Context: an optimization exercise on an open-source flow, tuned for small area. The choices shown serve that exercise and are no tape-out recipe.
Only simulation tests tie the RTL to the original design; equivalence was not proved.
The series may have gaps, and a smaller design here may also do less where the tests do not look.

==> flow/design.v <==
module keccak_next_round(in, out);
    input [7:0] in;
    output [7:0] out;
    assign out[0] = in[7];
    assign out[1] = in[0]^ in[4]^ in[5]^ in[6];
    assign out[2] = in[1]^ in[5]^ in[6]^ in[7];
    assign out[3] = in[0]^ in[2]^ in[4]^ in[5]^ in[7];
    assign out[4] = in[0]^ in[1]^ in[3]^ in[4];
    assign out[5] = in[1]^ in[2]^ in[4]^ in[5];
    assign out[6] = in[2]^ in[3]^ in[5]^ in[6];
    assign out[7] = in[3]^ in[4]^ in[6]^ in[7];
endmodule
module keccak_key_expand(in, out);
    input [7:0] in;
    output [31:0] out;
    assign out = {in[5], 15'b0, in[4], 7'b0, in[3], 3'b0, in[2], 1'b0, in[1], in[0]};
endmodule
module keccak_theta(in, out);
    input [799:0] in;
    output [799:0] out;
    wire [31:0] parity [4:0];
    genvar i;
    generate
    for (i = 0; i < 5; i = i+1)
    begin : loop1
        assign parity[i] = in[((i)*(32)) +: 32] ^ in[((i+5)*(32)) +: 32] ^ in[((i+10)*(32)) +: 32] ^ in[((i+15)*(32)) +: 32] ^ in[((i+20)*(32)) +: 32];
    end
    endgenerate
    generate
    for (i = 0; i < 25; i = i+1)
    begin : loop2
        wire [31:0] tmp = {parity[(i+1)%5][30:0], parity[(i+1)%5][31]};
        assign out[((i)*(32)) +: 32] = in[((i)*(32)) +: 32] ^ parity[(i+4)%5] ^ tmp;
    end
    endgenerate
endmodule
module keccak_rho(in, out);
    input [799:0] in;
    output [799:0] out;
    assign out = {
        in[785:768],in[799:786],
        in[743:736],in[767:744],
        in[706:704],in[735:707],
        in[701:672],in[703:702],
        in[653:640],in[671:654],
        in[631:608],in[639:632],
        in[586:576],in[607:587],
        in[560:544],in[575:561],
        in[530:512],in[543:531],
        in[502:480],in[511:503],
        in[472:448],in[479:473],
        in[422:416],in[447:423],
        in[404:384],in[415:405],
        in[373:352],in[383:374],
        in[348:320],in[351:349],
        in[299:288],in[319:300],
        in[264:256],in[287:265],
        in[249:224],in[255:250],
        in[211:192],in[223:212],
        in[187:160],in[191:188],
        in[132:128],in[159:133],
        in[99:96],in[127:100],
        in[65:64],in[95:66],
        in[62:32],in[63:63],
        in[31:0]
    };
endmodule
module keccak_pi(in, out);
    input [799:0] in;
    output [799:0] out;
    genvar x;
    genvar y;
    generate
    for (x = 0; x < 5; x = x+1)
    begin : outer
        for (y = 0; y < 5; y = y+1)
        begin : loop
            assign out[(((((0*x+1*y)%5)+5*((2*x+3*y)%5)))*(32)) +: 32] = in[(((((x)%5)+5*((y)%5)))*(32)) +: 32];
        end
    end
    endgenerate
endmodule
module keccak_chi(in, out);
    input [799:0] in;
    output [799:0] out;
    genvar i;
    generate
    for (i = 0; i < 25; i = i+1)
    begin : loop
        localparam i1 = i-(i%5)+((i+1)%5);
        localparam i2 = i-(i%5)+((i+2)%5);
        assign out[((i)*(32)) +: 32] = in[((i)*(32)) +: 32] ^ ((~in[((i1)*(32)) +: 32]) & in[((i2)*(32)) +: 32]);
    end
    endgenerate
endmodule
module keccak_iota(in, roundkey, out);
    input [799:0] in;
    input [7:0] roundkey;
    output [799:0] out;
    wire [31:0] expanded;
    keccak_key_expand re(roundkey, expanded);
    assign out = {in[799:32], in[31:0] ^ expanded};
endmodule    
module keccak_round_comb(in, roundkey, out);
    input [799:0] in;
    input [7:0] roundkey;
    output [799:0] out;
    wire [799:0] midstate [4:0];
    keccak_theta  theta (in, midstate[0]);
    keccak_rho    rho   (midstate[0], midstate[1]);
    keccak_pi     pi    (midstate[1], midstate[2]);
    keccak_chi    chi   (midstate[2], midstate[3]);
    keccak_iota   iota  (midstate[3], roundkey, out);
endmodule
module keccak_padding(in, out);
    parameter WIDTH = 0;
    input [WIDTH-1:0] in;
    output [807:0] out;
    assign out = {8'h35, {799-WIDTH{1'b0}}, 1'b1, in};
endmodule
module keccak_hasher(clk, rst, in, read, out, write);
    parameter WIDTH = 0;  
    parameter THROUGHPUT = 0;  
    localparam ROUNDS = 12;
    localparam UNROLLING = ROUNDS / THROUGHPUT;
    input clk;
    input rst;
    input [WIDTH-1:0] in;
    input read;
    output [255:0] out;
    output write;
    reg [799:0] state;
    reg [THROUGHPUT-1:0] progress;
    wire [807:0] padded;
    keccak_padding #(WIDTH) padder(in, padded);
    wire [7:0] key [ROUNDS:0];
    assign key[0] = padded[807:800];
    genvar i, j;
    generate
    for (i = 0; i < ROUNDS; i = i+1)
    begin : keys
        keccak_next_round next(key[i], key[i+1]);
    end
    endgenerate
    wire [THROUGHPUT-1:0] step = {progress[THROUGHPUT-2:0], read};
    wire [799:0] mid [UNROLLING:0];
    assign mid[0] = read ? padded[799:0] : state;
    generate
    for (i = 0; i < UNROLLING; i = i+1)
    begin : rounds
        reg [7:0] rk;
        integer s;
        always @(*)
        begin
            rk = 8'b0;
            for (s = 0; s < THROUGHPUT; s = s+1)
                if (step[s])
                    rk = rk | key[s*UNROLLING+i];
        end
        keccak_round_comb round(mid[i], rk, mid[i+1]);
    end
    endgenerate
    always @(posedge clk)
    begin
        state <= mid[UNROLLING];
        progress <= rst ? {THROUGHPUT{1'b0}} : {progress[THROUGHPUT-2:0], read};
    end
    assign out = state[255:0];
    assign write = progress[THROUGHPUT-1];
endmodule
module odo_keccak800(clk, rst, in, read, out, write);
    input clk;
    input rst;
    input [639:0] in;
    input read;
    output [255:0] out;
    output write;
    keccak_hasher #(640, 4) hash(clk, rst, in, read, out, write);
endmodule
==> flow/run.sh <==
#!/bin/bash
# synth_recipe.tcl (not shown) runs the flow's synth.tcl, then flattens the netlist and writes it again
# the make line also repeats each setting of config.mk as NAME=value (left out here)
make -C /OpenROAD-flow-scripts/flow DESIGN_CONFIG=/design/flow/config.mk WORK_HOME=/design/flow/orfs CLKGATE_MAP_FILE= SYNTH_SCRIPT=/design/flow/synth_recipe.tcl finish
==> flow/config.mk <==
export PLATFORM = sky130hd
export DESIGN_NAME = odo_keccak800
export DESIGN_NICKNAME = odo_keccak800
export VERILOG_FILES = /design/flow/design.v
export SDC_FILE = /design/flow/constraint.sdc
export NUM_CORES = 4
export LEC_CHECK = 0
export CAP_MARGIN = 40
export CORE_MARGIN = 2
export CORE_UTILIZATION = 25
export PLACE_DENSITY = 0.32
export SLEW_MARGIN = 40
==> flow/constraint.sdc <==
create_clock -name core_clock -period 5.0 [get_ports {clk}]
set_input_delay 1.0000 -clock core_clock [delete_from_list [all_inputs] [get_ports {clk}]]
set_output_delay 1.0000 -clock core_clock [all_outputs]
set_load 0.01 [all_outputs]
Run 1, routed metal, one color a layer:
Drawn at 1 px/um. Two of the layers only.
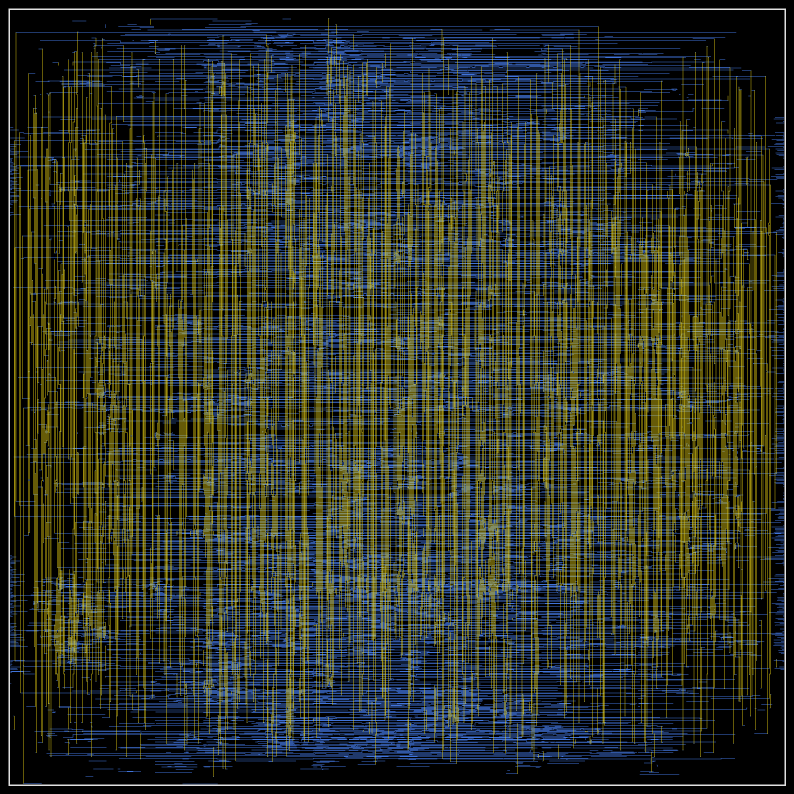
| color | layer | wire length |
|---|---|---|
| yellow | metal 4 | 218 mm |
| blue | metal 3 | 255 mm |
final wirelength: 1690 mm
via count: 156k
GRT Util Overall: 54.1%
WL/cell: 57.6 um

Run 1, nets reached from selected ports:
Drawn at 1 px/um.
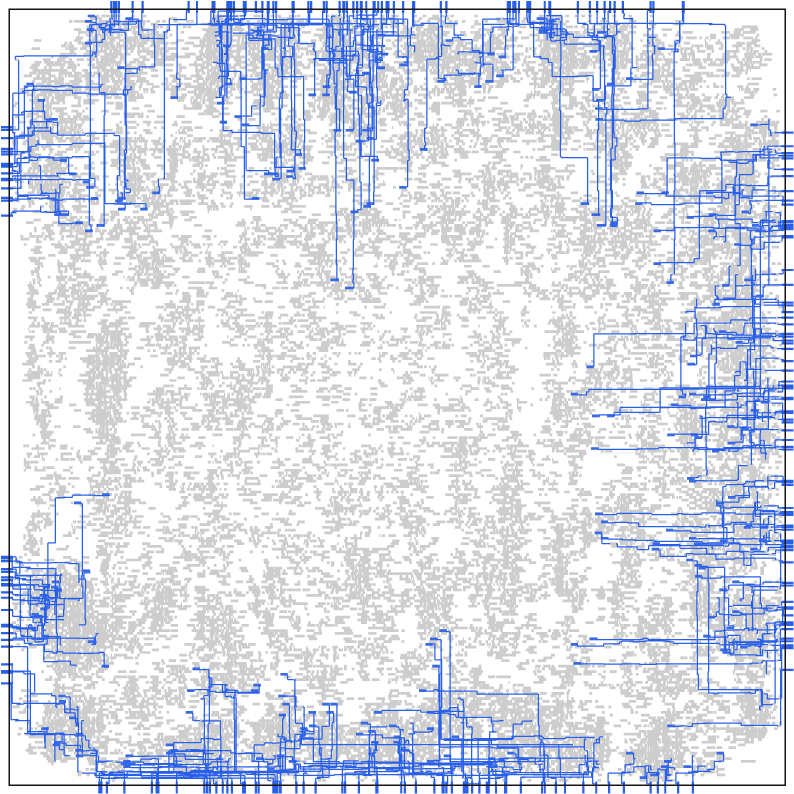
| color | port | bits | direction | edge | end cells | buffers | wire |
|---|---|---|---|---|---|---|---|
| blue | out | 256 | output | 79 east, 74 north, 66 south, 37 west | 256 | 537 | 38.9 mm |
Ports: 900
Port Buffers: 899

Run 1, wire density map:
Drawn at 0.5 px/um. 39 x 39 tiles, from black (low) to pale yellow (high), scaled to the fullest tile. Values are wire area over tile area, all layers added.
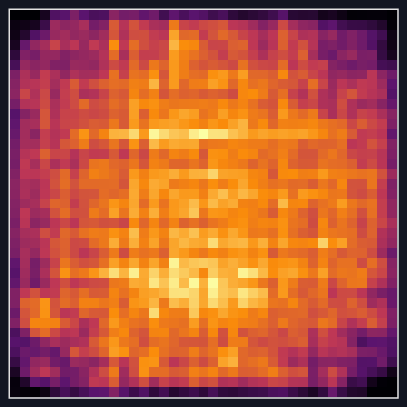
mean over tiles: 0.54
fullest tile: 0.94
densest ninth of the die: center
nearly empty tiles: 1.1%

==> impl_metrics.csv, run 1 <==
group,metric,value,unit
status,status,"complete, but fails checks",
status,failed_checks,"negative setup slack",
placement,pre_cts_ws,-4.16,ns
sta,finClkSkew,0.134,ns
floorplanning,die-height,774,um
sta,finalWorstSetupSlack,-2.27,ns
clocking,cts_setup_buffers,91,
setup_path,reg2reg_depth,23,
drt,route.detailed.drc,0,
sta,slew_headroom,38.6,%
logic_synthesis,synth-seq-cells,804,
placement,post-dp-hpwl,1550,mm
logic_synthesis,synth_fa_ha_area_share,0,%
sta,finalSetupViolCount,800,
setup_path,max_stage_delay,0.61,ns
setup_path,critPathBufInv,13,
placement,place_congestion,1.26,
setup_path,cp_common_cell,"buf_12",
sta,fin_crit,7.27,ns
layout,multi_input_area,142000,um^2
global_route,antenna_found_initial,287,
drt,drt_iter0_markers,23050,
clocking,path_clk_slew,0.06,ns
logic_synthesis,yosysWarnings,3,
layout,ff_latch_area,16200,um^2
setup_path,r2r-end,"hash.state[649]",
logic_synthesis,synthCells,11874,
## run 1: sequential cells by signal, summed over array words and instances (netlist names)
name	count
hash.state	800
hash.progress	4
## run 1: per-stage QoR
stage	setup TNS [ns]	std cells	utilization, %	cell area (um^2)
after floorplan	-884.49	11874	-	153000
after global placement	-2781.59	28499	43.4	256000
final	-1560.85	29298	46.2	273000
after CTS	-1421.05	28812	44.9	265000
after global routing	-1498.53	29052	46.1	272000
after detailed placement	-2748.27	28499	43.4	256000
## run 1: synth_stat cells, drive strengths merged
cell type  instances
xnor2           2922
o21ai              1
xor3             239
clkbuf            11
or2                1
dfxtp            804
a21oi              1
xnor3           2684
xor2            1244
mux2              49
nor2             755
inv                3
nand2b           355
nand2            840
nand3              1
buf              435
nor3               3
nor2b            603
mux2i            921
and2               2
## Run 2: files that changed since run 1, shown whole
==> flow/design.v <==
module keccak_next_round(in, out);
    input [7:0] in;
    output [7:0] out;
    assign out[0] = in[7];
    assign out[1] = in[0]^ in[4]^ in[5]^ in[6];
    assign out[2] = in[1]^ in[5]^ in[6]^ in[7];
    assign out[3] = in[0]^ in[2]^ in[4]^ in[5]^ in[7];
    assign out[4] = in[0]^ in[1]^ in[3]^ in[4];
    assign out[5] = in[1]^ in[2]^ in[4]^ in[5];
    assign out[6] = in[2]^ in[3]^ in[5]^ in[6];
    assign out[7] = in[3]^ in[4]^ in[6]^ in[7];
endmodule
module keccak_key_expand(in, out);
    input [7:0] in;
    output [31:0] out;
    assign out = {in[5], 15'b0, in[4], 7'b0, in[3], 3'b0, in[2], 1'b0, in[1], in[0]};
endmodule
module keccak_xor(a, b, y);
    parameter W = 32;
    input [W-1:0] a;
    input [W-1:0] b;
    output [W-1:0] y;
    assign y = a ^ b;
endmodule
module keccak_xnor(a, b, y);
    parameter W = 32;
    input [W-1:0] a;
    input [W-1:0] b;
    output [W-1:0] y;
    assign y = ~(a ^ b);
endmodule
module keccak_orn(a, b, y);
    parameter W = 32;
    input [W-1:0] a;
    input [W-1:0] b;
    output [W-1:0] y;
    assign y = a | (~b);
endmodule
module keccak_muxn(s, a, b, y);
    parameter W = 32;
    input s;
    input [W-1:0] a;
    input [W-1:0] b;
    output [W-1:0] y;
    assign y = ~(s ? b : a);
endmodule
module keccak_theta(in, out);
    input [799:0] in;
    output [799:0] out;
    wire [159:0] p01, p23, p03, parity, rotated, d;
    genvar i;
    generate
    for (i = 0; i < 5; i = i+1)
    begin : loop1
        keccak_xor x01(in[((i)*(32)) +: 32], in[((i+5)*(32)) +: 32], p01[((i)*(32)) +: 32]);
        keccak_xor x23(in[((i+10)*(32)) +: 32], in[((i+15)*(32)) +: 32], p23[((i)*(32)) +: 32]);
        keccak_xor x03(p01[((i)*(32)) +: 32], p23[((i)*(32)) +: 32], p03[((i)*(32)) +: 32]);
        keccak_xor x04(p03[((i)*(32)) +: 32], in[((i+20)*(32)) +: 32], parity[((i)*(32)) +: 32]);
        assign rotated[((i)*(32)) +: 32] = {parity[32*i+30:32*i], parity[32*i+31]};
    end
    for (i = 0; i < 5; i = i+1)
    begin : loop2
        keccak_xor xd(parity[(((i+4)%5)*(32)) +: 32], rotated[(((i+1)%5)*(32)) +: 32], d[((i)*(32)) +: 32]);
    end
    endgenerate
    generate
    for (i = 0; i < 25; i = i+1)
    begin : loop3
        keccak_xor xo(in[((i)*(32)) +: 32], d[((i%5)*(32)) +: 32], out[((i)*(32)) +: 32]);
    end
    endgenerate
endmodule
module keccak_rho(in, out);
    input [799:0] in;
    output [799:0] out;
    assign out = {
        in[785:768],in[799:786],
        in[743:736],in[767:744],
        in[706:704],in[735:707],
        in[701:672],in[703:702],
        in[653:640],in[671:654],
        in[631:608],in[639:632],
        in[586:576],in[607:587],
        in[560:544],in[575:561],
        in[530:512],in[543:531],
        in[502:480],in[511:503],
        in[472:448],in[479:473],
        in[422:416],in[447:423],
        in[404:384],in[415:405],
        in[373:352],in[383:374],
        in[348:320],in[351:349],
        in[299:288],in[319:300],
        in[264:256],in[287:265],
        in[249:224],in[255:250],
        in[211:192],in[223:212],
        in[187:160],in[191:188],
        in[132:128],in[159:133],
        in[99:96],in[127:100],
        in[65:64],in[95:66],
        in[62:32],in[63:63],
        in[31:0]
    };
endmodule
module keccak_pi(in, out);
    input [799:0] in;
    output [799:0] out;
    genvar x;
    genvar y;
    generate
    for (x = 0; x < 5; x = x+1)
    begin : outer
        for (y = 0; y < 5; y = y+1)
        begin : loop
            assign out[(((((0*x+1*y)%5)+5*((2*x+3*y)%5)))*(32)) +: 32] = in[(((((x)%5)+5*((y)%5)))*(32)) +: 32];
        end
    end
    endgenerate
endmodule
module keccak_chi_iota(in, roundkey, out);
    parameter INV = 0;
    input [799:0] in;
    input [7:0] roundkey;
    output [799:0] out;
    wire [31:0] expanded = {roundkey[5], 15'b0, roundkey[4], 7'b0, roundkey[3], 3'b0,
                            roundkey[2], 1'b0, roundkey[1], roundkey[0]};
    genvar i;
    generate
    for (i = 0; i < 25; i = i+1)
    begin : loop
        localparam i1 = i-(i%5)+((i+1)%5);
        localparam i2 = i-(i%5)+((i+2)%5);
        wire [31:0] a;
        wire [31:0] t;
        if (i == 0)
        begin : lane0
            assign a = in[((i)*(32)) +: 32] ^ expanded;
        end
        else
        begin : lanen
            assign a = in[((i)*(32)) +: 32];
        end
        if (INV)
        begin : inv
            keccak_orn n(in[((i2)*(32)) +: 32], in[((i1)*(32)) +: 32], t);
            keccak_xor x(a, t, out[((i)*(32)) +: 32]);
        end
        else
        begin : noinv
            keccak_orn n(in[((i1)*(32)) +: 32], in[((i2)*(32)) +: 32], t);
            keccak_xnor x(a, t, out[((i)*(32)) +: 32]);
        end
    end
    endgenerate
endmodule
module keccak_round_comb(in, roundkey, out);
    parameter INV = 0;  
    input [799:0] in;
    input [7:0] roundkey;
    output [799:0] out;
    function [799:0] rho;
        input [799:0] in;
        rho = {
            in[785:768],in[799:786],
            in[743:736],in[767:744],
            in[706:704],in[735:707],
            in[701:672],in[703:702],
            in[653:640],in[671:654],
            in[631:608],in[639:632],
            in[586:576],in[607:587],
            in[560:544],in[575:561],
            in[530:512],in[543:531],
            in[502:480],in[511:503],
            in[472:448],in[479:473],
            in[422:416],in[447:423],
            in[404:384],in[415:405],
            in[373:352],in[383:374],
            in[348:320],in[351:349],
            in[299:288],in[319:300],
            in[264:256],in[287:265],
            in[249:224],in[255:250],
            in[211:192],in[223:212],
            in[187:160],in[191:188],
            in[132:128],in[159:133],
            in[99:96],in[127:100],
            in[65:64],in[95:66],
            in[62:32],in[63:63],
            in[31:0]
        };
    endfunction
    function [799:0] pi;
        input [799:0] in;
        integer x, y;
        begin
            pi = 800'b0;
            for (x = 0; x < 5; x = x+1)
                for (y = 0; y < 5; y = y+1)
                    pi[(((((0*x+1*y)%5)+5*((2*x+3*y)%5)))*(32)) +: 32] = in[(((((x)%5)+5*((y)%5)))*(32)) +: 32];
        end
    endfunction
    wire [799:0] after_theta;
    keccak_theta    theta (in, after_theta);
    keccak_chi_iota #(INV) chi (pi(rho(after_theta)), roundkey, out);
endmodule
module keccak_padding(in, out);
    parameter WIDTH = 0;
    input [WIDTH-1:0] in;
    output [807:0] out;
    assign out = {8'h35, {799-WIDTH{1'b0}}, 1'b1, in};
endmodule
module keccak_hasher(clk, rst, in, read, out, write);
    parameter WIDTH = 0;  
    parameter THROUGHPUT = 0;  
    localparam ROUNDS = 12;
    input clk;
    input rst;
    input [WIDTH-1:0] in;
    input read;
    output [255:0] out;
    output write;
    reg [799:0] state;
    reg [3:0] progress;
    genvar i;
    wire [807:0] padded = {8'h35, {799-WIDTH{1'b0}}, 1'b1, in};
    function [7:0] key;
        input integer r;
        integer j;
        reg [7:0] k;
        begin
            k = 8'h35;
            for (j = 0; j < r; j = j+1)
                k = {k[3]^k[4]^k[6]^k[7], k[2]^k[3]^k[5]^k[6], k[1]^k[2]^k[4]^k[5],
                     k[0]^k[1]^k[3]^k[4], k[0]^k[2]^k[4]^k[5]^k[7], k[1]^k[5]^k[6]^k[7],
                     k[0]^k[4]^k[5]^k[6], k[7]};
            key = k;
        end
    endfunction
    wire load = ~(progress[0] | progress[1] | progress[2]);
    wire [7:0] key_a = progress[0] ? key(2) : progress[1] ? key(5) :
                       progress[2] ? key(8) : key(11);
    wire [7:0] key_b0 = progress[0] ? key(3) : progress[1] ? key(6) :
                        progress[2] ? key(9) : key(0);
    wire [7:0] key_b1 = progress[0] ? key(4) : progress[1] ? key(7) :
                        progress[2] ? key(10) : key(1);
    wire [799:0] after_a, start_n, after_b0, after_b1;
    keccak_round_comb round_a(state, key_a, after_a);
    generate
    for (i = 0; i < 640; i = i+1)
    begin : muxes
        keccak_muxn #(1) mux(load, after_a[i], padded[i], start_n[i]);
    end
    endgenerate
    assign start_n[799:640] = ~(load ? padded[799:640] : after_a[799:640]);
    keccak_round_comb #(1) round_b0(start_n, key_b0, after_b0);
    keccak_round_comb round_b1(after_b0, key_b1, after_b1);
    always @(posedge clk)
    begin
        state <= after_b1;
        progress <= rst ? 4'b0 : {progress[2:0], read};
    end
    assign out = after_a[255:0];
    assign write = progress[3];
endmodule
module odo_keccak800(clk, rst, in, read, out, write);
    input clk;
    input rst;
    input [639:0] in;
    input read;
    output [255:0] out;
    output write;
    keccak_hasher #(640, 4) hash(clk, rst, in, read, out, write);
endmodule
==> flow/config.mk <==
export PLATFORM = sky130hd
export DESIGN_NAME = odo_keccak800
export DESIGN_NICKNAME = odo_keccak800
export VERILOG_FILES = /design/flow/design.v
export SDC_FILE = /design/flow/constraint.sdc
export NUM_CORES = 4
export LEC_CHECK = 0
export CAP_MARGIN = 20
export CORE_MARGIN = 2
export CORE_UTILIZATION = 45
export PLACE_DENSITY = 0.55
export SLEW_MARGIN = 20
export SYNTH_HIERARCHICAL = 1
export SYNTH_MINIMUM_KEEP_SIZE = 0
==> run 2 against run 1 <==
The flow now stops in 5_1_grt. Synthesized area decreased by 32%. Synthesized cell count decreased by 5.2%.
==> impl_metrics.csv, run 2 <==
group,metric,value,unit
status,status,"did not finish",
status,haltStage,"5_1_grt",
status,error,"[ERROR GRT-0116] Global routing finished with congestion. Check the congestion regions in the DRC Viewer.",
placement,pre_cts_ws,-3.23,ns
clocking,htreeDepth,3,
logic_synthesis,synth_flop_cell,"dfxtp_1",
global_route,grt_max_degree,66,
floorplanning,die-height,479,um
logic_synthesis,ys_async_sr_fraction,0,%
clocking,clock_path_buffers,3,
global_route,grt_pass1_wl,1710,mm
placement,post-dp-hpwl,902,mm
logic_synthesis,synth-seq-cells,804,
placement,dp.cells,23340,
floorplanning,initial_core_util,45.2,%
logic_synthesis,synth_most_common_cell,"xor2_1",
logic_synthesis,syn_area,102000,um^2
global_route,grt_usage,105,%
logic_synthesis,synth_top_area_share,48.4,%
floorplanning,ios,900,
logic_synthesis,yosysSeqAreaShare,15.8,%
floorplanning,die_w,479,um
clocking,cts_inserted_buffers,99,
logic_synthesis,synth_top_cell_by_area,"xor2_1",
logic_synthesis,ys_top_cells_by_count,"5,618 x xor2_1, 2,401 x nand2b_1, 1,600 x xnor2_1",
logic_synthesis,yosys-top-cells-area,"xor2_1 48%, dfxtp_1 16%, nand2b_1 15%",
logic_synthesis,synth_nets,11898,
logic_synthesis,yosys.cell_types.count,20,
placement,dpl_cell_area,184000,um^2
logic_synthesis,synth_edf_count,0,
placement,io_buffers,899,
logic_synthesis,synthCells,11255,
logic_synthesis,yosysWarnings,9,
placement,place_congestion,1.75,
global_route,grt_pass1_vias,182820,
run 2: worst max-delay path by stage:
stage / startpoint / endpoint / slack, ns
after detailed placement: hash.state[15] / hash.state[442] / -3.23
after CTS: hash.state[82] / hash.state[302] / -1.65
after floorplan: hash.progress[0] / hash.state[250] / -12.47
after global placement: hash.state[175] / hash.state[798] / -3.77
run 2: Yosys stat by module, one instance, submodules excluded, excerpt:
module / times used / cells / area (um^2)
keccak_orn: 75 / 32 / 200
keccak_xnor: 50 / 32 / 280
keccak_xor: 175 / 32 / 280
run 2: repair_timing:
item,4_1_cts
gates resized for setup,2280
endpoints found under the setup margin,985
endpoints found under the hold margin,0
setup buffers,576
pin swaps,878
run 2: logic make-up after synthesis:
logic type,after synthesis,synth area share (%)
AOI/OAI and AO/OA,3,0.0197
and+or+nand+nor,2567,15.5
xor gates and xnor gates,7218,62.2
buffers and inverters,22,0.161
DFF,804,15.8
muxes,640,6.30
other,1,0.00369
==> run 2 -> run 3 <==
--- a/flow/config.mk
+++ b/flow/config.mk
@@ -8,6 +8,7 @@
 export CAP_MARGIN = 20
 export CORE_MARGIN = 2
 export CORE_UTILIZATION = 45
+export GPL_TIMING_DRIVEN = 0
 export PLACE_DENSITY = 0.55
 export SLEW_MARGIN = 20
 export SYNTH_HIERARCHICAL = 1
==> run 3 against run 2 <==
The run again fails in 5_1_grt. Synthesized area is the same. Synthesized cell count is the same.
==> impl_metrics.csv, run 3 <==
group,metric,value,unit
logic_synthesis,synth_edf_count,0,
logic_synthesis,synth_most_common_cell,"xor2_1",
logic_synthesis,ys_top_cells_by_count,"5,618 x xor2_1, 2,401 x nand2b_1, 1,600 x xnor2_1",
logic_synthesis,synth_flop_cell,"dfxtp_1",
placement,place_congestion,1.71,
placement,post-dp-hpwl,879,mm
floorplanning,die_w,479,um
clocking,htreeDepth,3,
logic_synthesis,synth_nets,11898,
logic_synthesis,synth_top_area_share,48.4,%
logic_synthesis,yosys.cell_types.count,20,
logic_synthesis,ys_async_sr_fraction,0,%
global_route,grt_pass1_wl,1540,mm
logic_synthesis,yosysSeqAreaShare,15.8,%
status,status,"did not finish",
global_route,grt_usage,96.5,%
clocking,clock_path_buffers,3,
logic_synthesis,yosys-top-cells-area,"xor2_1 48%, dfxtp_1 16%, nand2b_1 15%",
status,error,"[ERROR GRT-0116] Global routing finished with congestion. Check the congestion regions in the DRC Viewer.",
placement,io_buffers,899,
status,haltStage,"5_1_grt",
floorplanning,die-height,479,um
global_route,grt_max_degree,31,
global_route,grt_pass1_vias,138167,
logic_synthesis,synth-seq-cells,804,
logic_synthesis,yosysWarnings,9,
clocking,cts_inserted_buffers,96,
placement,pre_cts_ws,-6.68,ns
logic_synthesis,synth_top_cell_by_area,"xor2_1",
floorplanning,ios,900,
logic_synthesis,syn_area,102000,um^2
run 3: how the worst min path moves through the flow:
| stage | from | to | slack, ns | depth (start not counted) |
|---|---|---|---|---|
| after detailed placement | hash.progress[0] | hash.progress[1] | 0.55 | 1 |
| after CTS | hash.progress[0] | hash.progress[1] | 0.56 | 1 |
| after global placement | hash.progress[1] | hash.progress[2] | 0.52 | 2 |
| after floorplan | hash.progress[1] | hash.progress[2] | 0.47 | 2 |
run 3: logic make-up after synthesis:
| kind of cell | Yosys count | share of synthesized area, % |
|---|---|---|
| flops | 804 | 15.8 |
| simple gates | 2567 | 15.5 |
| other cells | 1 | 0.00369 |
| xor+xnor | 7218 | 62.2 |
| mux | 640 | 6.30 |
| compound gates | 3 | 0.0197 |
| buf+inv | 22 | 0.161 |
run 3: repair_timing:
item / 4_1_cts
pin swaps: 397
hold buffers: 0
gates resized for setup: 3467
setup endpoints to repair: 1056
setup buffers: 1060
gates cloned: 7
run 3: through the flow:
stage                     instance area [um^2]  TNS (ns)  hold WS, ns  cells  util, %
after floorplan                         105000  -9905.80        0.473  11255        -
after global placement                  118000         -        0.518  15146     52.5
after detailed placement                132000  -4182.49        0.548  15550     58.8
after CTS                               181000  -2349.03        0.557  16797     80.6
==> run 3 -> run 4 <==
--- a/flow/config.mk
+++ b/flow/config.mk
@@ -7,9 +7,9 @@
 export LEC_CHECK = 0
 export CAP_MARGIN = 20
 export CORE_MARGIN = 2
-export CORE_UTILIZATION = 45
+export CORE_UTILIZATION = 35
 export GPL_TIMING_DRIVEN = 0
-export PLACE_DENSITY = 0.55
+export PLACE_DENSITY = 0.45
 export SLEW_MARGIN = 20
 export SYNTH_HIERARCHICAL = 1
 export SYNTH_MINIMUM_KEEP_SIZE = 0
==> run 4 against run 3 <==
The run again fails in 5_1_grt. Synthesized area did not move. Synthesized cell count did not move.
==> impl_metrics.csv, run 4 <==
group,metric,value,unit
logic_synthesis,yosysSeqAreaShare,15.8,%
status,status,"did not finish",
global_route,grt_pass1_vias,140335,
logic_synthesis,yosysWarnings,9,
floorplanning,ios,900,
clocking,numClockSinks,804,
clocking,clock_path_buffers,3,
placement,place_congestion,1.53,
global_route,grt_usage,84.7,%
global_route,grt_max_degree,29,
placement,post-dp-hpwl,982,mm
logic_synthesis,synth_most_common_cell,"xor2_1",
logic_synthesis,synth_edf_count,0,
clocking,cts_inserted_buffers,104,
logic_synthesis,synth_top_cell_by_area,"xor2_1",
logic_synthesis,synth-seq-cells,804,
logic_synthesis,synth_top_area_share,48.4,%
status,error,"[ERROR GRT-0116] Global routing finished with congestion. Check the congestion regions in the DRC Viewer.",
logic_synthesis,ys_top_cells_by_count,"5,618 x xor2_1, 2,401 x nand2b_1, 1,600 x xnor2_1",
floorplanning,die-height,543,um
global_route,grt_pass1_wl,1720,mm
clocking,htreeDepth,3,
placement,pre_cts_ws,-6.93,ns
logic_synthesis,syn_area,102000,um^2
floorplanning,die_w,543,um
logic_synthesis,synth_flop_cell,"dfxtp_1",
logic_synthesis,yosys.cell_types.count,20,
clocking,cts-hold-fix-buffers,0,
logic_synthesis,synth_nets,11898,
logic_synthesis,yosys-top-cells-area,"xor2_1 48%, dfxtp_1 16%, nand2b_1 15%",
logic_synthesis,ys_async_sr_fraction,0,%
status,haltStage,"5_1_grt",
logic_synthesis,synthCells,11255,
placement,io_buffers,899,
floorplanning,initial_core_util,35.2,%
run 4: cell counts after synthesis:
No cell type changed its count.
run 4: modules after synthesis, one instance, submodules excluded, a selection:
module       flip-flops and latches  cells inside  area [um^2]  times used
keccak_xor                        0            32          280         175
keccak_orn                        0            32          200          75
keccak_xnor                       0            32          280          50
run 4: cells by family after synthesis:
kind of cell | synth area share [%]
xor gates and xnor gates | 62.2
buffers and inverters | 0.161
other | 0.00369
DFF | 15.8
muxes | 6.30
and+or+nand+nor | 15.5
AOI/OAI and AO/OA | 0.0197
run 4: through the flow:
step,cells,instance area [um^2]
CTS,17949,193000
detailed placement,16495,139000
global placement,15935,119000
floorplan,11255,105000
run 4: what timing repair did:
item | in CTS
endpoints found under the hold margin | 0
gates resized for setup | 3768
endpoints found under the setup margin | 1056
pin swaps | 583
cloned | 12
setup buffers | 1246
run 4: metal layers:
layer,GRT overflow,GRT usage [%]
met1,77,84.5
met2,4841,98.8
met3,78,74.5
met4,2114,78.0
met5,4,56.7
==> run 4 -> run 5 <==
==> flow/config.mk (replaced) <==
export PLATFORM = sky130hd
export DESIGN_NAME = odo_keccak800
export DESIGN_NICKNAME = odo_keccak800
export VERILOG_FILES = /design/flow/design.v
export SDC_FILE = /design/flow/constraint.sdc
export NUM_CORES = 4
export LEC_CHECK = 0
export CAP_MARGIN = 10
export CORE_MARGIN = 2
export CORE_UTILIZATION = 60
export PLACE_DENSITY = 0.7
export SLEW_MARGIN = 10
export SYNTH_HIERARCHICAL = 1
export SYNTH_MINIMUM_KEEP_SIZE = 0
==> run 5 against run 4 <==
The run fails in 3_5_place_dp. Synthesized cell count unchanged. Synthesized area unchanged.
==> impl_metrics.csv, run 5 <==
group,metric,value,unit
floorplanning,die_w,416,um
logic_synthesis,synth_top_cell_by_area,"xor2_1",
logic_synthesis,synth_fa_ha_area_share,0,%
logic_synthesis,synthCells,11255,
placement,io_buffers,899,
logic_synthesis,yosys-top-cells-area,"xor2_1 48%, dfxtp_1 16%, nand2b_1 15%",
status,haltStage,"3_5_place_dp",
floorplanning,initial_core_util,60.2,%
logic_synthesis,synth_top_area_share,48.4,%
logic_synthesis,synth_nets,11898,
logic_synthesis,synth_most_common_cell,"xor2_1",
placement,place_congestion,1.98,
logic_synthesis,ys_async_sr_fraction,0,%
logic_synthesis,yosys.cell_types.count,20,
logic_synthesis,synth_area_per_cell,9.03,um^2
status,status,"did not finish",
floorplanning,die-height,416,um
logic_synthesis,post_synth_mux_area_share,6.30,%
status,error,"[ERROR DPL-0038] Utilization greater than 100%, impossible to legalize",
logic_synthesis,synth_top_family_by_area,"XOR/XNOR gates",
logic_synthesis,synth_flop_cell,"dfxtp_1",
logic_synthesis,yosys.area_share.simple,15.5,%
logic_synthesis,synth_edf_count,0,
floorplanning,rows,151,
logic_synthesis,syn_area,102000,um^2
logic_synthesis,yosysSeqAreaShare,15.8,%
logic_synthesis,ys_top_cells_by_count,"5,618 x xor2_1, 2,401 x nand2b_1, 1,600 x xnor2_1",
logic_synthesis,yosysWarnings,9,
logic_synthesis,synth-seq-cells,804,
floorplanning,ios,900,
logic_synthesis,synth_compound_area_share,0.0197,%
logic_synthesis,synth_xor_area_share,62.2,%
[run 5: cell families after synthesis]
| kind of cell | Yosys count |
|---|---|
| mux | 640 |
| xor+xnor | 7218 |
| compound gates | 3 |
| other cells | 1 |
| flops | 804 |
| buf+inv | 22 |
| simple gates | 2567 |
[run 5: per-module statistics from Yosys (local to each module, per instance), excerpt]
module       cells inside  cell area (um^2)  copies in the design  flops+latches
keccak_orn             32               200                    75              0
keccak_xnor            32               280                    50              0
keccak_xor             32               280                   175              0
[run 5: worst max-delay path by stage]
stage / from / end / slack [ns]
2_1_floorplan: hash.progress[0] / hash.state[250] / -12.47
3_3_place_gp: hash.state[390] / hash.state[297] / -4.07
[run 5: metrics by stage]
stage	TNS, ns	setup slack (ns)	instances	instance area, um^2
floorplan	-9905.80	-12.47	11255	105000
global placement	-2407.31	-4.07	22342	179000
==> run 5 -> run 6 <==
--- a/flow/design.v
+++ b/flow/design.v
@@ -36,12 +36,16 @@
     output [W-1:0] y;
     assign y = a | (~b);
 endmodule
-module keccak_muxn(s, a, b, y);
-    parameter W = 32;
-    input s;
-    input [W-1:0] a;
-    input [W-1:0] b;
-    output [W-1:0] y;
+module keccak_muxn(clk, s_next, a, b, y);
+    parameter W = 32;
+    input clk;
+    input s_next;
+    input [W-1:0] a;
+    input [W-1:0] b;
+    output [W-1:0] y;
+    reg s;
+    always @(posedge clk)
+        s <= s_next;
     assign y = ~(s ? b : a);
 endmodule
 module keccak_theta(in, out);
@@ -152,7 +156,7 @@
     end
     endgenerate
 endmodule
-module keccak_round_comb(in, roundkey, out);
+module keccak_rpci(in, roundkey, out);
     parameter INV = 0;  
     input [799:0] in;
     input [7:0] roundkey;
@@ -197,9 +201,7 @@
                     pi[(((((0*x+1*y)%5)+5*((2*x+3*y)%5)))*(32)) +: 32] = in[(((((x)%5)+5*((y)%5)))*(32)) +: 32];
         end
     endfunction
-    wire [799:0] after_theta;
-    keccak_theta    theta (in, after_theta);
-    keccak_chi_iota #(INV) chi (pi(rho(after_theta)), roundkey, out);
+    keccak_chi_iota #(INV) chi (pi(rho(in)), roundkey, out);
 endmodule
 module keccak_padding(in, out);
     parameter WIDTH = 0;
@@ -217,9 +219,9 @@
     input read;
     output [255:0] out;
     output write;
-    reg [799:0] state;
-    reg [3:0] progress;
     genvar i;
+    reg [799:0] ra, rb, rc;
+    reg [ROUNDS-1:0] progress;
     wire [807:0] padded = {8'h35, {799-WIDTH{1'b0}}, 1'b1, in};
     function [7:0] key;
         input integer r;
@@ -234,31 +236,37 @@
             key = k;
         end
     endfunction
-    wire load = ~(progress[0] | progress[1] | progress[2]);
-    wire [7:0] key_a = progress[0] ? key(2) : progress[1] ? key(5) :
-                       progress[2] ? key(8) : key(11);
-    wire [7:0] key_b0 = progress[0] ? key(3) : progress[1] ? key(6) :
-                        progress[2] ? key(9) : key(0);
-    wire [7:0] key_b1 = progress[0] ? key(4) : progress[1] ? key(7) :
-                        progress[2] ? key(10) : key(1);
-    wire [799:0] after_a, start_n, after_b0, after_b1;
-    keccak_round_comb round_a(state, key_a, after_a);
-    generate
-    for (i = 0; i < 640; i = i+1)
+    wire [7:0] key_a = (progress[0] ? key(0) : 8'b0) | (progress[3] ? key(3) : 8'b0) |
+                       (progress[6] ? key(6) : 8'b0) | (progress[9] ? key(9) : 8'b0);
+    wire [7:0] key_b = (progress[1] ? key(1) : 8'b0) | (progress[4] ? key(4) : 8'b0) |
+                       (progress[7] ? key(7) : 8'b0) | (progress[10] ? key(10) : 8'b0);
+    wire [7:0] key_c = (progress[2] ? key(2) : 8'b0) | (progress[5] ? key(5) : 8'b0) |
+                       (progress[8] ? key(8) : 8'b0) | (progress[11] ? key(11) : 8'b0);
+    wire load = ~(progress[2] | progress[5] | progress[8]);
+    wire load_next = rst | ~(progress[1] | progress[4] | progress[7]);
+    wire [799:0] xa, xb, xc, start_n, ta_n, tb, tc;
+    keccak_rpci #(1) rpci_a(ra, key_a, xa);
+    keccak_theta     theta_b(xa, tb);
+    keccak_rpci #(0) rpci_b(rb, key_b, xb);
+    keccak_theta     theta_c(xb, tc);
+    keccak_rpci #(0) rpci_c(rc, key_c, xc);
+    generate
+    for (i = 0; i < 20; i = i+1)
     begin : muxes
-        keccak_muxn #(1) mux(load, after_a[i], padded[i], start_n[i]);
-    end
-    endgenerate
-    assign start_n[799:640] = ~(load ? padded[799:640] : after_a[799:640]);
-    keccak_round_comb #(1) round_b0(start_n, key_b0, after_b0);
-    keccak_round_comb round_b1(after_b0, key_b1, after_b1);
+        keccak_muxn #(32) mux(clk, load_next, xc[((i)*(32)) +: 32], padded[((i)*(32)) +: 32], start_n[((i)*(32)) +: 32]);
+    end
+    endgenerate
+    assign start_n[799:640] = ~(load ? padded[799:640] : xc[799:640]);
+    keccak_theta     theta_a(start_n, ta_n);
     always @(posedge clk)
     begin
-        state <= after_b1;
-        progress <= rst ? 4'b0 : {progress[2:0], read};
-    end
-    assign out = after_a[255:0];
-    assign write = progress[3];
+        ra <= ta_n;
+        rb <= tb;
+        rc <= tc;
+        progress <= rst ? {ROUNDS{1'b0}} : {progress[ROUNDS-2:0], read};
+    end
+    assign out = xc[255:0];
+    assign write = progress[ROUNDS-1];
 endmodule
 module odo_keccak800(clk, rst, in, read, out, write);
     input clk;
==> flow/config.mk (replaced) <==
export PLATFORM = sky130hd
export DESIGN_NAME = odo_keccak800
export DESIGN_NICKNAME = odo_keccak800
export VERILOG_FILES = /design/flow/design.v
export SDC_FILE = /design/flow/constraint.sdc
export NUM_CORES = 4
export LEC_CHECK = 0
export CAP_MARGIN = 20
export CORE_MARGIN = 2
export CORE_UTILIZATION = 30
export GPL_TIMING_DRIVEN = 0
export PLACE_DENSITY = 0.4
export SLEW_MARGIN = 20
export SYNTH_HIERARCHICAL = 1
export SYNTH_MINIMUM_KEEP_SIZE = 0
Run 6, wire density map:
Drawn at 0.5 px/um. 34 x 34 tiles, from black (low) to pale yellow (high), scaled to the fullest tile. Values are wire area over tile area, all layers added.
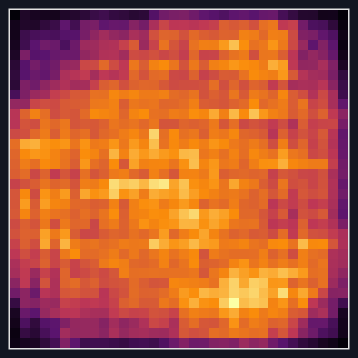
mean over tiles: 0.60
fullest tile: 1.1
tiles over half the peak: 73%
nearly empty tiles: 0.30%
densest ninth of the die: center
GRT Util Overall: 60.2%
WL/cell: 60.8 um

Run 6, the worst timing path:
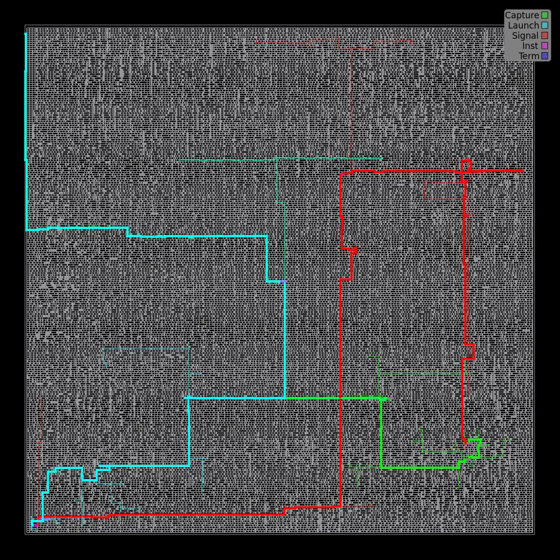
final core occ: 40.1%
crit path time final: 5.85 ns
final setup TNS: -45.71 ns
Worst Slack Setup Final: -0.855 ns
Layout Cells excl Fill: 23.6k

==> run 6 against run 5 <==
Now fails the layout checks on max-capacitance violations, max-slew violations, negative setup slack. Synthesized area up 33%. Synthesized cell count rose by 15%.
==> impl_metrics.csv, run 6 <==
group,metric,value,unit
status,status,"complete, but fails checks",
status,failed_checks,"max-capacitance violations, max-slew violations, negative setup slack",
sta,slew_headroom,-61.9,%
placement,pre_cts_ws,-0.978,ns
sta,slew_violations,213,
logic_synthesis,syn_area,135000,um^2
clocking,cts_inserted_buffers,309,
clocking,clock_path_buffers,4,
setup_path,cp_common_cell,"xor2_1",
floorplanning,rows,246,
drt,route.detailed.drc,0,
global_route,antenna_found_initial,780,
sta,finClkSkew,0.0870,ns
run,drv_cap,33,
placement,io_buffers,899,
global_route,grt_pass1_wl,1650,mm
floorplanning,die-height,676,um
logic_synthesis,synth_nets,13619,
sta,finalWorstSetupSlack,-0.855,ns
floorplanning,ios,900,
sta,finalSetupViolCount,192,
logic_synthesis,synth_area_per_cell,10.4,um^2
clocking,cts_setup_buffers,1,
drt,drt_iter0_markers,25317,
global_route,grt_pass1_vias,109055,
setup_path,critPathBufInv,2,
logic_synthesis,yosysWarnings,10,
setup_path,max_stage_delay,1.48,ns
logic_synthesis,synthCells,12976,
placement,dpl_cell_area,161000,um^2
setup_path,reg2reg_depth,8,
layout,reg.largest.list,"hash.ra x800, hash.rb x800, hash.rc x800",
placement,dp.cells,20077,
clocking,numClockSinks,2432,
Run 6, routed metal, one color a layer:
Drawn at 1 px/um. Two of the layers only.
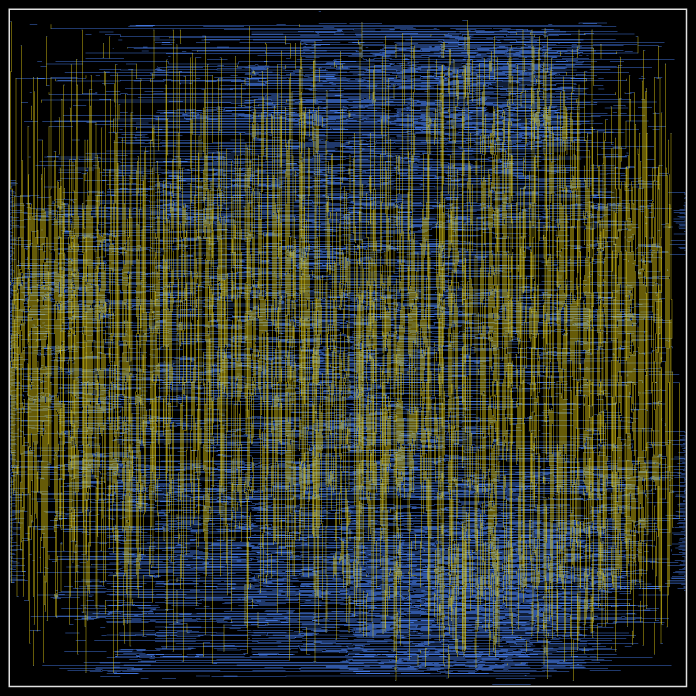
| color | layer | wire length |
|---|---|---|
| blue | metal 3 | 221 mm |
| yellow | metal 4 | 175 mm |
final wirelength: 1430 mm
via count: 136k

[run 6: per-layer routing]
metal / GRT usage (%) / wire [um] / share of wire, %
met1: 62.5 / 497000 / 35
met2: 77.9 / 535000 / 37
met3: 40.7 / 221000 / 15
met4: 60.3 / 175000 / 12
met5: 3.63 / 3840 / 0.27
[run 6: final cells by class]
class	count	area [um^2]
multi-input cells	10445	91300
diodes	2914	7290
plain buffers	98	1290
well taps	5952	7450
clock buffers	411	8670
inverters	1	6.26
clock inverters	148	2160
fillers	44401	269000
repair buffers	1155	13100
flip-flops and latches	2432	48800
[run 6: worst min-delay path by stage]
stage	end	cells past startpoint	startpoint	slack [ns]
after detailed placement	hash.progress[5]	1	hash.progress[4]	0.48
after floorplan	hash.progress[7]	1	hash.progress[6]	0.45
final	hash.progress[10]	1	hash.progress[9]	0.50
after CTS	hash.progress[10]	1	hash.progress[9]	0.50
after global placement	hash.progress[7]	1	hash.progress[6]	0.47
after global routing	hash.progress[10]	1	hash.progress[9]	0.51
Run 6, nets reached from selected ports:
Drawn at 1 px/um.
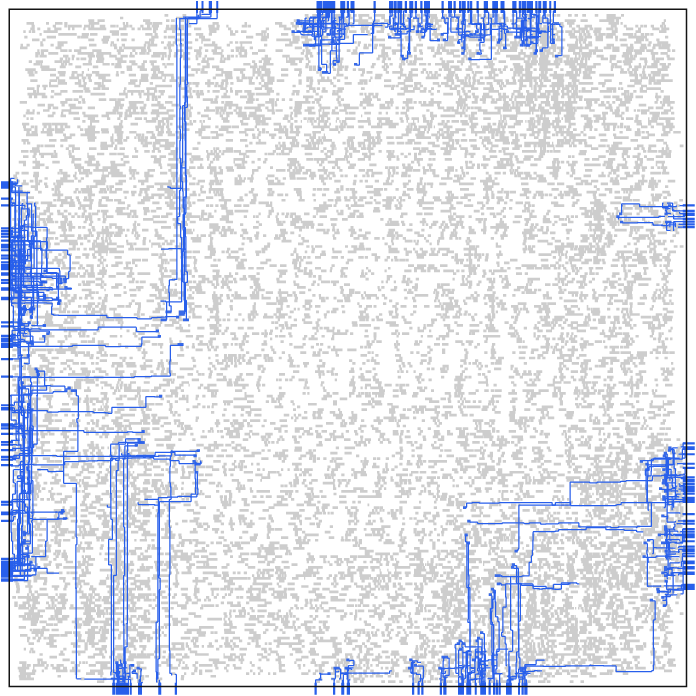

==> run 6 -> run 7 <==
--- a/flow/config.mk
+++ b/flow/config.mk
@@ -7,9 +7,8 @@
 export LEC_CHECK = 0
 export CAP_MARGIN = 20
 export CORE_MARGIN = 2
-export CORE_UTILIZATION = 30
-export GPL_TIMING_DRIVEN = 0
-export PLACE_DENSITY = 0.4
+export CORE_UTILIZATION = 25
+export PLACE_DENSITY = 0.32
 export SLEW_MARGIN = 20
 export SYNTH_HIERARCHICAL = 1
 export SYNTH_MINIMUM_KEEP_SIZE = 0
Run 7, nets reached from selected ports:
Drawn at 1 px/um.
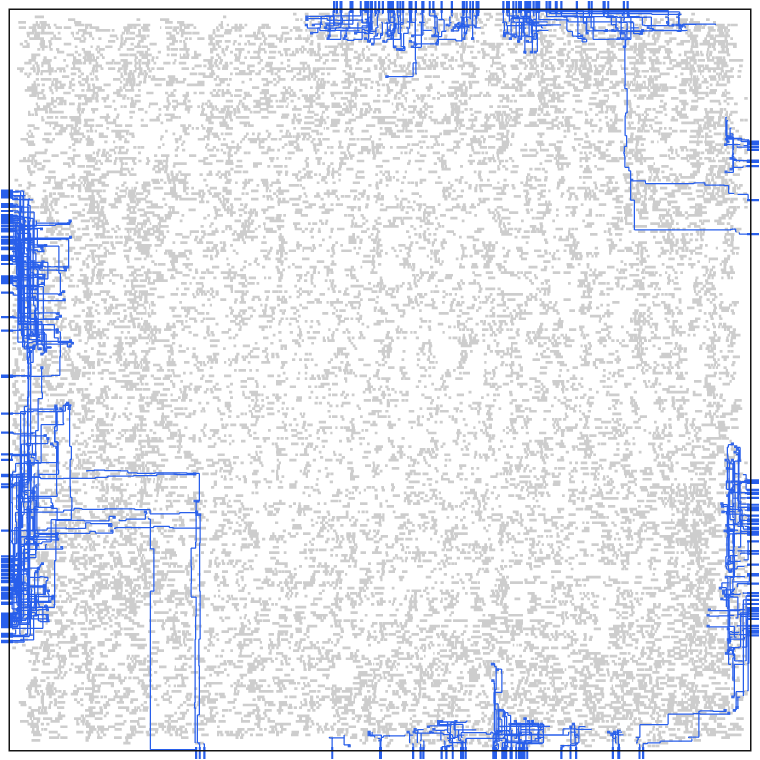
| color | port | bits | direction | edge | end cells | buffers | wire |
|---|---|---|---|---|---|---|---|
| blue | out | 256 | output | 93 west, 70 north, 52 east, 41 south | 256 | 259 | 23.2 mm |

Run 7, routed metal, one color a layer:
Drawn at 1 px/um. Two of the layers only.
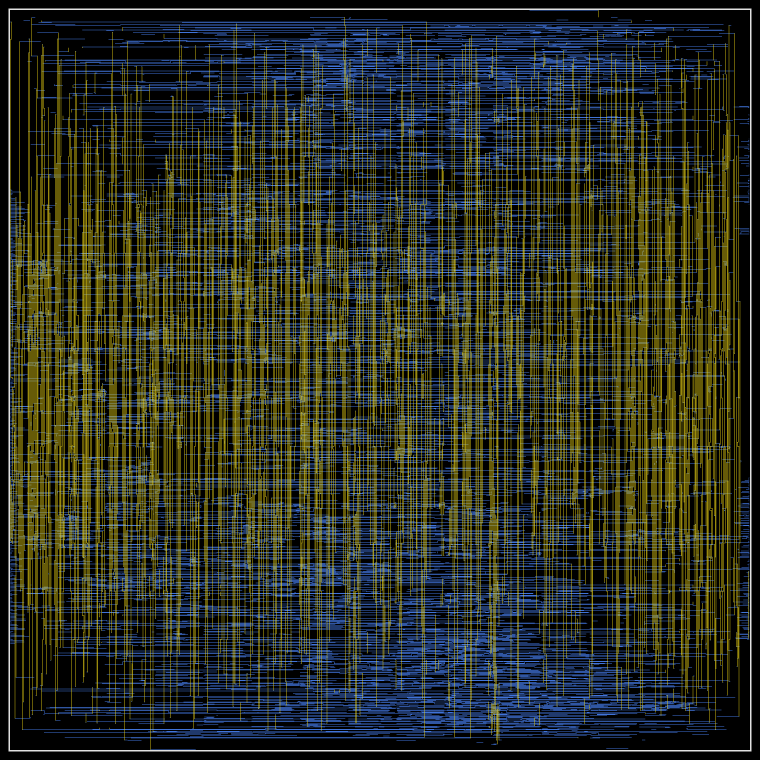
| color | layer | wire length |
|---|---|---|
| yellow | metal 4 | 187 mm |
| blue | metal 3 | 200 mm |
GRT Util Overall: 53.8%
final wirelength: 1540 mm
via count: 132k
WL/cell: 59.1 um

Run 7, the worst timing path:
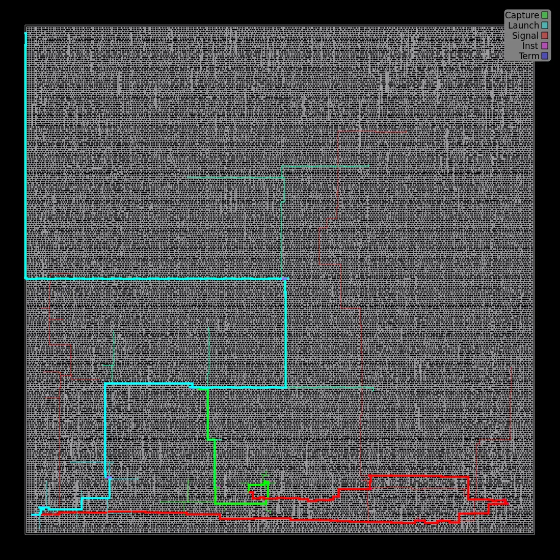
Layout Cells excl Fill: 26.1k
final setup TNS: -0.104 ns

==> run 7 against run 6 <==
The layout still fails its checks (max-capacitance violations, max-slew violations, negative setup slack). Final area rose by 4.2%. First-iteration DRC count decreased by 12%. Via count down 3.1%. Setup slack better by 0.75 ns. Synthesized area is the same. Critical path depth is the same. Clock skew grew 0.016 ns.
==> impl_metrics.csv, run 7 <==
group,metric,value,unit
status,status,"complete, but fails checks",
status,failed_checks,"max-capacitance violations, max-slew violations, negative setup slack",
layout,antenna_cells,2723,
placement,post-dp-hpwl,1400,mm
sta,slew_violations,13,
logic_synthesis,syn_area,135000,um^2
clocking,htreeDepth,5,
clocking,cts_setup_buffers,0,
setup_path,r2r-end,"hash.ra[251]",
sta,finalWorstSetupSlack,-0.104,ns
layout,fin_area,188000,um^2
run,drv_cap,2,
global_route,grt_pass1_vias,112469,
layout,fillers,55796,
sta,finalSetupViolCount,1,
sta,slew_headroom,-18.7,%
clocking,path_clk_slew,0.06,ns
logic_synthesis,synth_area_per_cell,10.4,um^2
layout,multi_input_area,88400,um^2
global_route,grt_pass1_wl,1760,mm
layout,seq_cells,2432,
global_route,grt_max_degree,79,
drt,dr_wl_met2,579,mm
layout,ff_latch_area,48800,um^2
layout,multi_input_area_share,47.1,%
floorplanning,taps,7208,
placement,place_congestion,1.16,
drt,dr_wl_met3,200,mm
global_route,grt-busiest-layer,"met2",
placement,pre_cts_ws,0.296,ns
layout,largest_cell_class,"multi-input combinational cells",
clocking,cts_inserted_buffers,322,
placement,dpl_cell_area,169000,um^2
layout,nClkBuffers,433,
global_route,antenna_found_initial,730,
==> run 7: cell types whose count changed in the layout (fill, tap and decap cells not counted), moves of 11 or more <==
cell       before   now
mux2i_1       622   640
clkinv_4        4    15
buf_4           5  1728
mux2i_2        17     0
buf_6          89     6
xor2_2        547   283
xor2_4         81    42
clkbuf_16     309   325
dfxtp_4         0    21
buf_16         22     1
xor2_1       4990  5293
buf_8         187     4
diode_2      2914  2723
dfxtp_1      2370  2358
==> run 7: worst reg2reg max path, stage by stage (launching register included) <==
cell and delay, ns:
dfxtp_4 1.09, buf_4 0.59, mux2i_1 0.71, xor2_1 0.24
xor2_1 0.20, xor2_1 0.94, xor2_1 0.26, buf_4 0.27
xor2_1 0.61
Run 7, wire density map:
Drawn at 0.5 px/um. 37 x 37 tiles, from black (low) to pale yellow (high), scaled to the fullest tile. Values are wire area over tile area, all layers added.
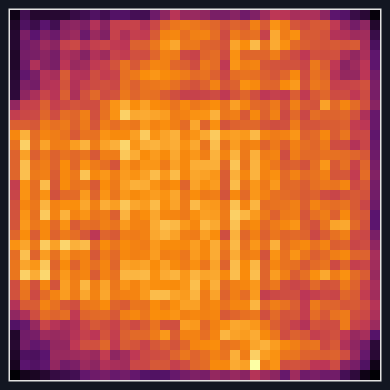

==> run 7 -> run 8 <==
--- a/flow/config.mk
+++ b/flow/config.mk
@@ -5,10 +5,13 @@
 export SDC_FILE = /design/flow/constraint.sdc
 export NUM_CORES = 4
 export LEC_CHECK = 0
-export CAP_MARGIN = 20
+export CAP_MARGIN = 35
 export CORE_MARGIN = 2
 export CORE_UTILIZATION = 25
+export CTS_BUF_LIST = sky130_fd_sc_hd__clkbuf_8
+export GPL_TIMING_DRIVEN = 0
 export PLACE_DENSITY = 0.32
-export SLEW_MARGIN = 20
+export SETUP_SLACK_MARGIN = 0.7
+export SLEW_MARGIN = 35
 export SYNTH_HIERARCHICAL = 1
 export SYNTH_MINIMUM_KEEP_SIZE = 0
Run 8, wire density map:
Drawn at 0.5 px/um. 37 x 37 tiles, from black (low) to pale yellow (high), scaled to the fullest tile. Values are wire area over tile area, all layers added.
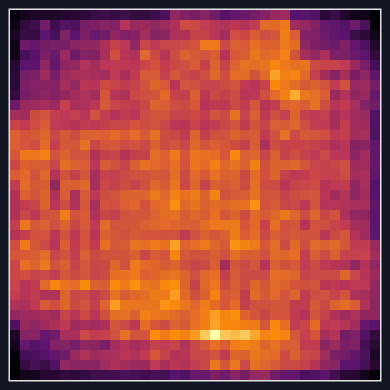
tiles over half the peak: 65%
fullest tile: 1.0
emptiest ninth of the die: north-west
GRT Util Overall: 53.6%
WL/cell: 59.9 um

Run 8, routed metal, one color a layer:
Drawn at 1 px/um. Two of the layers only.
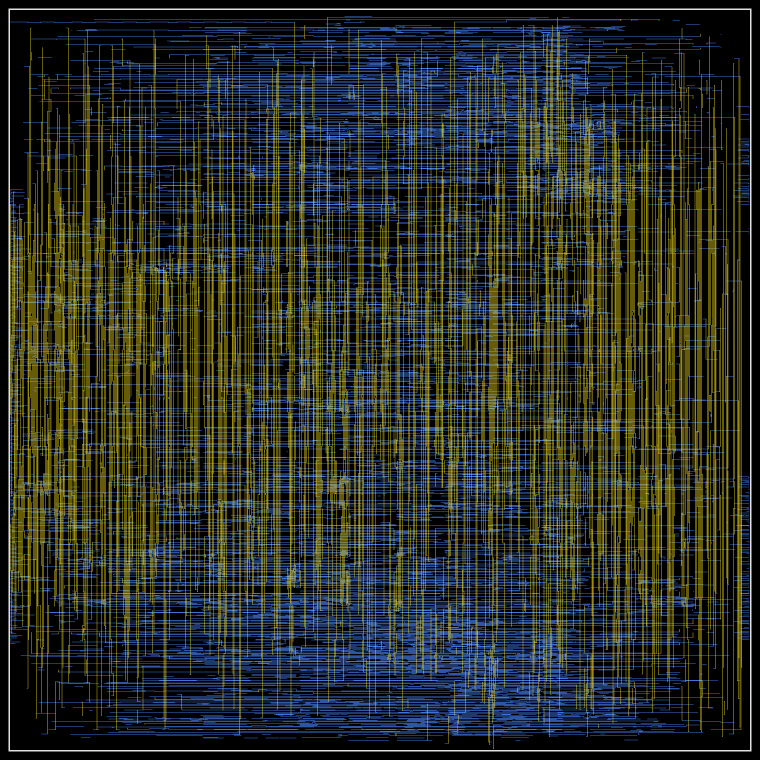
via count: 128k
final wirelength: 1530 mm

Run 8, the worst timing path:
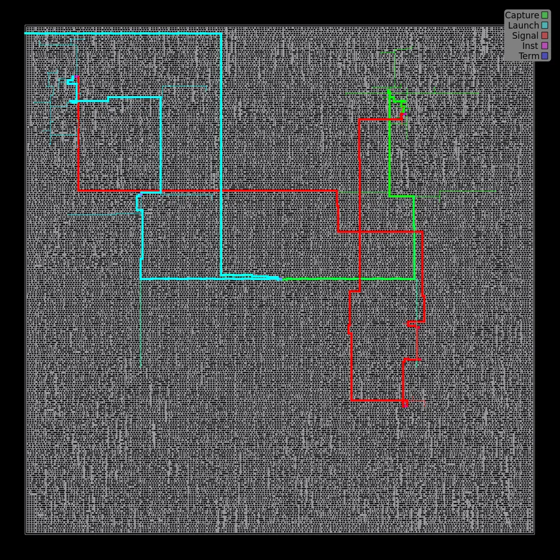
Worst Slack Setup Final: 0.157 ns
final setup TNS: 0 ns

==> run 8 against run 7 <==
The layout fails its checks (antenna violations, max-capacitance violations, max-slew violations). Die area stayed put. Utilization is 1.5 points higher. Non-clock buffer count down 1355. Final area grew 4.4%. Count of clock-buffer cells in the layout is 185 higher.
==> impl_metrics.csv, run 8 <==
group,metric,value,unit
global_route,grt_pass1_wl,1740,mm
layout,fin_area,196000,um^2
floorplanning,die-height,740,um
drt,drtAntennaViolNets,3,
layout,instances_no_fill,25523,
setup_path,r2r-end,"hash.rc[683]",
floorplanning,rows,270,
run,drv_cap,1,
floorplanning,initial_core_util,25.1,%
sta,finalSetupViolCount,0,
layout,multi_input_area,103000,um^2
placement,dp.cells,21403,
status,failed_checks,"antenna violations, max-capacitance violations, max-slew violations",
setup_path,reg2reg_depth,7,
drt,drt_iter0_markers,21398,
hold_path,holdPathEnd,"hash.progress[0]",
placement,pre_cts_ws,-1.04,ns
drt,route.detailed.drc,0,
layout,fillers,54621,
sta,fin_crit,4.84,ns
layout,ff_latch_area,49000,um^2
floorplanning,ios,900,
floorplanning,die_w,740,um
placement,dpl_cell_area,173000,um^2
logic_synthesis,synthCells,12976,
sta,slew_violations,15,
sta,slew_headroom,-4.69,%
clocking,cts_inserted_buffers,474,
logic_synthesis,syn_area,135000,um^2
logic_synthesis,synth_area_per_cell,10.4,um^2
setup_path,critPathBufInv,0,
status,status,"complete, but fails checks",
[run 8: per-layer routing]
metal  part of all wire, %  vias to the layer above  GRT usage, %
li1                      -                    45928             -
met1                    37                    65098          60.6
met2                    38                    12748          69.3
met3                    13                     3607          27.7
met4                    12                      200          55.7
met5                  0.11                        -         0.314
[run 8: layout make-up]
cell class | count | area share, %
plain buffers | 98 | 0.663
well taps | 7208 | 4.60
flip-flops and latches | 2432 | 25.0
inverters | 1 | 0.00575
multi-input cells | 10445 | 52.4
clock buffers | 618 | 4.34
repair buffers | 1235 | 7.71
diodes | 3223 | 4.12
clock inverters | 263 | 1.19
[run 8: what timing repair did]
item	CTS	global route
pin swaps	9	9
setup buffers	9	7
endpoints found under the setup margin	556	118
resized for setup	345	85
Run 8, nets reached from selected ports:
Drawn at 1 px/um.
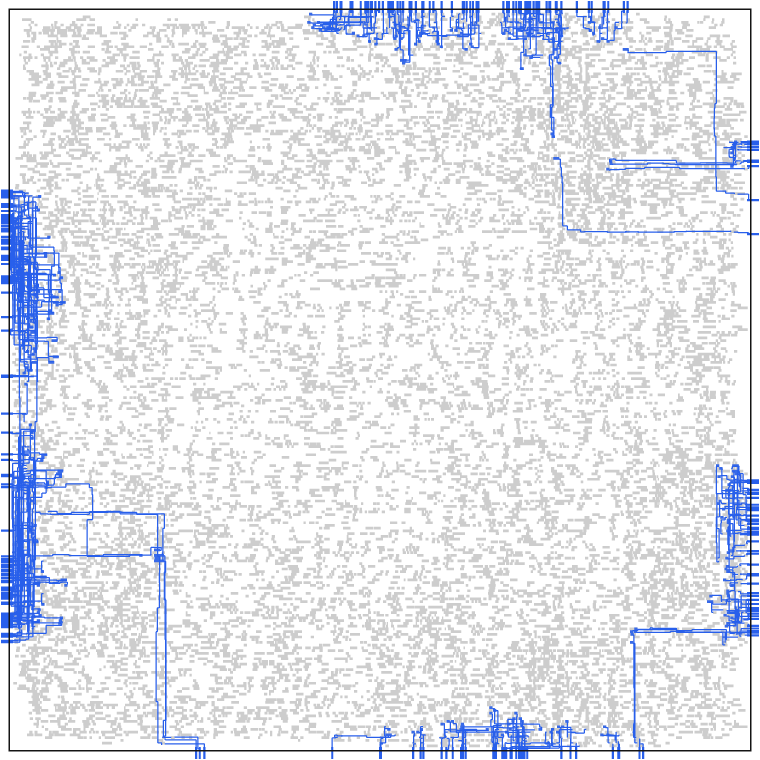

==> run 8 -> run 9 <==
--- a/flow/config.mk
+++ b/flow/config.mk
@@ -5,13 +5,13 @@
 export SDC_FILE = /design/flow/constraint.sdc
 export NUM_CORES = 4
 export LEC_CHECK = 0
-export CAP_MARGIN = 35
+export CAP_MARGIN = 50
 export CORE_MARGIN = 2
 export CORE_UTILIZATION = 25
 export CTS_BUF_LIST = sky130_fd_sc_hd__clkbuf_8
 export GPL_TIMING_DRIVEN = 0
 export PLACE_DENSITY = 0.32
 export SETUP_SLACK_MARGIN = 0.7
-export SLEW_MARGIN = 35
+export SLEW_MARGIN = 50
 export SYNTH_HIERARCHICAL = 1
 export SYNTH_MINIMUM_KEEP_SIZE = 0
Run 9, nets reached from selected ports:
Drawn at 1 px/um.
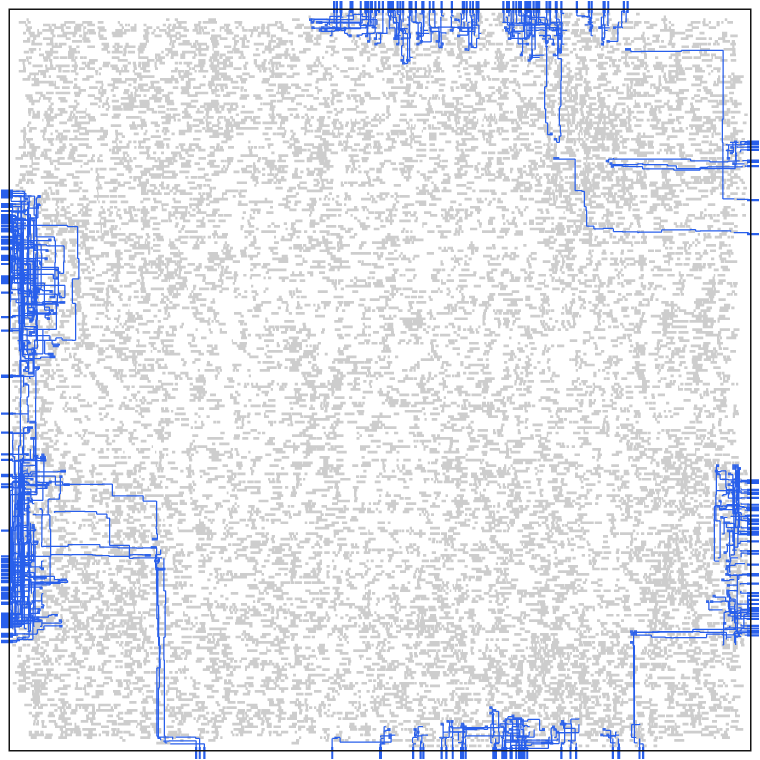
| color | port | bits | direction | edge | end cells | buffers | wire |
|---|---|---|---|---|---|---|---|
| blue | out | 256 | output | 93 west, 70 north, 52 east, 41 south | 256 | 258 | 21.2 mm |

Run 9, routed metal, one color a layer:
Drawn at 1 px/um. Two of the layers only.
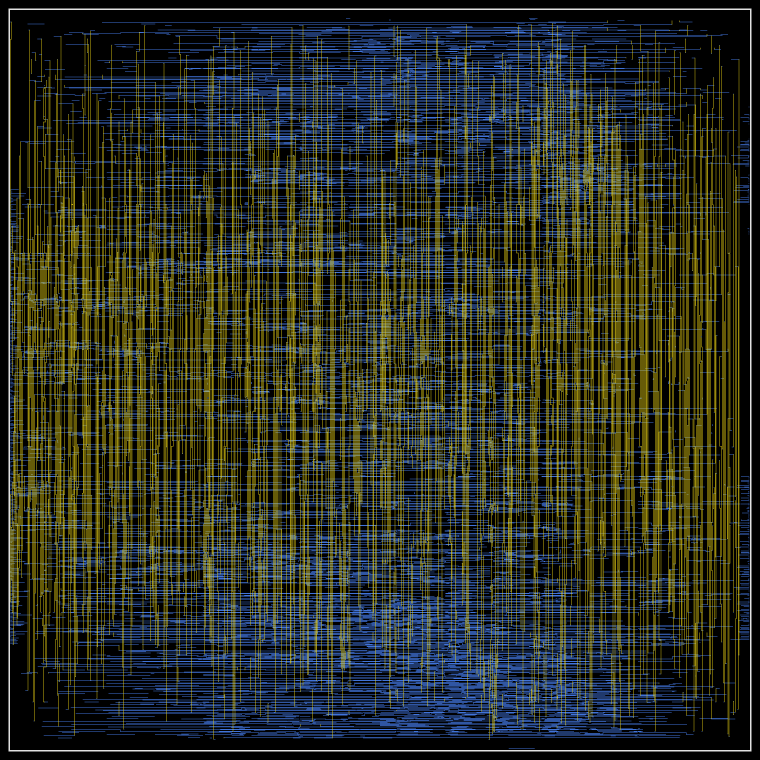
| color | layer | wire length |
|---|---|---|
| yellow | metal 4 | 184 mm |
| blue | metal 3 | 197 mm |
final wirelength: 1530 mm
via count: 127k
WL/cell: 60.1 um
GRT Util Overall: 53.7%

Run 9, wire density map:
Drawn at 0.5 px/um. 37 x 37 tiles, from black (low) to pale yellow (high), scaled to the fullest tile. Values are wire area over tile area, all layers added.
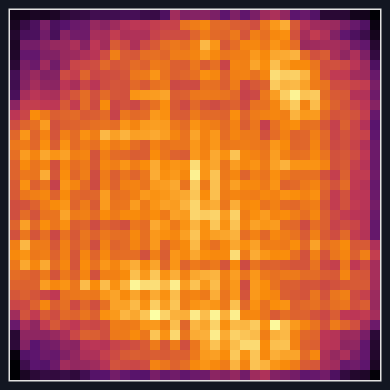
nearly empty tiles: 0.30%
emptiest ninth of the die: north-west
mean over tiles: 0.51
fullest tile: 0.84
tiles over half the peak: 79%

==> run 9 against run 8 <==
Non-clock buffer count is 133 higher. The layout fails its checks (antenna violations). Largest cell class unchanged. Routed wire length hardly changed.
==> impl_metrics.csv, run 9 <==
group,metric,value,unit
status,status,"complete, but fails checks",
status,failed_checks,"antenna violations",
global_route,grt-busiest-layer,"met2",
sta,setup_total_negative_slack,0,ns
setup_path,reg2reg_depth,8,
sta,finalSetupViolCount,0,
clocking,path_clk_slew,0.06,ns
drt,topRoutingLayerUsed,"met5",
placement,io_buffers,899,
hold_path,holdPathEnd,"hash.progress[0]",
placement,dpl_cell_area,186000,um^2
sta,slew_headroom,31.5,%
floorplanning,rows,270,
drt,wirelength_met1,567,mm
layout,fin_area,207000,um^2
layout,reg.largest.list,"hash.ra x800, hash.rb x800, hash.rc x800",
drt,drtAntennaViolNets,1,
logic_synthesis,syn_area,135000,um^2
floorplanning,ios,900,
clocking,cts-hold-fix-buffers,0,
placement,post-dp-hpwl,1380,mm
logic_synthesis,synth_area_per_cell,10.4,um^2
global_route,grt_pass1_vias,108078,
global_route,gr-usage-met1,60.4,%
clocking,cts_inserted_buffers,477,
drt,drt_iter0_markers,20098,
logic_synthesis,yosysWarnings,10,
placement,place_congestion,1.16,
clocking,numClockSinks,2432,
global_route,grt_max_degree,25,
run 9: layout make-up:
cell class	count	area, um^2	share of cell area, %
Buffer	98	1300	0.630
Timing Repair Buffer	1368	17300	8.38
Sequential cell	2432	49300	23.8
Clock buffer	607	8350	4.04
Tap cell	7208	9020	4.36
Clock inverter	282	2420	1.17
Inverter	1	11.3	0.00544
Multi-Input combinational cell	10445	112000	53.9
Antenna cell	3028	7580	3.66
run 9: per-stage QoR:
stage	std cells	hold slack, ns
final	25469	0.157
after detailed placement	21524	0.505
after floorplan	12976	0.446
after CTS	22425	0.118
after global placement	21083	0.480
after global routing	24399	0.188
run 9: worst max path at each step:
| stage | endpoint | slack, ns |
|---|---|---|
| 3_3_place_gp | hash.rc[137] | -2.48 |
| 4_1_cts | hash.ra[513] | 0.55 |
| 5_1_grt | hash.ra[484] | 0.45 |
| 2_1_floorplan | hash.ra[130] | 2.27 |
| 3_5_place_dp | hash.ra[33] | -0.52 |
| 6_report | hash.ra[484] | 0.29 |
run 9: repair_timing:
action / in CTS / in global routing
endpoints found under the hold margin: 0 / 0
setup buffers: 12 / 6
endpoints found under the setup margin: 98 / 20
resized for setup: 67 / 9
pin swaps: 11 / 3
==> run 9 -> run 10 <==
==> flow/config.mk (replaced) <==
export PLATFORM = sky130hd
export DESIGN_NAME = odo_keccak800
export DESIGN_NICKNAME = odo_keccak800
export VERILOG_FILES = /design/flow/design.v
export SDC_FILE = /design/flow/constraint.sdc
export NUM_CORES = 4
export LEC_CHECK = 0
export CAP_MARGIN = 10
export CORE_MARGIN = 2
export CORE_UTILIZATION = 45
export CTS_BUF_LIST = sky130_fd_sc_hd__clkbuf_8
export GPL_TIMING_DRIVEN = 0
export PLACE_DENSITY = 0.55
export SLEW_MARGIN = 10
export SYNTH_HIERARCHICAL = 1
export SYNTH_MINIMUM_KEEP_SIZE = 0
==> run 10 against run 9 <==
The flow now stops in 5_1_grt. Synthesized area unchanged. Synthesized cell count unchanged.
==> impl_metrics.csv, run 10 <==
group,metric,value,unit
status,status,"did not finish",
status,haltStage,"5_1_grt",
status,error,"[ERROR GRT-0116] Global routing finished with congestion. Check the congestion regions in the DRC Viewer.",
floorplanning,rows,201,
clocking,cts-hold-fix-buffers,0,
placement,io_buffers,899,
global_route,grt_max_degree,21,
global_route,grt_pass1_wl,1710,mm
clocking,clock_path_buffers,4,
clocking,htreeDepth,5,
floorplanning,ios,900,
placement,place_congestion,1.40,
logic_synthesis,synth_area_per_cell,10.4,um^2
logic_synthesis,yosysWarnings,10,
logic_synthesis,syn_area,135000,um^2
logic_synthesis,synth_nets,13619,
global_route,grt_usage,81.9,%
logic_synthesis,synthCells,12976,
global_route,grt_pass1_vias,136898,
floorplanning,initial_core_util,45.2,%
floorplanning,die-height,552,um
clocking,numClockSinks,2432,
floorplanning,die_w,552,um
placement,dp.cells,17959,
clocking,cts_inserted_buffers,417,
global_route,globalRouteOverflowTotal,5490,
placement,post-dp-hpwl,1010,mm
placement,pre_cts_ws,-0.370,ns
clocking,cts_root_buf,"clkbuf_8",
==> run 10: per-stage QoR <==
stage / area [um^2] / utilization [%]
CTS: 163000 / 54.3
detailed placement: 153000 / 51.1
global placement: 149000 / 49.9
floorplan: 135000 / -
==> run 10: per-layer routing <==
metal / global-route usage (%) / GRT overflow
met1: 83.9 / 21
met2: 94.6 / 3845
met3: 71.8 / 26
met4: 73.4 / 1596
met5: 45.7 / 2
==> run 10: what timing repair did <==
item / 4_1_cts
setup buffers: 0
resized for setup: 1
setup endpoints to repair: 2
==> run 10: worst max path at each step <==
stage               slack (ns)                 from      endpoint  cells after the start
CTS                     -0.006  hash.muxes[4].mux.s  hash.ra[287]                      8
global placement         -0.92              in[202]  hash.ra[714]                      7
floorplan                 2.27     hash.progress[2]  hash.ra[130]                     11
detailed placement       -0.37              in[158]  hash.ra[287]                      7
==> run 10 -> run 11 <==
==> flow/config.mk (replaced) <==
export PLATFORM = sky130hd
export DESIGN_NAME = odo_keccak800
export DESIGN_NICKNAME = odo_keccak800
export VERILOG_FILES = /design/flow/design.v
export SDC_FILE = /design/flow/constraint.sdc
export NUM_CORES = 4
export LEC_CHECK = 0
export CAP_MARGIN = 45
export CORE_MARGIN = 2
export CORE_UTILIZATION = 26
export CTS_BUF_LIST = sky130_fd_sc_hd__clkbuf_8
export GPL_TIMING_DRIVEN = 0
export PLACE_DENSITY = 0.33
export SETUP_SLACK_MARGIN = 0.7
export SLEW_MARGIN = 45
export SYNTH_HIERARCHICAL = 1
export SYNTH_MINIMUM_KEEP_SIZE = 0
Run 11, the worst timing path:
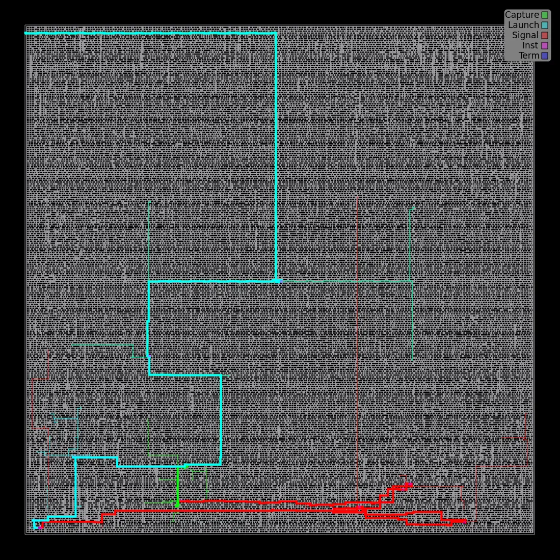
Layout Cells excl Fill: 25.0k
final core occ: 38.2%

Run 11, wire density map:
Drawn at 0.5 px/um. 36 x 36 tiles, from black (low) to pale yellow (high), scaled to the fullest tile. Values are wire area over tile area, all layers added.
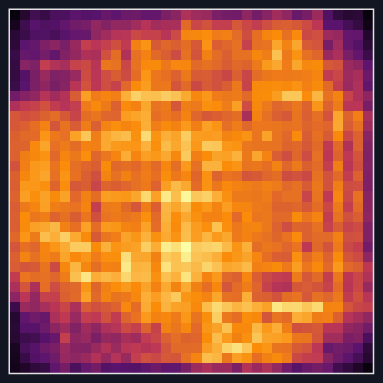
tiles over half the peak: 77%
fullest tile: 0.86
mean over tiles: 0.53
final wirelength: 1490 mm
via count: 128k

==> run 11 against run 10 <==
Synthesized area stayed put. Now fails the layout checks on antenna violations. Synthesized cell count stayed put.
==> impl_metrics.csv, run 11 <==
group,metric,value,unit
status,status,"complete, but fails checks",
status,failed_checks,"antenna violations",
global_route,grt_max_degree,24,
drt,drt_iter0_markers,21083,
run,drv_cap,0,
drt,topRoutingLayerUsed,"met5",
logic_synthesis,yosysWarnings,10,
sta,finalWorstSetupSlack,0.354,ns
global_route,grt_pass1_vias,106944,
floorplanning,rows,265,
sta,setup_total_negative_slack,0,ns
placement,dpl_cell_area,178000,um^2
layout,fin_area,199000,um^2
drt,drtAntennaViolNets,1,
placement,place_congestion,1.18,
clocking,numClockSinks,2432,
floorplanning,die-height,726,um
placement,post-dp-hpwl,1340,mm
sta,slew_violations,0,
clocking,cts_inserted_buffers,475,
setup_path,max_stage_delay,0.73,ns
clocking,path_clk_slew,0.06,ns
floorplanning,die_w,726,um
placement,pre_cts_ws,-0.451,ns
drt,dr_wl_met2,563,mm
sta,finalSetupViolCount,0,
sta,fin_crit,4.65,ns
clocking,htreeDepth,5,
global_route,antenna_found_initial,779,
clocking,clock_path_buffers,4,
layout,reg.largest.list,"hash.ra x800, hash.rb x800, hash.rc x800",
sta,hold_slack,0.270,ns
floorplanning,initial_core_util,26.0,%
Run 11, routed metal, one color a layer:
Drawn at 1 px/um. Two of the layers only.
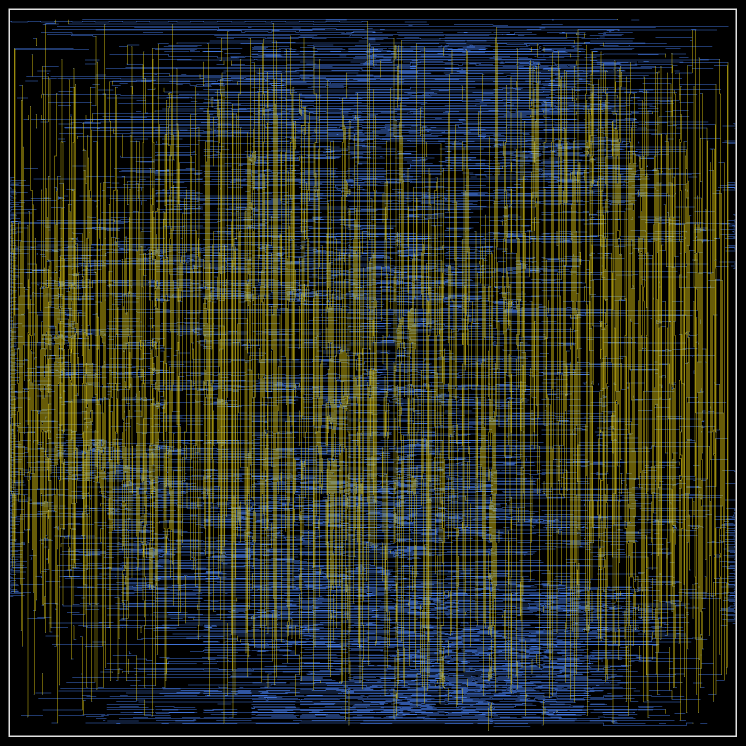
GRT Util Overall: 54.3%
WL/cell: 59.5 um

-- run 11: final cells by class --
class / instances / area [um^2]
clock inverters: 261 / 2380
flip-flops and latches: 2432 / 49100
repair buffers: 1251 / 15400
fillers: 51659 / 321000
inverters: 1 / 11.3
multi-input cells: 10445 / 106000
diodes: 2982 / 7460
well taps: 6942 / 8690
plain buffers: 98 / 1300
clock buffers: 623 / 8570
-- run 11: per-layer routing --
layer | global-route usage (%) | up-vias
met5 | 1.32 | -
met4 | 58.6 | 194
met3 | 28.7 | 3559
met2 | 69.7 | 13068
met1 | 60.5 | 65330
li1 | - | 45626
-- run 11: repair_timing --
action	4_1_cts	5_1_grt
pin swaps	6	2
endpoints found under the setup margin	233	27
resized for setup	65	21
setup buffers	7	1
-- run 11: worst paths after layout --
kind                        from                 to  slack (ns)  cells after the start
min reg2reg    hash.progress[10]  hash.progress[11]        0.51                      1
min                         read   hash.progress[0]        0.27                      2
max reg2reg  hash.muxes[1].mux.s       hash.ra[571]        0.35                      8
max          hash.muxes[1].mux.s       hash.ra[571]        0.35                      8
==> run 11 -> run 12 <==
==> flow/config.mk (replaced) <==
export PLATFORM = sky130hd
export DESIGN_NAME = odo_keccak800
export DESIGN_NICKNAME = odo_keccak800
export VERILOG_FILES = /design/flow/design.v
export SDC_FILE = /design/flow/constraint.sdc
export NUM_CORES = 4
export LEC_CHECK = 0
export CAP_MARGIN = 15
export CORE_MARGIN = 2
export CORE_UTILIZATION = 38
export CTS_BUF_LIST = sky130_fd_sc_hd__clkbuf_4 sky130_fd_sc_hd__clkbuf_8
export GPL_TIMING_DRIVEN = 0
export PLACE_DENSITY = 0.47
export SLEW_MARGIN = 15
export SYNTH_HIERARCHICAL = 1
export SYNTH_MINIMUM_KEEP_SIZE = 0
==> run 12 against run 11 <==
Synthesized cell count stayed put. Synthesized area stayed put. The run now fails in 5_1_grt.
==> impl_metrics.csv, run 12 <==
group,metric,value,unit
clocking,cts_setup_buffers,0,
clocking,cts-hold-fix-buffers,0,
floorplanning,initial_core_util,38.1,%
status,status,"did not finish",
clocking,numClockSinks,2432,
logic_synthesis,synth_area_per_cell,10.4,um^2
placement,post-dp-hpwl,1090,mm
floorplanning,die-height,601,um
global_route,grt_usage,73.3,%
clocking,clock_path_buffers,4,
clocking,cts_inserted_buffers,438,
placement,io_buffers,899,
logic_synthesis,synthCells,12976,
global_route,grt_pass1_vias,132822,
placement,place_congestion,1.36,
clocking,cts_root_buf,"clkbuf_8",
floorplanning,die_w,601,um
global_route,grt_max_degree,21,
placement,dp.cells,18771,
placement,pre_cts_ws,-0.560,ns
logic_synthesis,synth_nets,13619,
floorplanning,rows,219,
global_route,grt_pass1_wl,1750,mm
status,haltStage,"5_1_grt",
clocking,htreeDepth,5,
floorplanning,ios,900,
status,error,"[ERROR GRT-0116] Global routing finished with congestion. Check the congestion regions in the DRC Viewer.",
logic_synthesis,syn_area,135000,um^2
global_route,globalRouteOverflowTotal,2406,
logic_synthesis,yosysWarnings,10,
-- run 12: worst max path at each step --
stage,end
2_1_floorplan,hash.ra[130]
3_3_place_gp,hash.rc[152]
3_5_place_dp,hash.ra[47]
4_1_cts,out[1]
-- run 12: per-stage QoR --
step | instance area, um^2 | hold slack (ns)
4_1_cts | 165000 | 0.290
3_5_place_dp | 155000 | 0.485
3_3_place_gp | 150000 | 0.472
2_1_floorplan | 135000 | 0.446
-- run 12: timing repair --
action	CTS
setup endpoints to repair	21
pin swaps	1
gates resized for setup	12
-- run 12: metal layers --
metal,GRT overflow,global-route usage (%)
met3,11,59.0
met2,1556,87.3
met4,832,65.2
met1,4,78.2
met5,3,22.3
==> run 12 -> run 13 <==
==> flow/config.mk (replaced) <==
export PLATFORM = sky130hd
export DESIGN_NAME = odo_keccak800
export DESIGN_NICKNAME = odo_keccak800
export VERILOG_FILES = /design/flow/design.v
export SDC_FILE = /design/flow/constraint.sdc
export NUM_CORES = 4
export LEC_CHECK = 0
export CAP_MARGIN = 35
export CORE_MARGIN = 2
export CORE_UTILIZATION = 25
export CTS_BUF_LIST = sky130_fd_sc_hd__clkbuf_8
export PLACE_DENSITY = 0.32
export SETUP_SLACK_MARGIN = 0.5
export SLEW_MARGIN = 35
export SYNTH_HIERARCHICAL = 1
export SYNTH_MINIMUM_KEEP_SIZE = 0
Run 13, wire density map:
Drawn at 0.5 px/um. 37 x 37 tiles, from black (low) to pale yellow (high), scaled to the fullest tile. Values are wire area over tile area, all layers added.
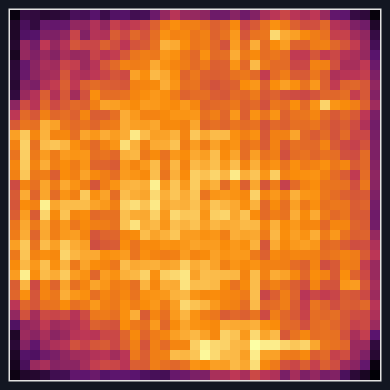
nearly empty tiles: 0.10%
tiles over half the peak: 83%
emptiest ninth of the die: north-west
fullest tile: 0.80
final wirelength: 1550 mm
WL/cell: 58.2 um
GRT Util Overall: 54.0%
via count: 134k

Run 13, nets reached from selected ports:
Drawn at 1 px/um.
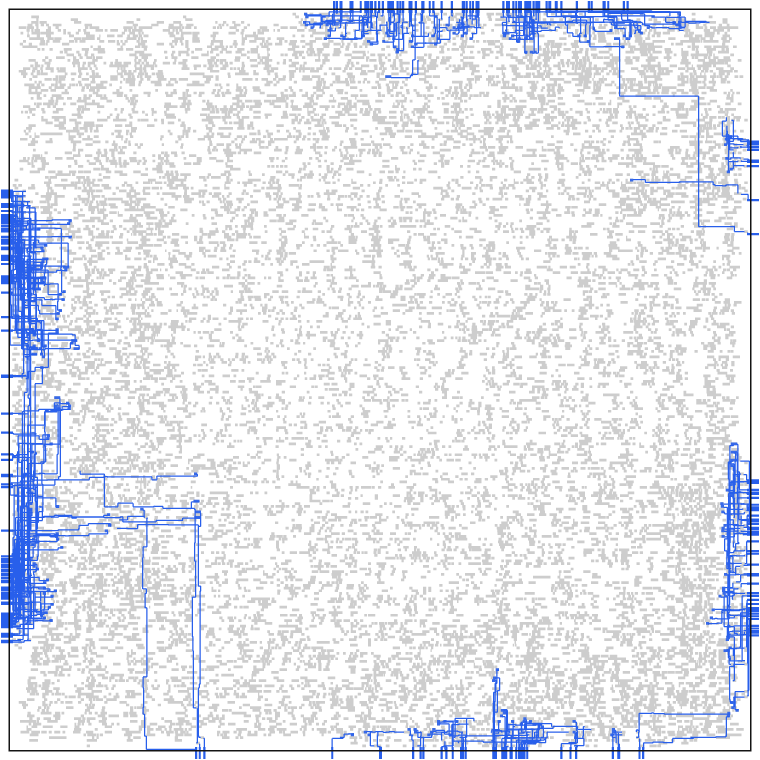
| color | port | bits | direction | edge | end cells | buffers | wire |
|---|---|---|---|---|---|---|---|
| blue | out | 256 | output | 93 west, 70 north, 52 east, 41 south | 256 | 259 | 23.4 mm |

==> run 13 against run 12 <==
Now clean on timing, DRC and antenna. Synthesized cell count did not move. Synthesized area is the same.
==> impl_metrics.csv, run 13 <==
group,metric,value,unit
status,status,"no timing/DRC/antenna violations",
layout,reg.largest.list,"hash.ra x800, hash.rb x800, hash.rc x800",
floorplanning,die-height,740,um
setup_path,critPathBufInv,3,
setup_path,crit_start,"hash.muxes[7].mux.s",
drt,drt_iter0_markers,21800,
clocking,cts-hold-fix-buffers,0,
layout,instances_no_fill,26544,
setup_path,max_stage_delay,0.81,ns
setup_path,cp_num_cells,9,
global_route,grt_pass1_wl,1770,mm
drt,drtAntennaViolNets,0,
logic_synthesis,yosysWarnings,10,
clocking,path_clk_slew,0.07,ns
logic_synthesis,synthCells,12976,
clocking,htreeDepth,5,
setup_path,r2r-end,"hash.ra[213]",
layout,fin_util,34.9,%
global_route,grt_max_degree,79,
sta,fin_crit,4.62,ns
global_route,grt_pass1_vias,114096,
setup_path,cp_common_cell,"xor2_1",
clocking,numClockSinks,2432,
run,drv_cap,0,
clocking,cts_inserted_buffers,479,
sta,slew_violations,0,
clocking,cts_root_buf,"clkbuf_8",
global_route,antenna_found_initial,736,
floorplanning,ios,900,
layout,ff_latch_area,49000,um^2
placement,dp.cells,22779,
global_route,globalRouteOverflowTotal,0,
setup_path,crit_end,"hash.ra[213]",
floorplanning,initial_core_util,25.1,%
setup_path,reg2reg_depth,9,
sta,finalWorstSetupSlack,0.385,ns
logic_synthesis,syn_area,135000,um^2
layout,fillers,55933,
sta,hold_slack,0.399,ns
drt,route.detailed.drc,0,
sta,finClkSkew,0.0939,ns
placement,pre_cts_ws,0.463,ns
sta,finalSetupViolCount,0,
placement,place_congestion,1.16,
Run 13, routed metal, one color a layer:
Drawn at 1 px/um. Two of the layers only.
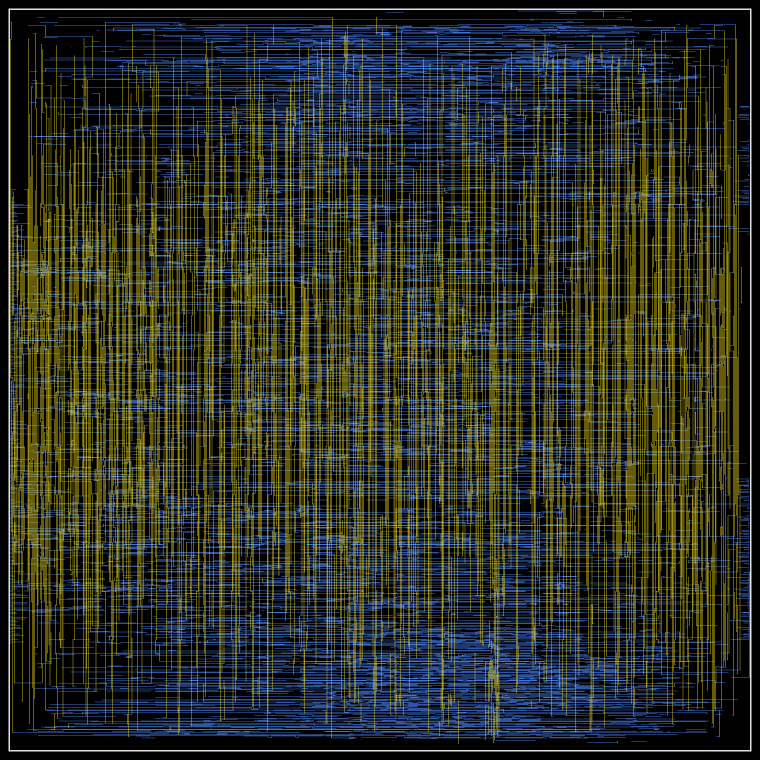
| color | layer | wire length |
|---|---|---|
| yellow | metal 4 | 189 mm |
| blue | metal 3 | 200 mm |

[run 13: final cells by class]
type	count	share of cell area (%)
clock buffer	618	4.52
timing repair buffer	2695	12.4
antenna	2883	3.83
inverter	1	0.00465
sequential	2432	26.0
tap	7208	4.79
multi-input combinational	10445	47.4
clock inverter	262	1.12
[run 13: routing by layer]
| layer | up-vias | share of wire [%] | GRT usage, % |
|---|---|---|---|
| met4 | 172 | 12 | 56.7 |
| li1 | 49052 | - | - |
| met1 | 67964 | 37 | 61.4 |
| met2 | 13111 | 37 | 69.8 |
| met5 | - | 0.11 | 0.0175 |
| met3 | 3659 | 13 | 26.8 |
[run 13: worst min-delay path by stage]
| stage | cells past startpoint | start | slack, ns | endpoint |
|---|---|---|---|---|
| floorplan | 1 | hash.progress[6] | 0.45 | hash.progress[7] |
| global placement | 1 | hash.progress[8] | 0.52 | hash.progress[9] |
| detailed placement | 1 | hash.progress[8] | 0.51 | hash.progress[9] |
| CTS | 2 | read | 0.34 | hash.progress[0] |
| global route | 2 | read | 0.43 | hash.progress[0] |
| finish | 3 | in[90] | 0.40 | hash.ra[90] |
[run 13: timing repair]
action	CTS	global route
pin swaps	1	0
buffers inserted	1	0
endpoints found under the setup margin	9	2
gates resized for setup	11	2
Run 13, the worst timing path:
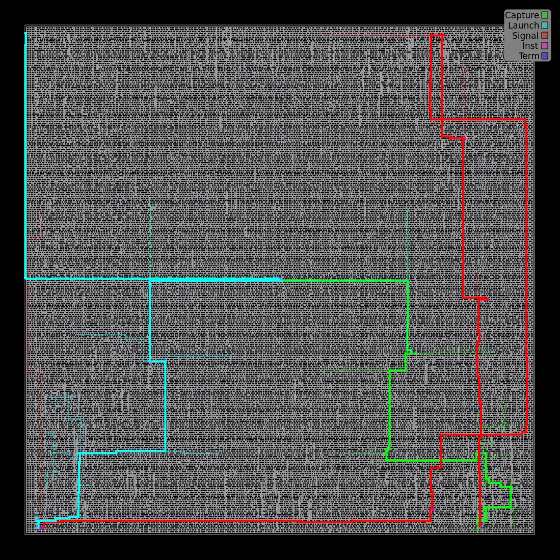

==> run 13 -> run 14 <==
--- a/flow/config.mk
+++ b/flow/config.mk
@@ -8,7 +8,7 @@
 export CAP_MARGIN = 35
 export CORE_MARGIN = 2
 export CORE_UTILIZATION = 25
-export CTS_BUF_LIST = sky130_fd_sc_hd__clkbuf_8
+export CTS_BUF_LIST = sky130_fd_sc_hd__clkbuf_4
 export PLACE_DENSITY = 0.32
 export SETUP_SLACK_MARGIN = 0.5
 export SLEW_MARGIN = 35
Run 14, the worst timing path:
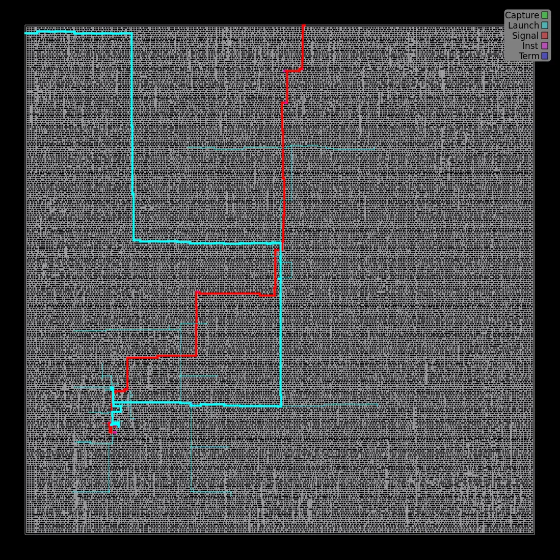
crit path time final: 4.67 ns
final core occ: 35.7%
Layout Cells excl Fill: 27.4k
Worst Slack Setup Final: 0.326 ns

Run 14, nets reached from selected ports:
Drawn at 1 px/um.
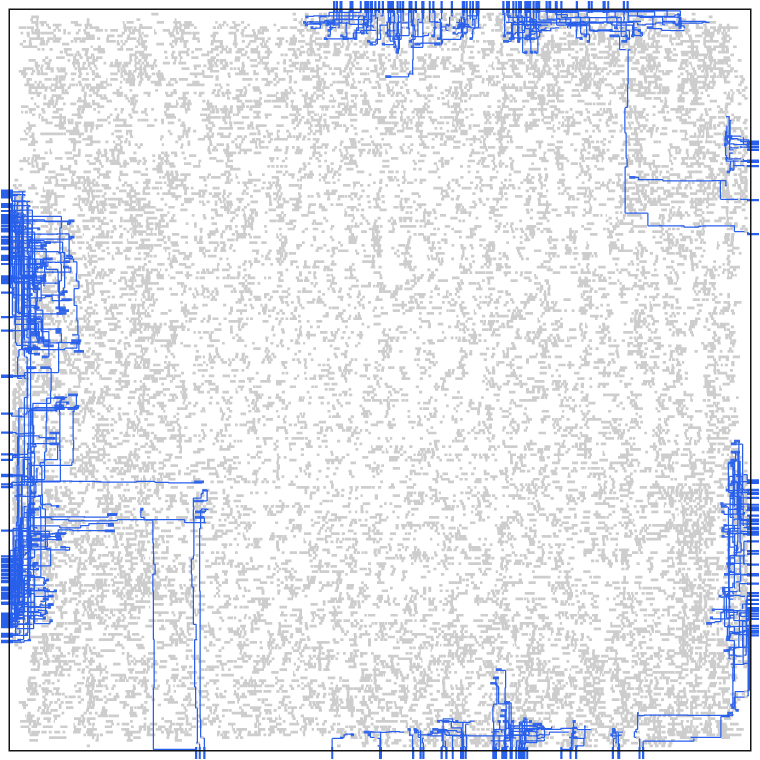
| color | port | bits | direction | edge | end cells | buffers | wire |
|---|---|---|---|---|---|---|---|
| blue | out | 256 | output | 93 west, 70 north, 52 east, 41 south | 256 | 266 | 22.9 mm |

==> run 14 against run 13 <==
The layout now fails its checks (antenna violations). First-iteration DRC count up 3.7%. Final area up 2.5%. Hold slack worse by 0.45 ns.
==> impl_metrics.csv, run 14 <==
group,metric,value,unit
clocking,htreeDepth,6,
floorplanning,rows,270,
logic_synthesis,synth_nets,13619,
status,status,"complete, but fails checks",
global_route,gr-usage-met1,61.5,%
global_route,globalRouteOverflowTotal,0,
clocking,cts_inserted_buffers,753,
global_route,grt-busiest-layer,"met2",
placement,dpl_cell_area,170000,um^2
run,drv_cap,0,
drt,drtAntennaViolNets,1,
hold_path,hold_start,"in[235]",
drt,wirelength_met1,575,mm
logic_synthesis,synthCells,12976,
floorplanning,die_w,740,um
setup_path,critPathBufInv,3,
global_route,grt_max_degree,79,
placement,io_buffers,899,
clocking,cts.repair.resized,301,
drt,topRoutingLayerUsed,"met5",
sta,setup_total_negative_slack,0,ns
clocking,cts_setup_buffers,28,
global_route,grt_pass1_wl,1780,mm
global_route,use_met3,26.8,%
placement,dp.cells,22779,
status,failed_checks,"antenna violations",
placement,post-dp-hpwl,1400,mm
layout,reg.largest.list,"hash.ra x800, hash.rb x800, hash.rc x800",
layout,fin_area,193000,um^2
sta,finClkSkew,0.133,ns
logic_synthesis,synth_area_per_cell,10.4,um^2
floorplanning,ios,900,
global_route,grt_pass1_vias,118518,
logic_synthesis,yosysWarnings,10,
drt,dr_wl_met3,202,mm
clocking,clock_path_buffers,4,
drt,dr_wl_met2,581,mm
drt,route.detailed.drc,0,
clocking,numClockSinks,2432,
setup_path,r2r_start,"hash.ra[546]",
sta,hold_slack,-0.0461,ns
floorplanning,die-height,740,um
placement,place_congestion,1.16,
Run 14, wire density map:
Drawn at 0.5 px/um. 37 x 37 tiles, from black (low) to pale yellow (high), scaled to the fullest tile. Values are wire area over tile area, all layers added.
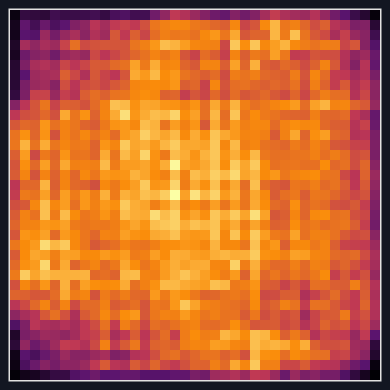
nearly empty tiles: 0.20%
fullest tile: 0.83
mean over tiles: 0.52
densest ninth of the die: center
tiles over half the peak: 81%
GRT Util Overall: 54.1%
WL/cell: 56.5 um
via count: 137k
final wirelength: 1550 mm

-- run 14: path summary, 6_finish.rpt --
kind / endpoint / slack [ns] / depth (start not counted)
worst min-delay path: hash.ra[235] / -0.05 / 3
worst min register to register: hash.progress[6] / 0.57 / 1
worst max register to register: hash.rb[530] / 0.39 / 7
worst max-delay path: out[15] / 0.33 / 7
-- run 14: cell type report --
| cell class | count | area (um^2) |
|---|---|---|
| diodes | 2828 | 7080 |
| clock buffers | 1047 | 7860 |
| clock inverters | 293 | 1720 |
| fillers | 56097 | 347000 |
| inverters | 1 | 8.76 |
| multi-input cells | 10445 | 90300 |
| flip-flops and latches | 2432 | 49100 |
| well taps | 7208 | 9020 |
| repair buffers | 3153 | 27900 |
Run 14, routed metal, one color a layer:
Drawn at 1 px/um. Two of the layers only.
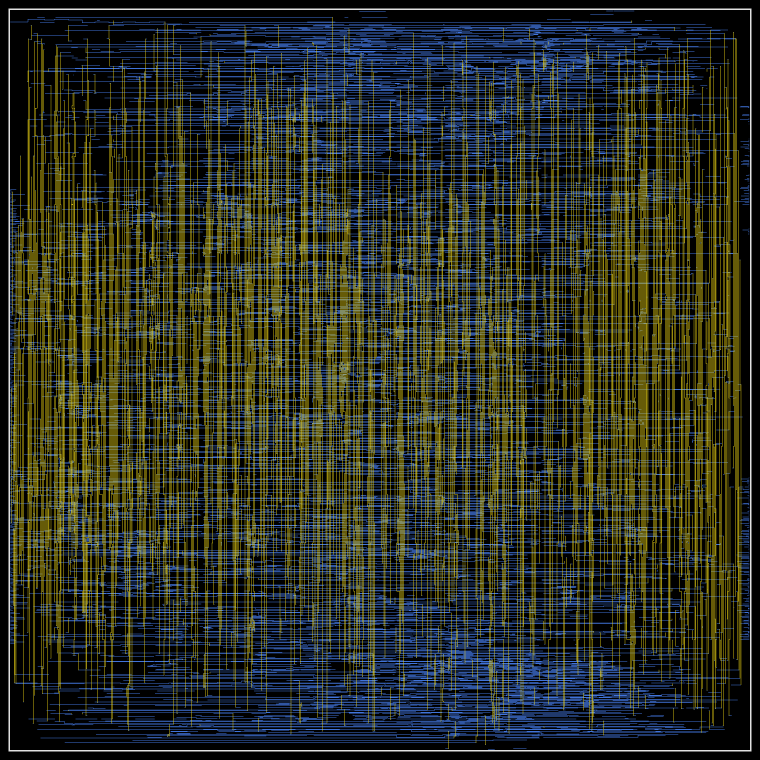

==> run 14 -> run 15 <==
--- a/flow/config.mk
+++ b/flow/config.mk
@@ -7,9 +7,9 @@
 export LEC_CHECK = 0
 export CAP_MARGIN = 35
 export CORE_MARGIN = 2
-export CORE_UTILIZATION = 25
-export CTS_BUF_LIST = sky130_fd_sc_hd__clkbuf_4
-export PLACE_DENSITY = 0.32
+export CORE_UTILIZATION = 28
+export CTS_BUF_LIST = sky130_fd_sc_hd__clkbuf_8
+export PLACE_DENSITY = 0.36
 export SETUP_SLACK_MARGIN = 0.5
 export SLEW_MARGIN = 35
 export SYNTH_HIERARCHICAL = 1
Run 15, routed metal, one color a layer:
Drawn at 1 px/um. Two of the layers only.
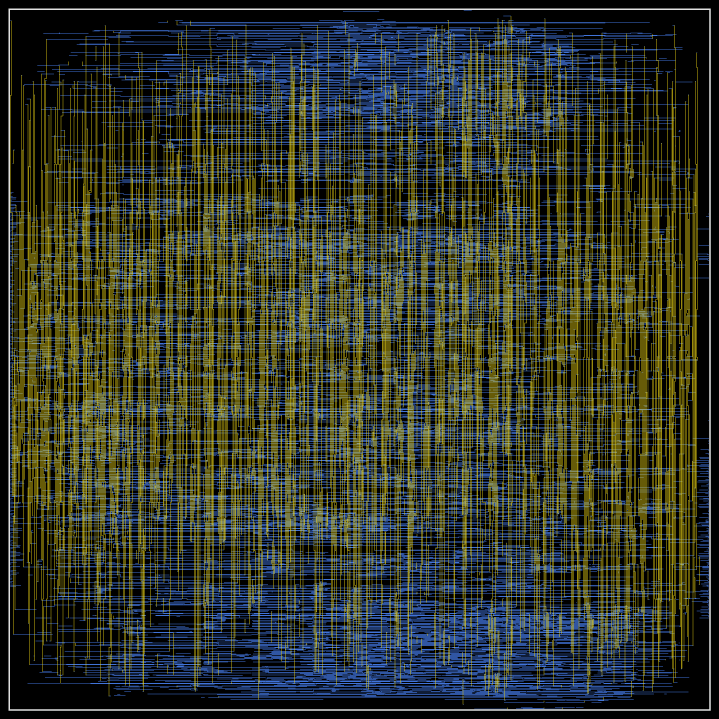
| color | layer | wire length |
|---|---|---|
| yellow | metal 4 | 193 mm |
| blue | metal 3 | 217 mm |
WL/cell: 59.5 um
final wirelength: 1480 mm
GRT Util Overall: 57.8%
via count: 137k

Run 15, nets reached from selected ports:
Drawn at 1 px/um.
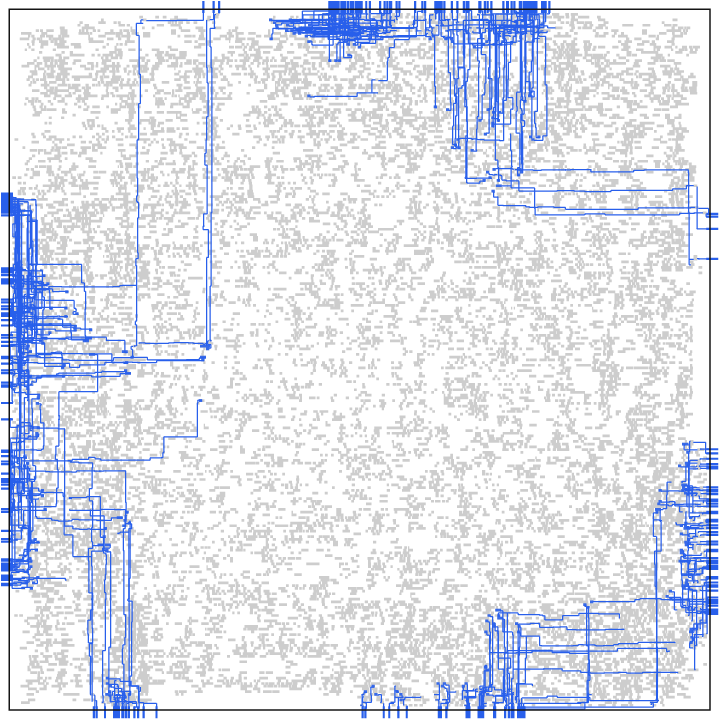
| color | port | bits | direction | edge | end cells | buffers | wire |
|---|---|---|---|---|---|---|---|
| blue | out | 256 | output | 79 north, 78 west, 52 east, 47 south | 256 | 267 | 29.2 mm |

Run 15, wire density map:
Drawn at 0.5 px/um. 35 x 35 tiles, from black (low) to pale yellow (high), scaled to the fullest tile. Values are wire area over tile area, all layers added.
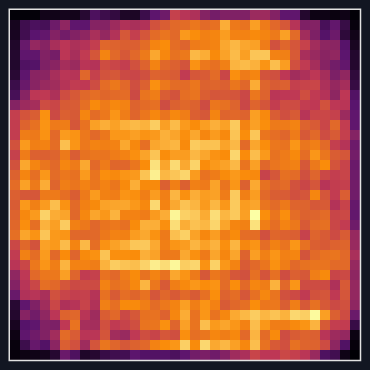

==> run 15 against run 14 <==
The layout fails its checks (max-capacitance violations, max-slew violations, negative setup slack). Setup slack worse by 0.64 ns. Synthesized area stayed put. Utilization increased by 2.3 points.
==> impl_metrics.csv, run 15 <==
group,metric,value,unit
run,drv_cap,1,
placement,place_congestion,1.24,
status,status,"complete, but fails checks",
layout,fin_util,38.0,%
global_route,grt_pass1_vias,116167,
logic_synthesis,synth_area_per_cell,10.4,um^2
global_route,grt_pass1_wl,1700,mm
layout,multi_input_area,88400,um^2
global_route,grt_use_met2,74.6,%
drt,wirelength_met1,520,mm
floorplanning,initial_core_util,28.1,%
drt,route.detailed.drc,0,
status,failed_checks,"max-capacitance violations, max-slew violations, negative setup slack",
sta,finalSetupViolCount,1,
layout,fillers,48511,
global_route,grt_max_degree,64,
clocking,clock_path_buffers,4,
setup_path,cp_common_cell,"xor2_1",
clocking,cts.repair.resized,8,
drt,drt_iter0_markers,24155,
logic_synthesis,yosysWarnings,10,
sta,finClkSkew,0.160,ns
clocking,cts-hold-fix-buffers,0,
global_route,globalRouteOverflowTotal,0,
sta,finalWorstSetupSlack,-0.310,ns
floorplanning,die_w,699,um
global_route,gr-usage-met1,60.7,%
floorplanning,die-height,699,um
sta,slew_violations,13,
global_route,antenna_found_initial,700,
layout,fin_area,183000,um^2
sta,fin_crit,5.31,ns
-- run 15: cell count changes in the layout (fill, tap and decap cells not counted), moves of 96 or more --
cell / change
buf_4: -217
dfxtp_1: +100
dlygate4sd3_1: -431
clkbuf_8: +599
diode_2: -575
inv_1: +96
clkinv_1: -190
clkbuf_4: -1047
-- run 15: layout make-up --
type	instances	share of cell area [%]
Antenna cell	2253	3.08
Clock buffer	599	4.50
Clock inverter	262	1.24
Inverter	1	0.00478
Multi-Input combinational cell	10445	48.3
Sequential cell	2432	26.7
Tap cell	6425	4.39
Timing Repair Buffer	2486	11.8
-- run 15: worst reg2reg max path: stages (launching register included) --
cell,delay (ns)
dfxtp_1,0.57
nand2b_1,0.14
xnor2_1,0.78
mux2i_1,0.50
xor2_1,0.42
xor2_1,0.26
xor2_2,0.15
buf_4,0.26
xor2_1,0.18
buf_4,0.34
xor2_2,1.40
-- run 15: path summary, 6_finish.rpt --
path | from | to | slack [ns] | cells after the start
max | hash.rc[717] | hash.ra[426] | -0.31 | 10
min | read | hash.progress[0] | 0.25 | 2
max reg2reg | hash.rc[717] | hash.ra[426] | -0.31 | 10
min reg2reg | hash.progress[5] | hash.progress[6] | 0.50 | 1
Run 15, the worst timing path:
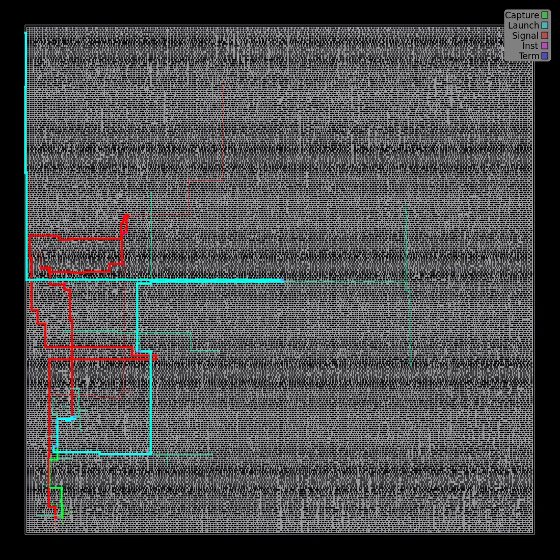

==> run 15 -> run 16 <==
==> flow/flow/run.sh (new file) <==
#!/bin/bash
# The standard layout (standard.sh: the standard synthesis and the
# standard ORFS steps), with one change: the buffer that ORFS puts on every
# input and output port is the platform's smallest buffer (buf_1) instead of
# ORFS's default choice. make's full output goes to standard_flow.log in the
# work folder.
set -euo pipefail
export BUFFER_PORTS_ARGS="-buffer_cell sky130_fd_sc_hd__buf_1"
bash standard.sh "BUFFER_PORTS_ARGS=$BUFFER_PORTS_ARGS" finish > standard_flow.log 2>&1
==> flow/standard.sh (new file) <==
#!/bin/bash
# synth_recipe.tcl (not shown) runs the flow's synth.tcl, then flattens the netlist and writes it again
# the make line also repeats each setting of config.mk as NAME=value (left out here)
make -C /OpenROAD-flow-scripts/flow DESIGN_CONFIG=/design/flow/config.mk WORK_HOME=/design/flow/orfs CLKGATE_MAP_FILE= SYNTH_SCRIPT=/design/flow/synth_recipe.tcl "${@:-finish}"
==> flow/config.mk (replaced) <==
export PLATFORM = sky130hd
export DESIGN_NAME = odo_keccak800
export DESIGN_NICKNAME = odo_keccak800
export VERILOG_FILES = /design/flow/design.v
export SDC_FILE = /design/flow/constraint.sdc
export NUM_CORES = 4
export LEC_CHECK = 0
export CAP_MARGIN = 50
export CORE_MARGIN = 2
export CORE_UTILIZATION = 25
export CTS_BUF_LIST = sky130_fd_sc_hd__clkbuf_8
export GPL_TIMING_DRIVEN = 0
export PLACE_DENSITY = 0.32
export SETUP_SLACK_MARGIN = 0.7
export SLEW_MARGIN = 50
export SYNTH_HIERARCHICAL = 1
export SYNTH_MINIMUM_KEEP_SIZE = 0
removed: flow/run.sh
Run 16, the worst timing path:
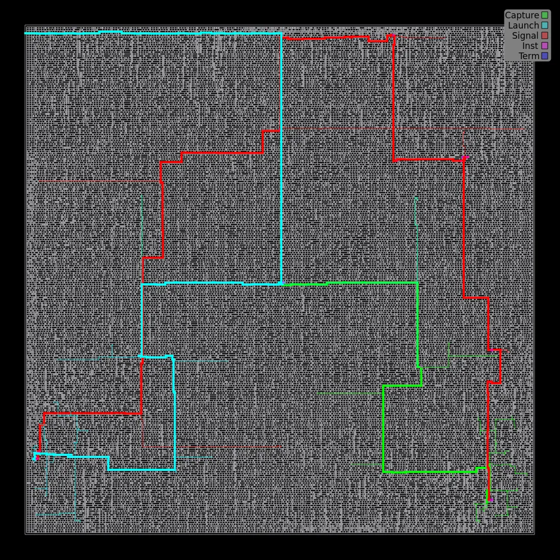
final core occ: 37.1%
crit path time final: 4.57 ns
Layout Cells excl Fill: 25.2k

Run 16, wire density map:
Drawn at 0.5 px/um. 37 x 37 tiles, from black (low) to pale yellow (high), scaled to the fullest tile. Values are wire area over tile area, all layers added.
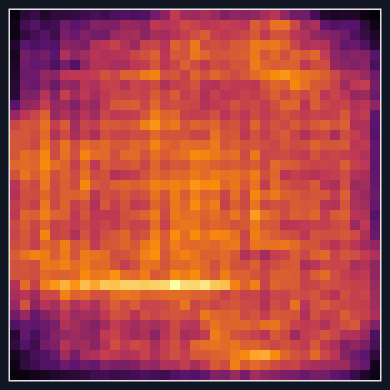
final wirelength: 1530 mm
GRT Util Overall: 53.7%
WL/cell: 60.6 um
via count: 126k

==> run 16 against run 15 <==
Fails layout checks on antenna violations. Sequential share of layout area fell by 2.1 points. Non-clock buffer count fell by 1042. Die area rose by 12%. Critical path depth fell by 2. Routed wire length rose by 3.0%. Synthesized area did not move. First-iteration DRC count fell by 14%. Utilization fell by 0.89 points. Critical path type unchanged. Critical endpoint is now hash.ra[661]. Highest routed layer unchanged.
==> impl_metrics.csv, run 16 <==
group,metric,value,unit
layout,ff_latch_area,49400,um^2
logic_synthesis,synthCells,12976,
logic_synthesis,synth_area_per_cell,10.4,um^2
placement,place_congestion,1.24,
global_route,use_met3,27.0,%
drt,wirelength_met1,571,mm
global_route,grt-busiest-layer,"met2",
global_route,globalRouteOverflowTotal,0,
sta,slew_headroom,30.7,%
drt,drtAntennaViolNets,2,
layout,reg.largest.list,"hash.ra x800, hash.rb x800, hash.rc x800",
floorplanning,die_w,740,um
logic_synthesis,syn_area,135000,um^2
clocking,clock_path_buffers,4,
layout,multi_input_area,112000,um^2
clocking,cts-hold-fix-buffers,33,
placement,post-dp-hpwl,1380,mm
sta,hold_slack,0.0247,ns
placement,io_buffers,899,
clocking,cts_setup_buffers,5,
status,failed_checks,"antenna violations",
clocking,cts_inserted_buffers,477,
sta,finalSetupViolCount,0,
clocking,numClockSinks,2432,
global_route,gr-usage-met1,61.8,%
layout,fin_area,201000,um^2
drt,route.detailed.drc,0,
drt,dr_wl_met2,577,mm
clocking,cts_root_buf,"clkbuf_8",
placement,dpl_cell_area,180000,um^2
clocking,cts.repair.resized,18,
global_route,grt_use_met2,68.7,%
global_route,grt_max_degree,24,
drt,dr_wl_met3,195,mm
sta,slew_violations,0,
drt,drt_iter0_markers,20773,
logic_synthesis,yosysWarnings,10,
clocking,htreeDepth,5,
global_route,grt_pass1_vias,108021,
sta,finClkSkew,0.126,ns
layout,fillers,53958,
floorplanning,ios,900,
sta,setup_total_negative_slack,0,ns
global_route,antenna_found_initial,787,
status,status,"complete, but fails checks",
global_route,grt_pass1_wl,1740,mm
floorplanning,die-height,740,um
sta,hold_viol_final,0,
Run 16, routed metal, one color a layer:
Drawn at 1 px/um. Two of the layers only.
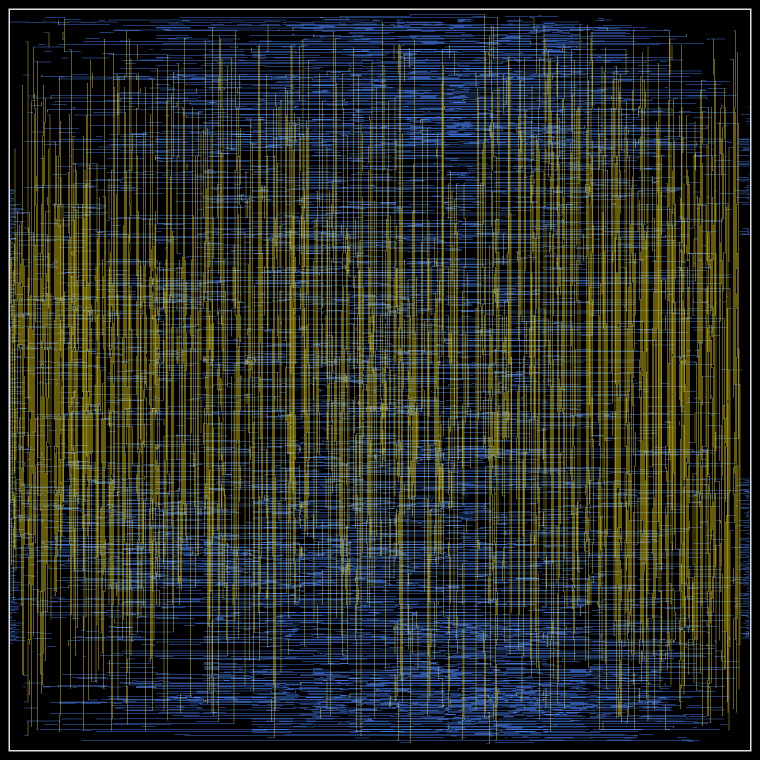
| color | layer | wire length |
|---|---|---|
| blue | metal 3 | 195 mm |
| yellow | metal 4 | 182 mm |

run 16: final timing paths:
kind	to	slack (ns)	cells past startpoint	start
min reg2reg	hash.progress[7]	0.49	1	hash.progress[6]
max	hash.ra[661]	0.43	8	hash.muxes[6].mux.s
max reg2reg	hash.ra[661]	0.43	8	hash.muxes[6].mux.s
min	hash.ra[181]	0.02	3	in[181]
run 16: cell type report:
| class | count | share of cell area, % |
|---|---|---|
| multi-input combinational | 10445 | 55.7 |
| tap | 7208 | 4.50 |
| inverter | 1 | 0.00312 |
| buffer | 98 | 0.649 |
| clock buffer | 626 | 4.30 |
| antenna | 2812 | 3.51 |
| sequential | 2432 | 24.6 |
| timing repair buffer | 1346 | 5.52 |
| clock inverter | 255 | 1.19 |
run 16: worst max-delay path: stages (launching register included):
cell     delay (ns)
dfxtp_1        0.33
buf_6          0.40
buf_8          0.38
mux2i_2        0.63
xor2_1         0.45
xor2_1         0.38
xor2_4         0.59
xor2_2         0.51
xor2_1         0.57
run 16: through the flow:
stage          instances  setup slack [ns]
6_report           25223             0.433
5_1_grt            24210             0.682
2_1_floorplan      12976              2.27
3_5_place_dp       21487             0.211
3_3_place_gp       21083             -2.29
4_1_cts            22406             0.602
Run 16, nets reached from selected ports:
Drawn at 1 px/um.
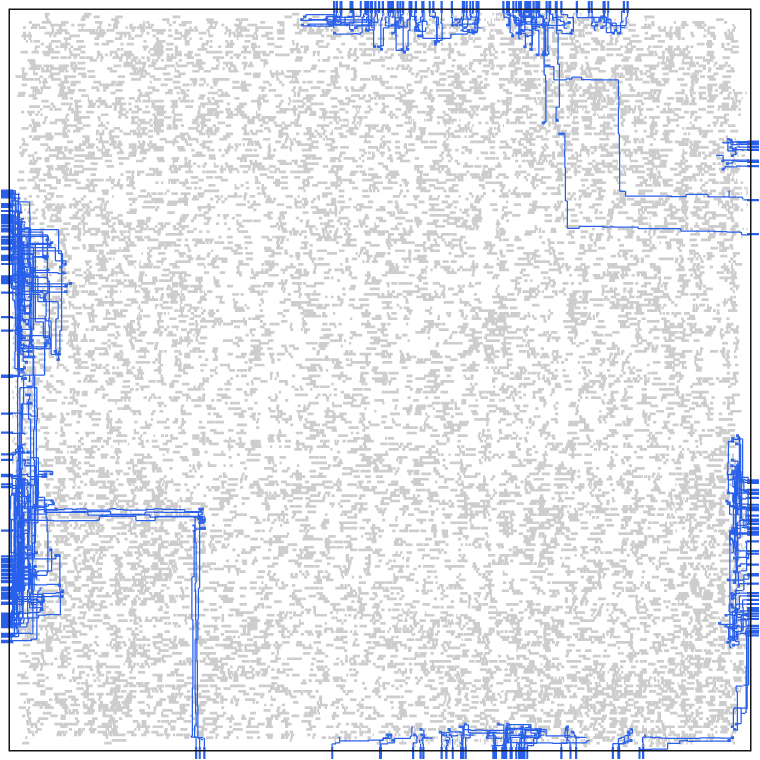

==> run 16 -> run 17 <==
==> flow/config.mk (replaced) <==
export PLATFORM = sky130hd
export DESIGN_NAME = odo_keccak800
export DESIGN_NICKNAME = odo_keccak800
export VERILOG_FILES = /design/flow/design.v
export SDC_FILE = /design/flow/constraint.sdc
export NUM_CORES = 4
export LEC_CHECK = 0
export CAP_MARGIN = 30
export CORE_MARGIN = 2
export CORE_UTILIZATION = 25
export CTS_BUF_LIST = sky130_fd_sc_hd__clkbuf_8
export PLACE_DENSITY = 0.32
export SETUP_SLACK_MARGIN = 0.7
export SLEW_MARGIN = 30
export SYNTH_HIERARCHICAL = 1
export SYNTH_MINIMUM_KEEP_SIZE = 0
Run 17, nets reached from selected ports:
Drawn at 1 px/um.
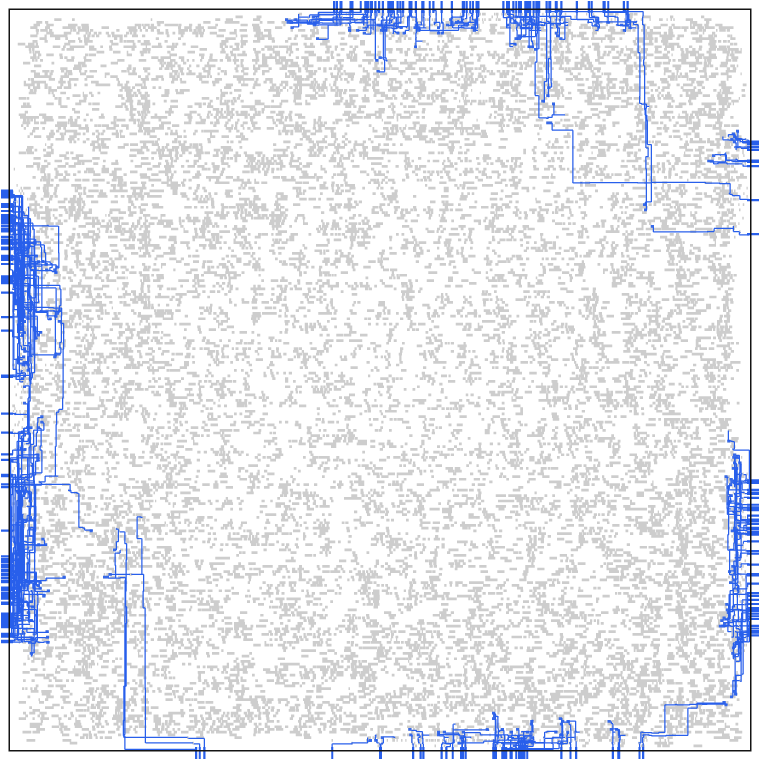

Run 17, the worst timing path:
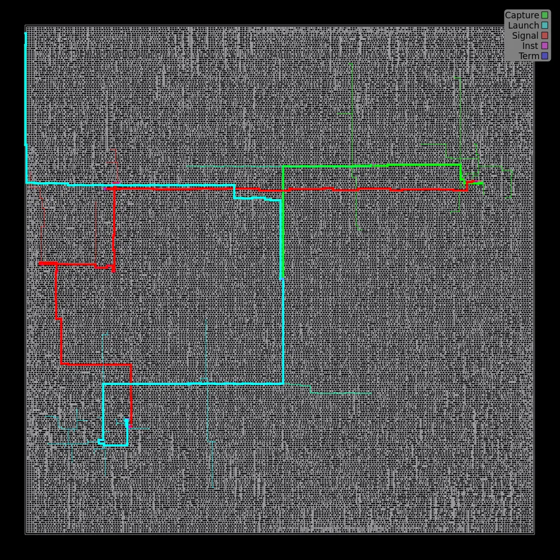
Worst Slack Setup Final: 0.241 ns
crit path time final: 4.76 ns
final core occ: 33.9%
Layout Cells excl Fill: 26.3k

Run 17, wire density map:
Drawn at 0.5 px/um. 37 x 37 tiles, from black (low) to pale yellow (high), scaled to the fullest tile. Values are wire area over tile area, all layers added.
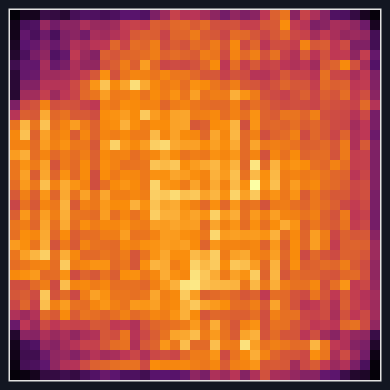
mean over tiles: 0.52
tiles over half the peak: 80%
nearly empty tiles: 0.40%
fullest tile: 0.84
GRT Util Overall: 53.8%
via count: 133k
WL/cell: 58.6 um
final wirelength: 1540 mm

==> run 17 against run 16 <==
The layout still fails its checks (antenna violations). Critical path type unchanged. Utilization fell by 3.3 points. Count of clock-buffer cells in the layout decreased by 4. Final area decreased by 8.8%. Final cell count grew 4.2%. Critical endpoint is now hash.ra[202].
==> impl_metrics.csv, run 17 <==
group,metric,value,unit
floorplanning,ios,900,
global_route,globalRouteOverflowTotal,0,
drt,drtAntennaViolNets,1,
placement,post-dp-hpwl,1400,mm
global_route,grt_pass1_wl,1760,mm
setup_path,critPathBufInv,0,
clocking,path_clk_slew,0.07,ns
logic_synthesis,synthCells,12976,
drt,route.detailed.drc,0,
global_route,antenna_found_initial,707,
sta,slew_headroom,6.12,%
placement,dp.cells,22621,
global_route,grt_pass1_vias,113500,
placement,pre_cts_ws,0.0846,ns
setup_path,max_stage_delay,0.75,ns
logic_synthesis,synth_area_per_cell,10.4,um^2
hold_path,hold_start,"in[278]",
placement,dpl_cell_area,164000,um^2
sta,finalSetupViolCount,0,
drt,drt_iter0_markers,21196,
setup_path,reg2reg_depth,8,
placement,place_congestion,1.19,
status,failed_checks,"antenna violations",
clocking,cts_inserted_buffers,480,
clocking,numClockSinks,2432,
status,status,"complete, but fails checks",
sta,slew_violations,0,
clocking,clock_path_buffers,4,
run 17: final cells by class:
cell class / instances / area, um^2 / share of cell area [%]
multi-input cells: 10445 / 89700 / 49.0
diodes: 2733 / 6840 / 3.74
flip-flops and latches: 2432 / 48900 / 26.7
clock inverters: 266 / 2560 / 1.40
well taps: 7208 / 9020 / 4.93
inverters: 1 / 8.76 / 0.00479
clock buffers: 622 / 8560 / 4.68
repair buffers: 2573 / 17400 / 9.48
run 17: metal layers:
layer / up-vias / track usage [%] / wire [um] / share of wire (%)
met4: 156 / 55.9 / 187000 / 12
met1: 67816 / 61.9 / 576000 / 37
li1: 48611 / - / - / -
met2: 12866 / 69.5 / 576000 / 37
met5: - / 0 / 1100 / 0.071
met3: 3612 / 25.9 / 199000 / 13

what the ideal ports hide:
In the flow no input, the clock included, has a driving cell. The finished layouts below were timed again as built, in two steps. Step 1: set_driving_cell puts a clkbuf_16 on clk and a buf_2 on each other input, an assumption about the parent block. Step 2, shift: input delay + t, output delay - t, t = (earliest + latest rising clock arrival at the registers) / 2. This alone moves slack from input paths to output paths. a / b / c = ideal ports / drivers / drivers and shift; a / b = the first two.
| run | shift t [ns] | setup WS [ns] | worst hold slack (ns) |
|---|---|---|---|
| run 1 | 1.151 | -2.269 / -2.204 / -3.355 | 0.615 / 0.615 / 0.615 |
| run 6 | 1.168 | -0.855 / -0.855 / -1.151 | 0.498 / 0.406 / 0.498 |
| run 7 | 1.188 | -0.104 / -0.104 / -0.104 | 0.524 / 0.524 / 0.524 |
| run 8 | 1.456 | 0.157 / 0.157 / -0.161 | 0.212 / 0.116 / 0.512 |
| run 9 | 1.492 | 0.294 / 0.294 / 0.155 | 0.157 / 0.055 / 0.523 |
| run 11 | 1.434 | 0.354 / 0.354 / 0.056 | 0.270 / 0.153 / 0.506 |
| run 13 | 1.455 | 0.385 / 0.330 / 0.271 | 0.399 / 0.291 / 0.575 |
| run 14 | 2.133 | 0.326 / 0.176 / -0.262 | -0.046 / -0.170 / 0.567 |
| run 15 | 1.482 | -0.310 / -0.310 / -0.484 | 0.250 / 0.132 / 0.496 |
| run 16 | 1.478 | 0.433 / 0.433 / 0.284 | 0.025 / -0.084 / 0.490 |
| run 17 | 1.492 | 0.241 / 0.241 / 0.241 | 0.038 / -0.079 / 0.506 |
For run 1, which loses most, drivers alone change the setup slack by +0.065 ns; drivers and shift together by -1.086 ns.
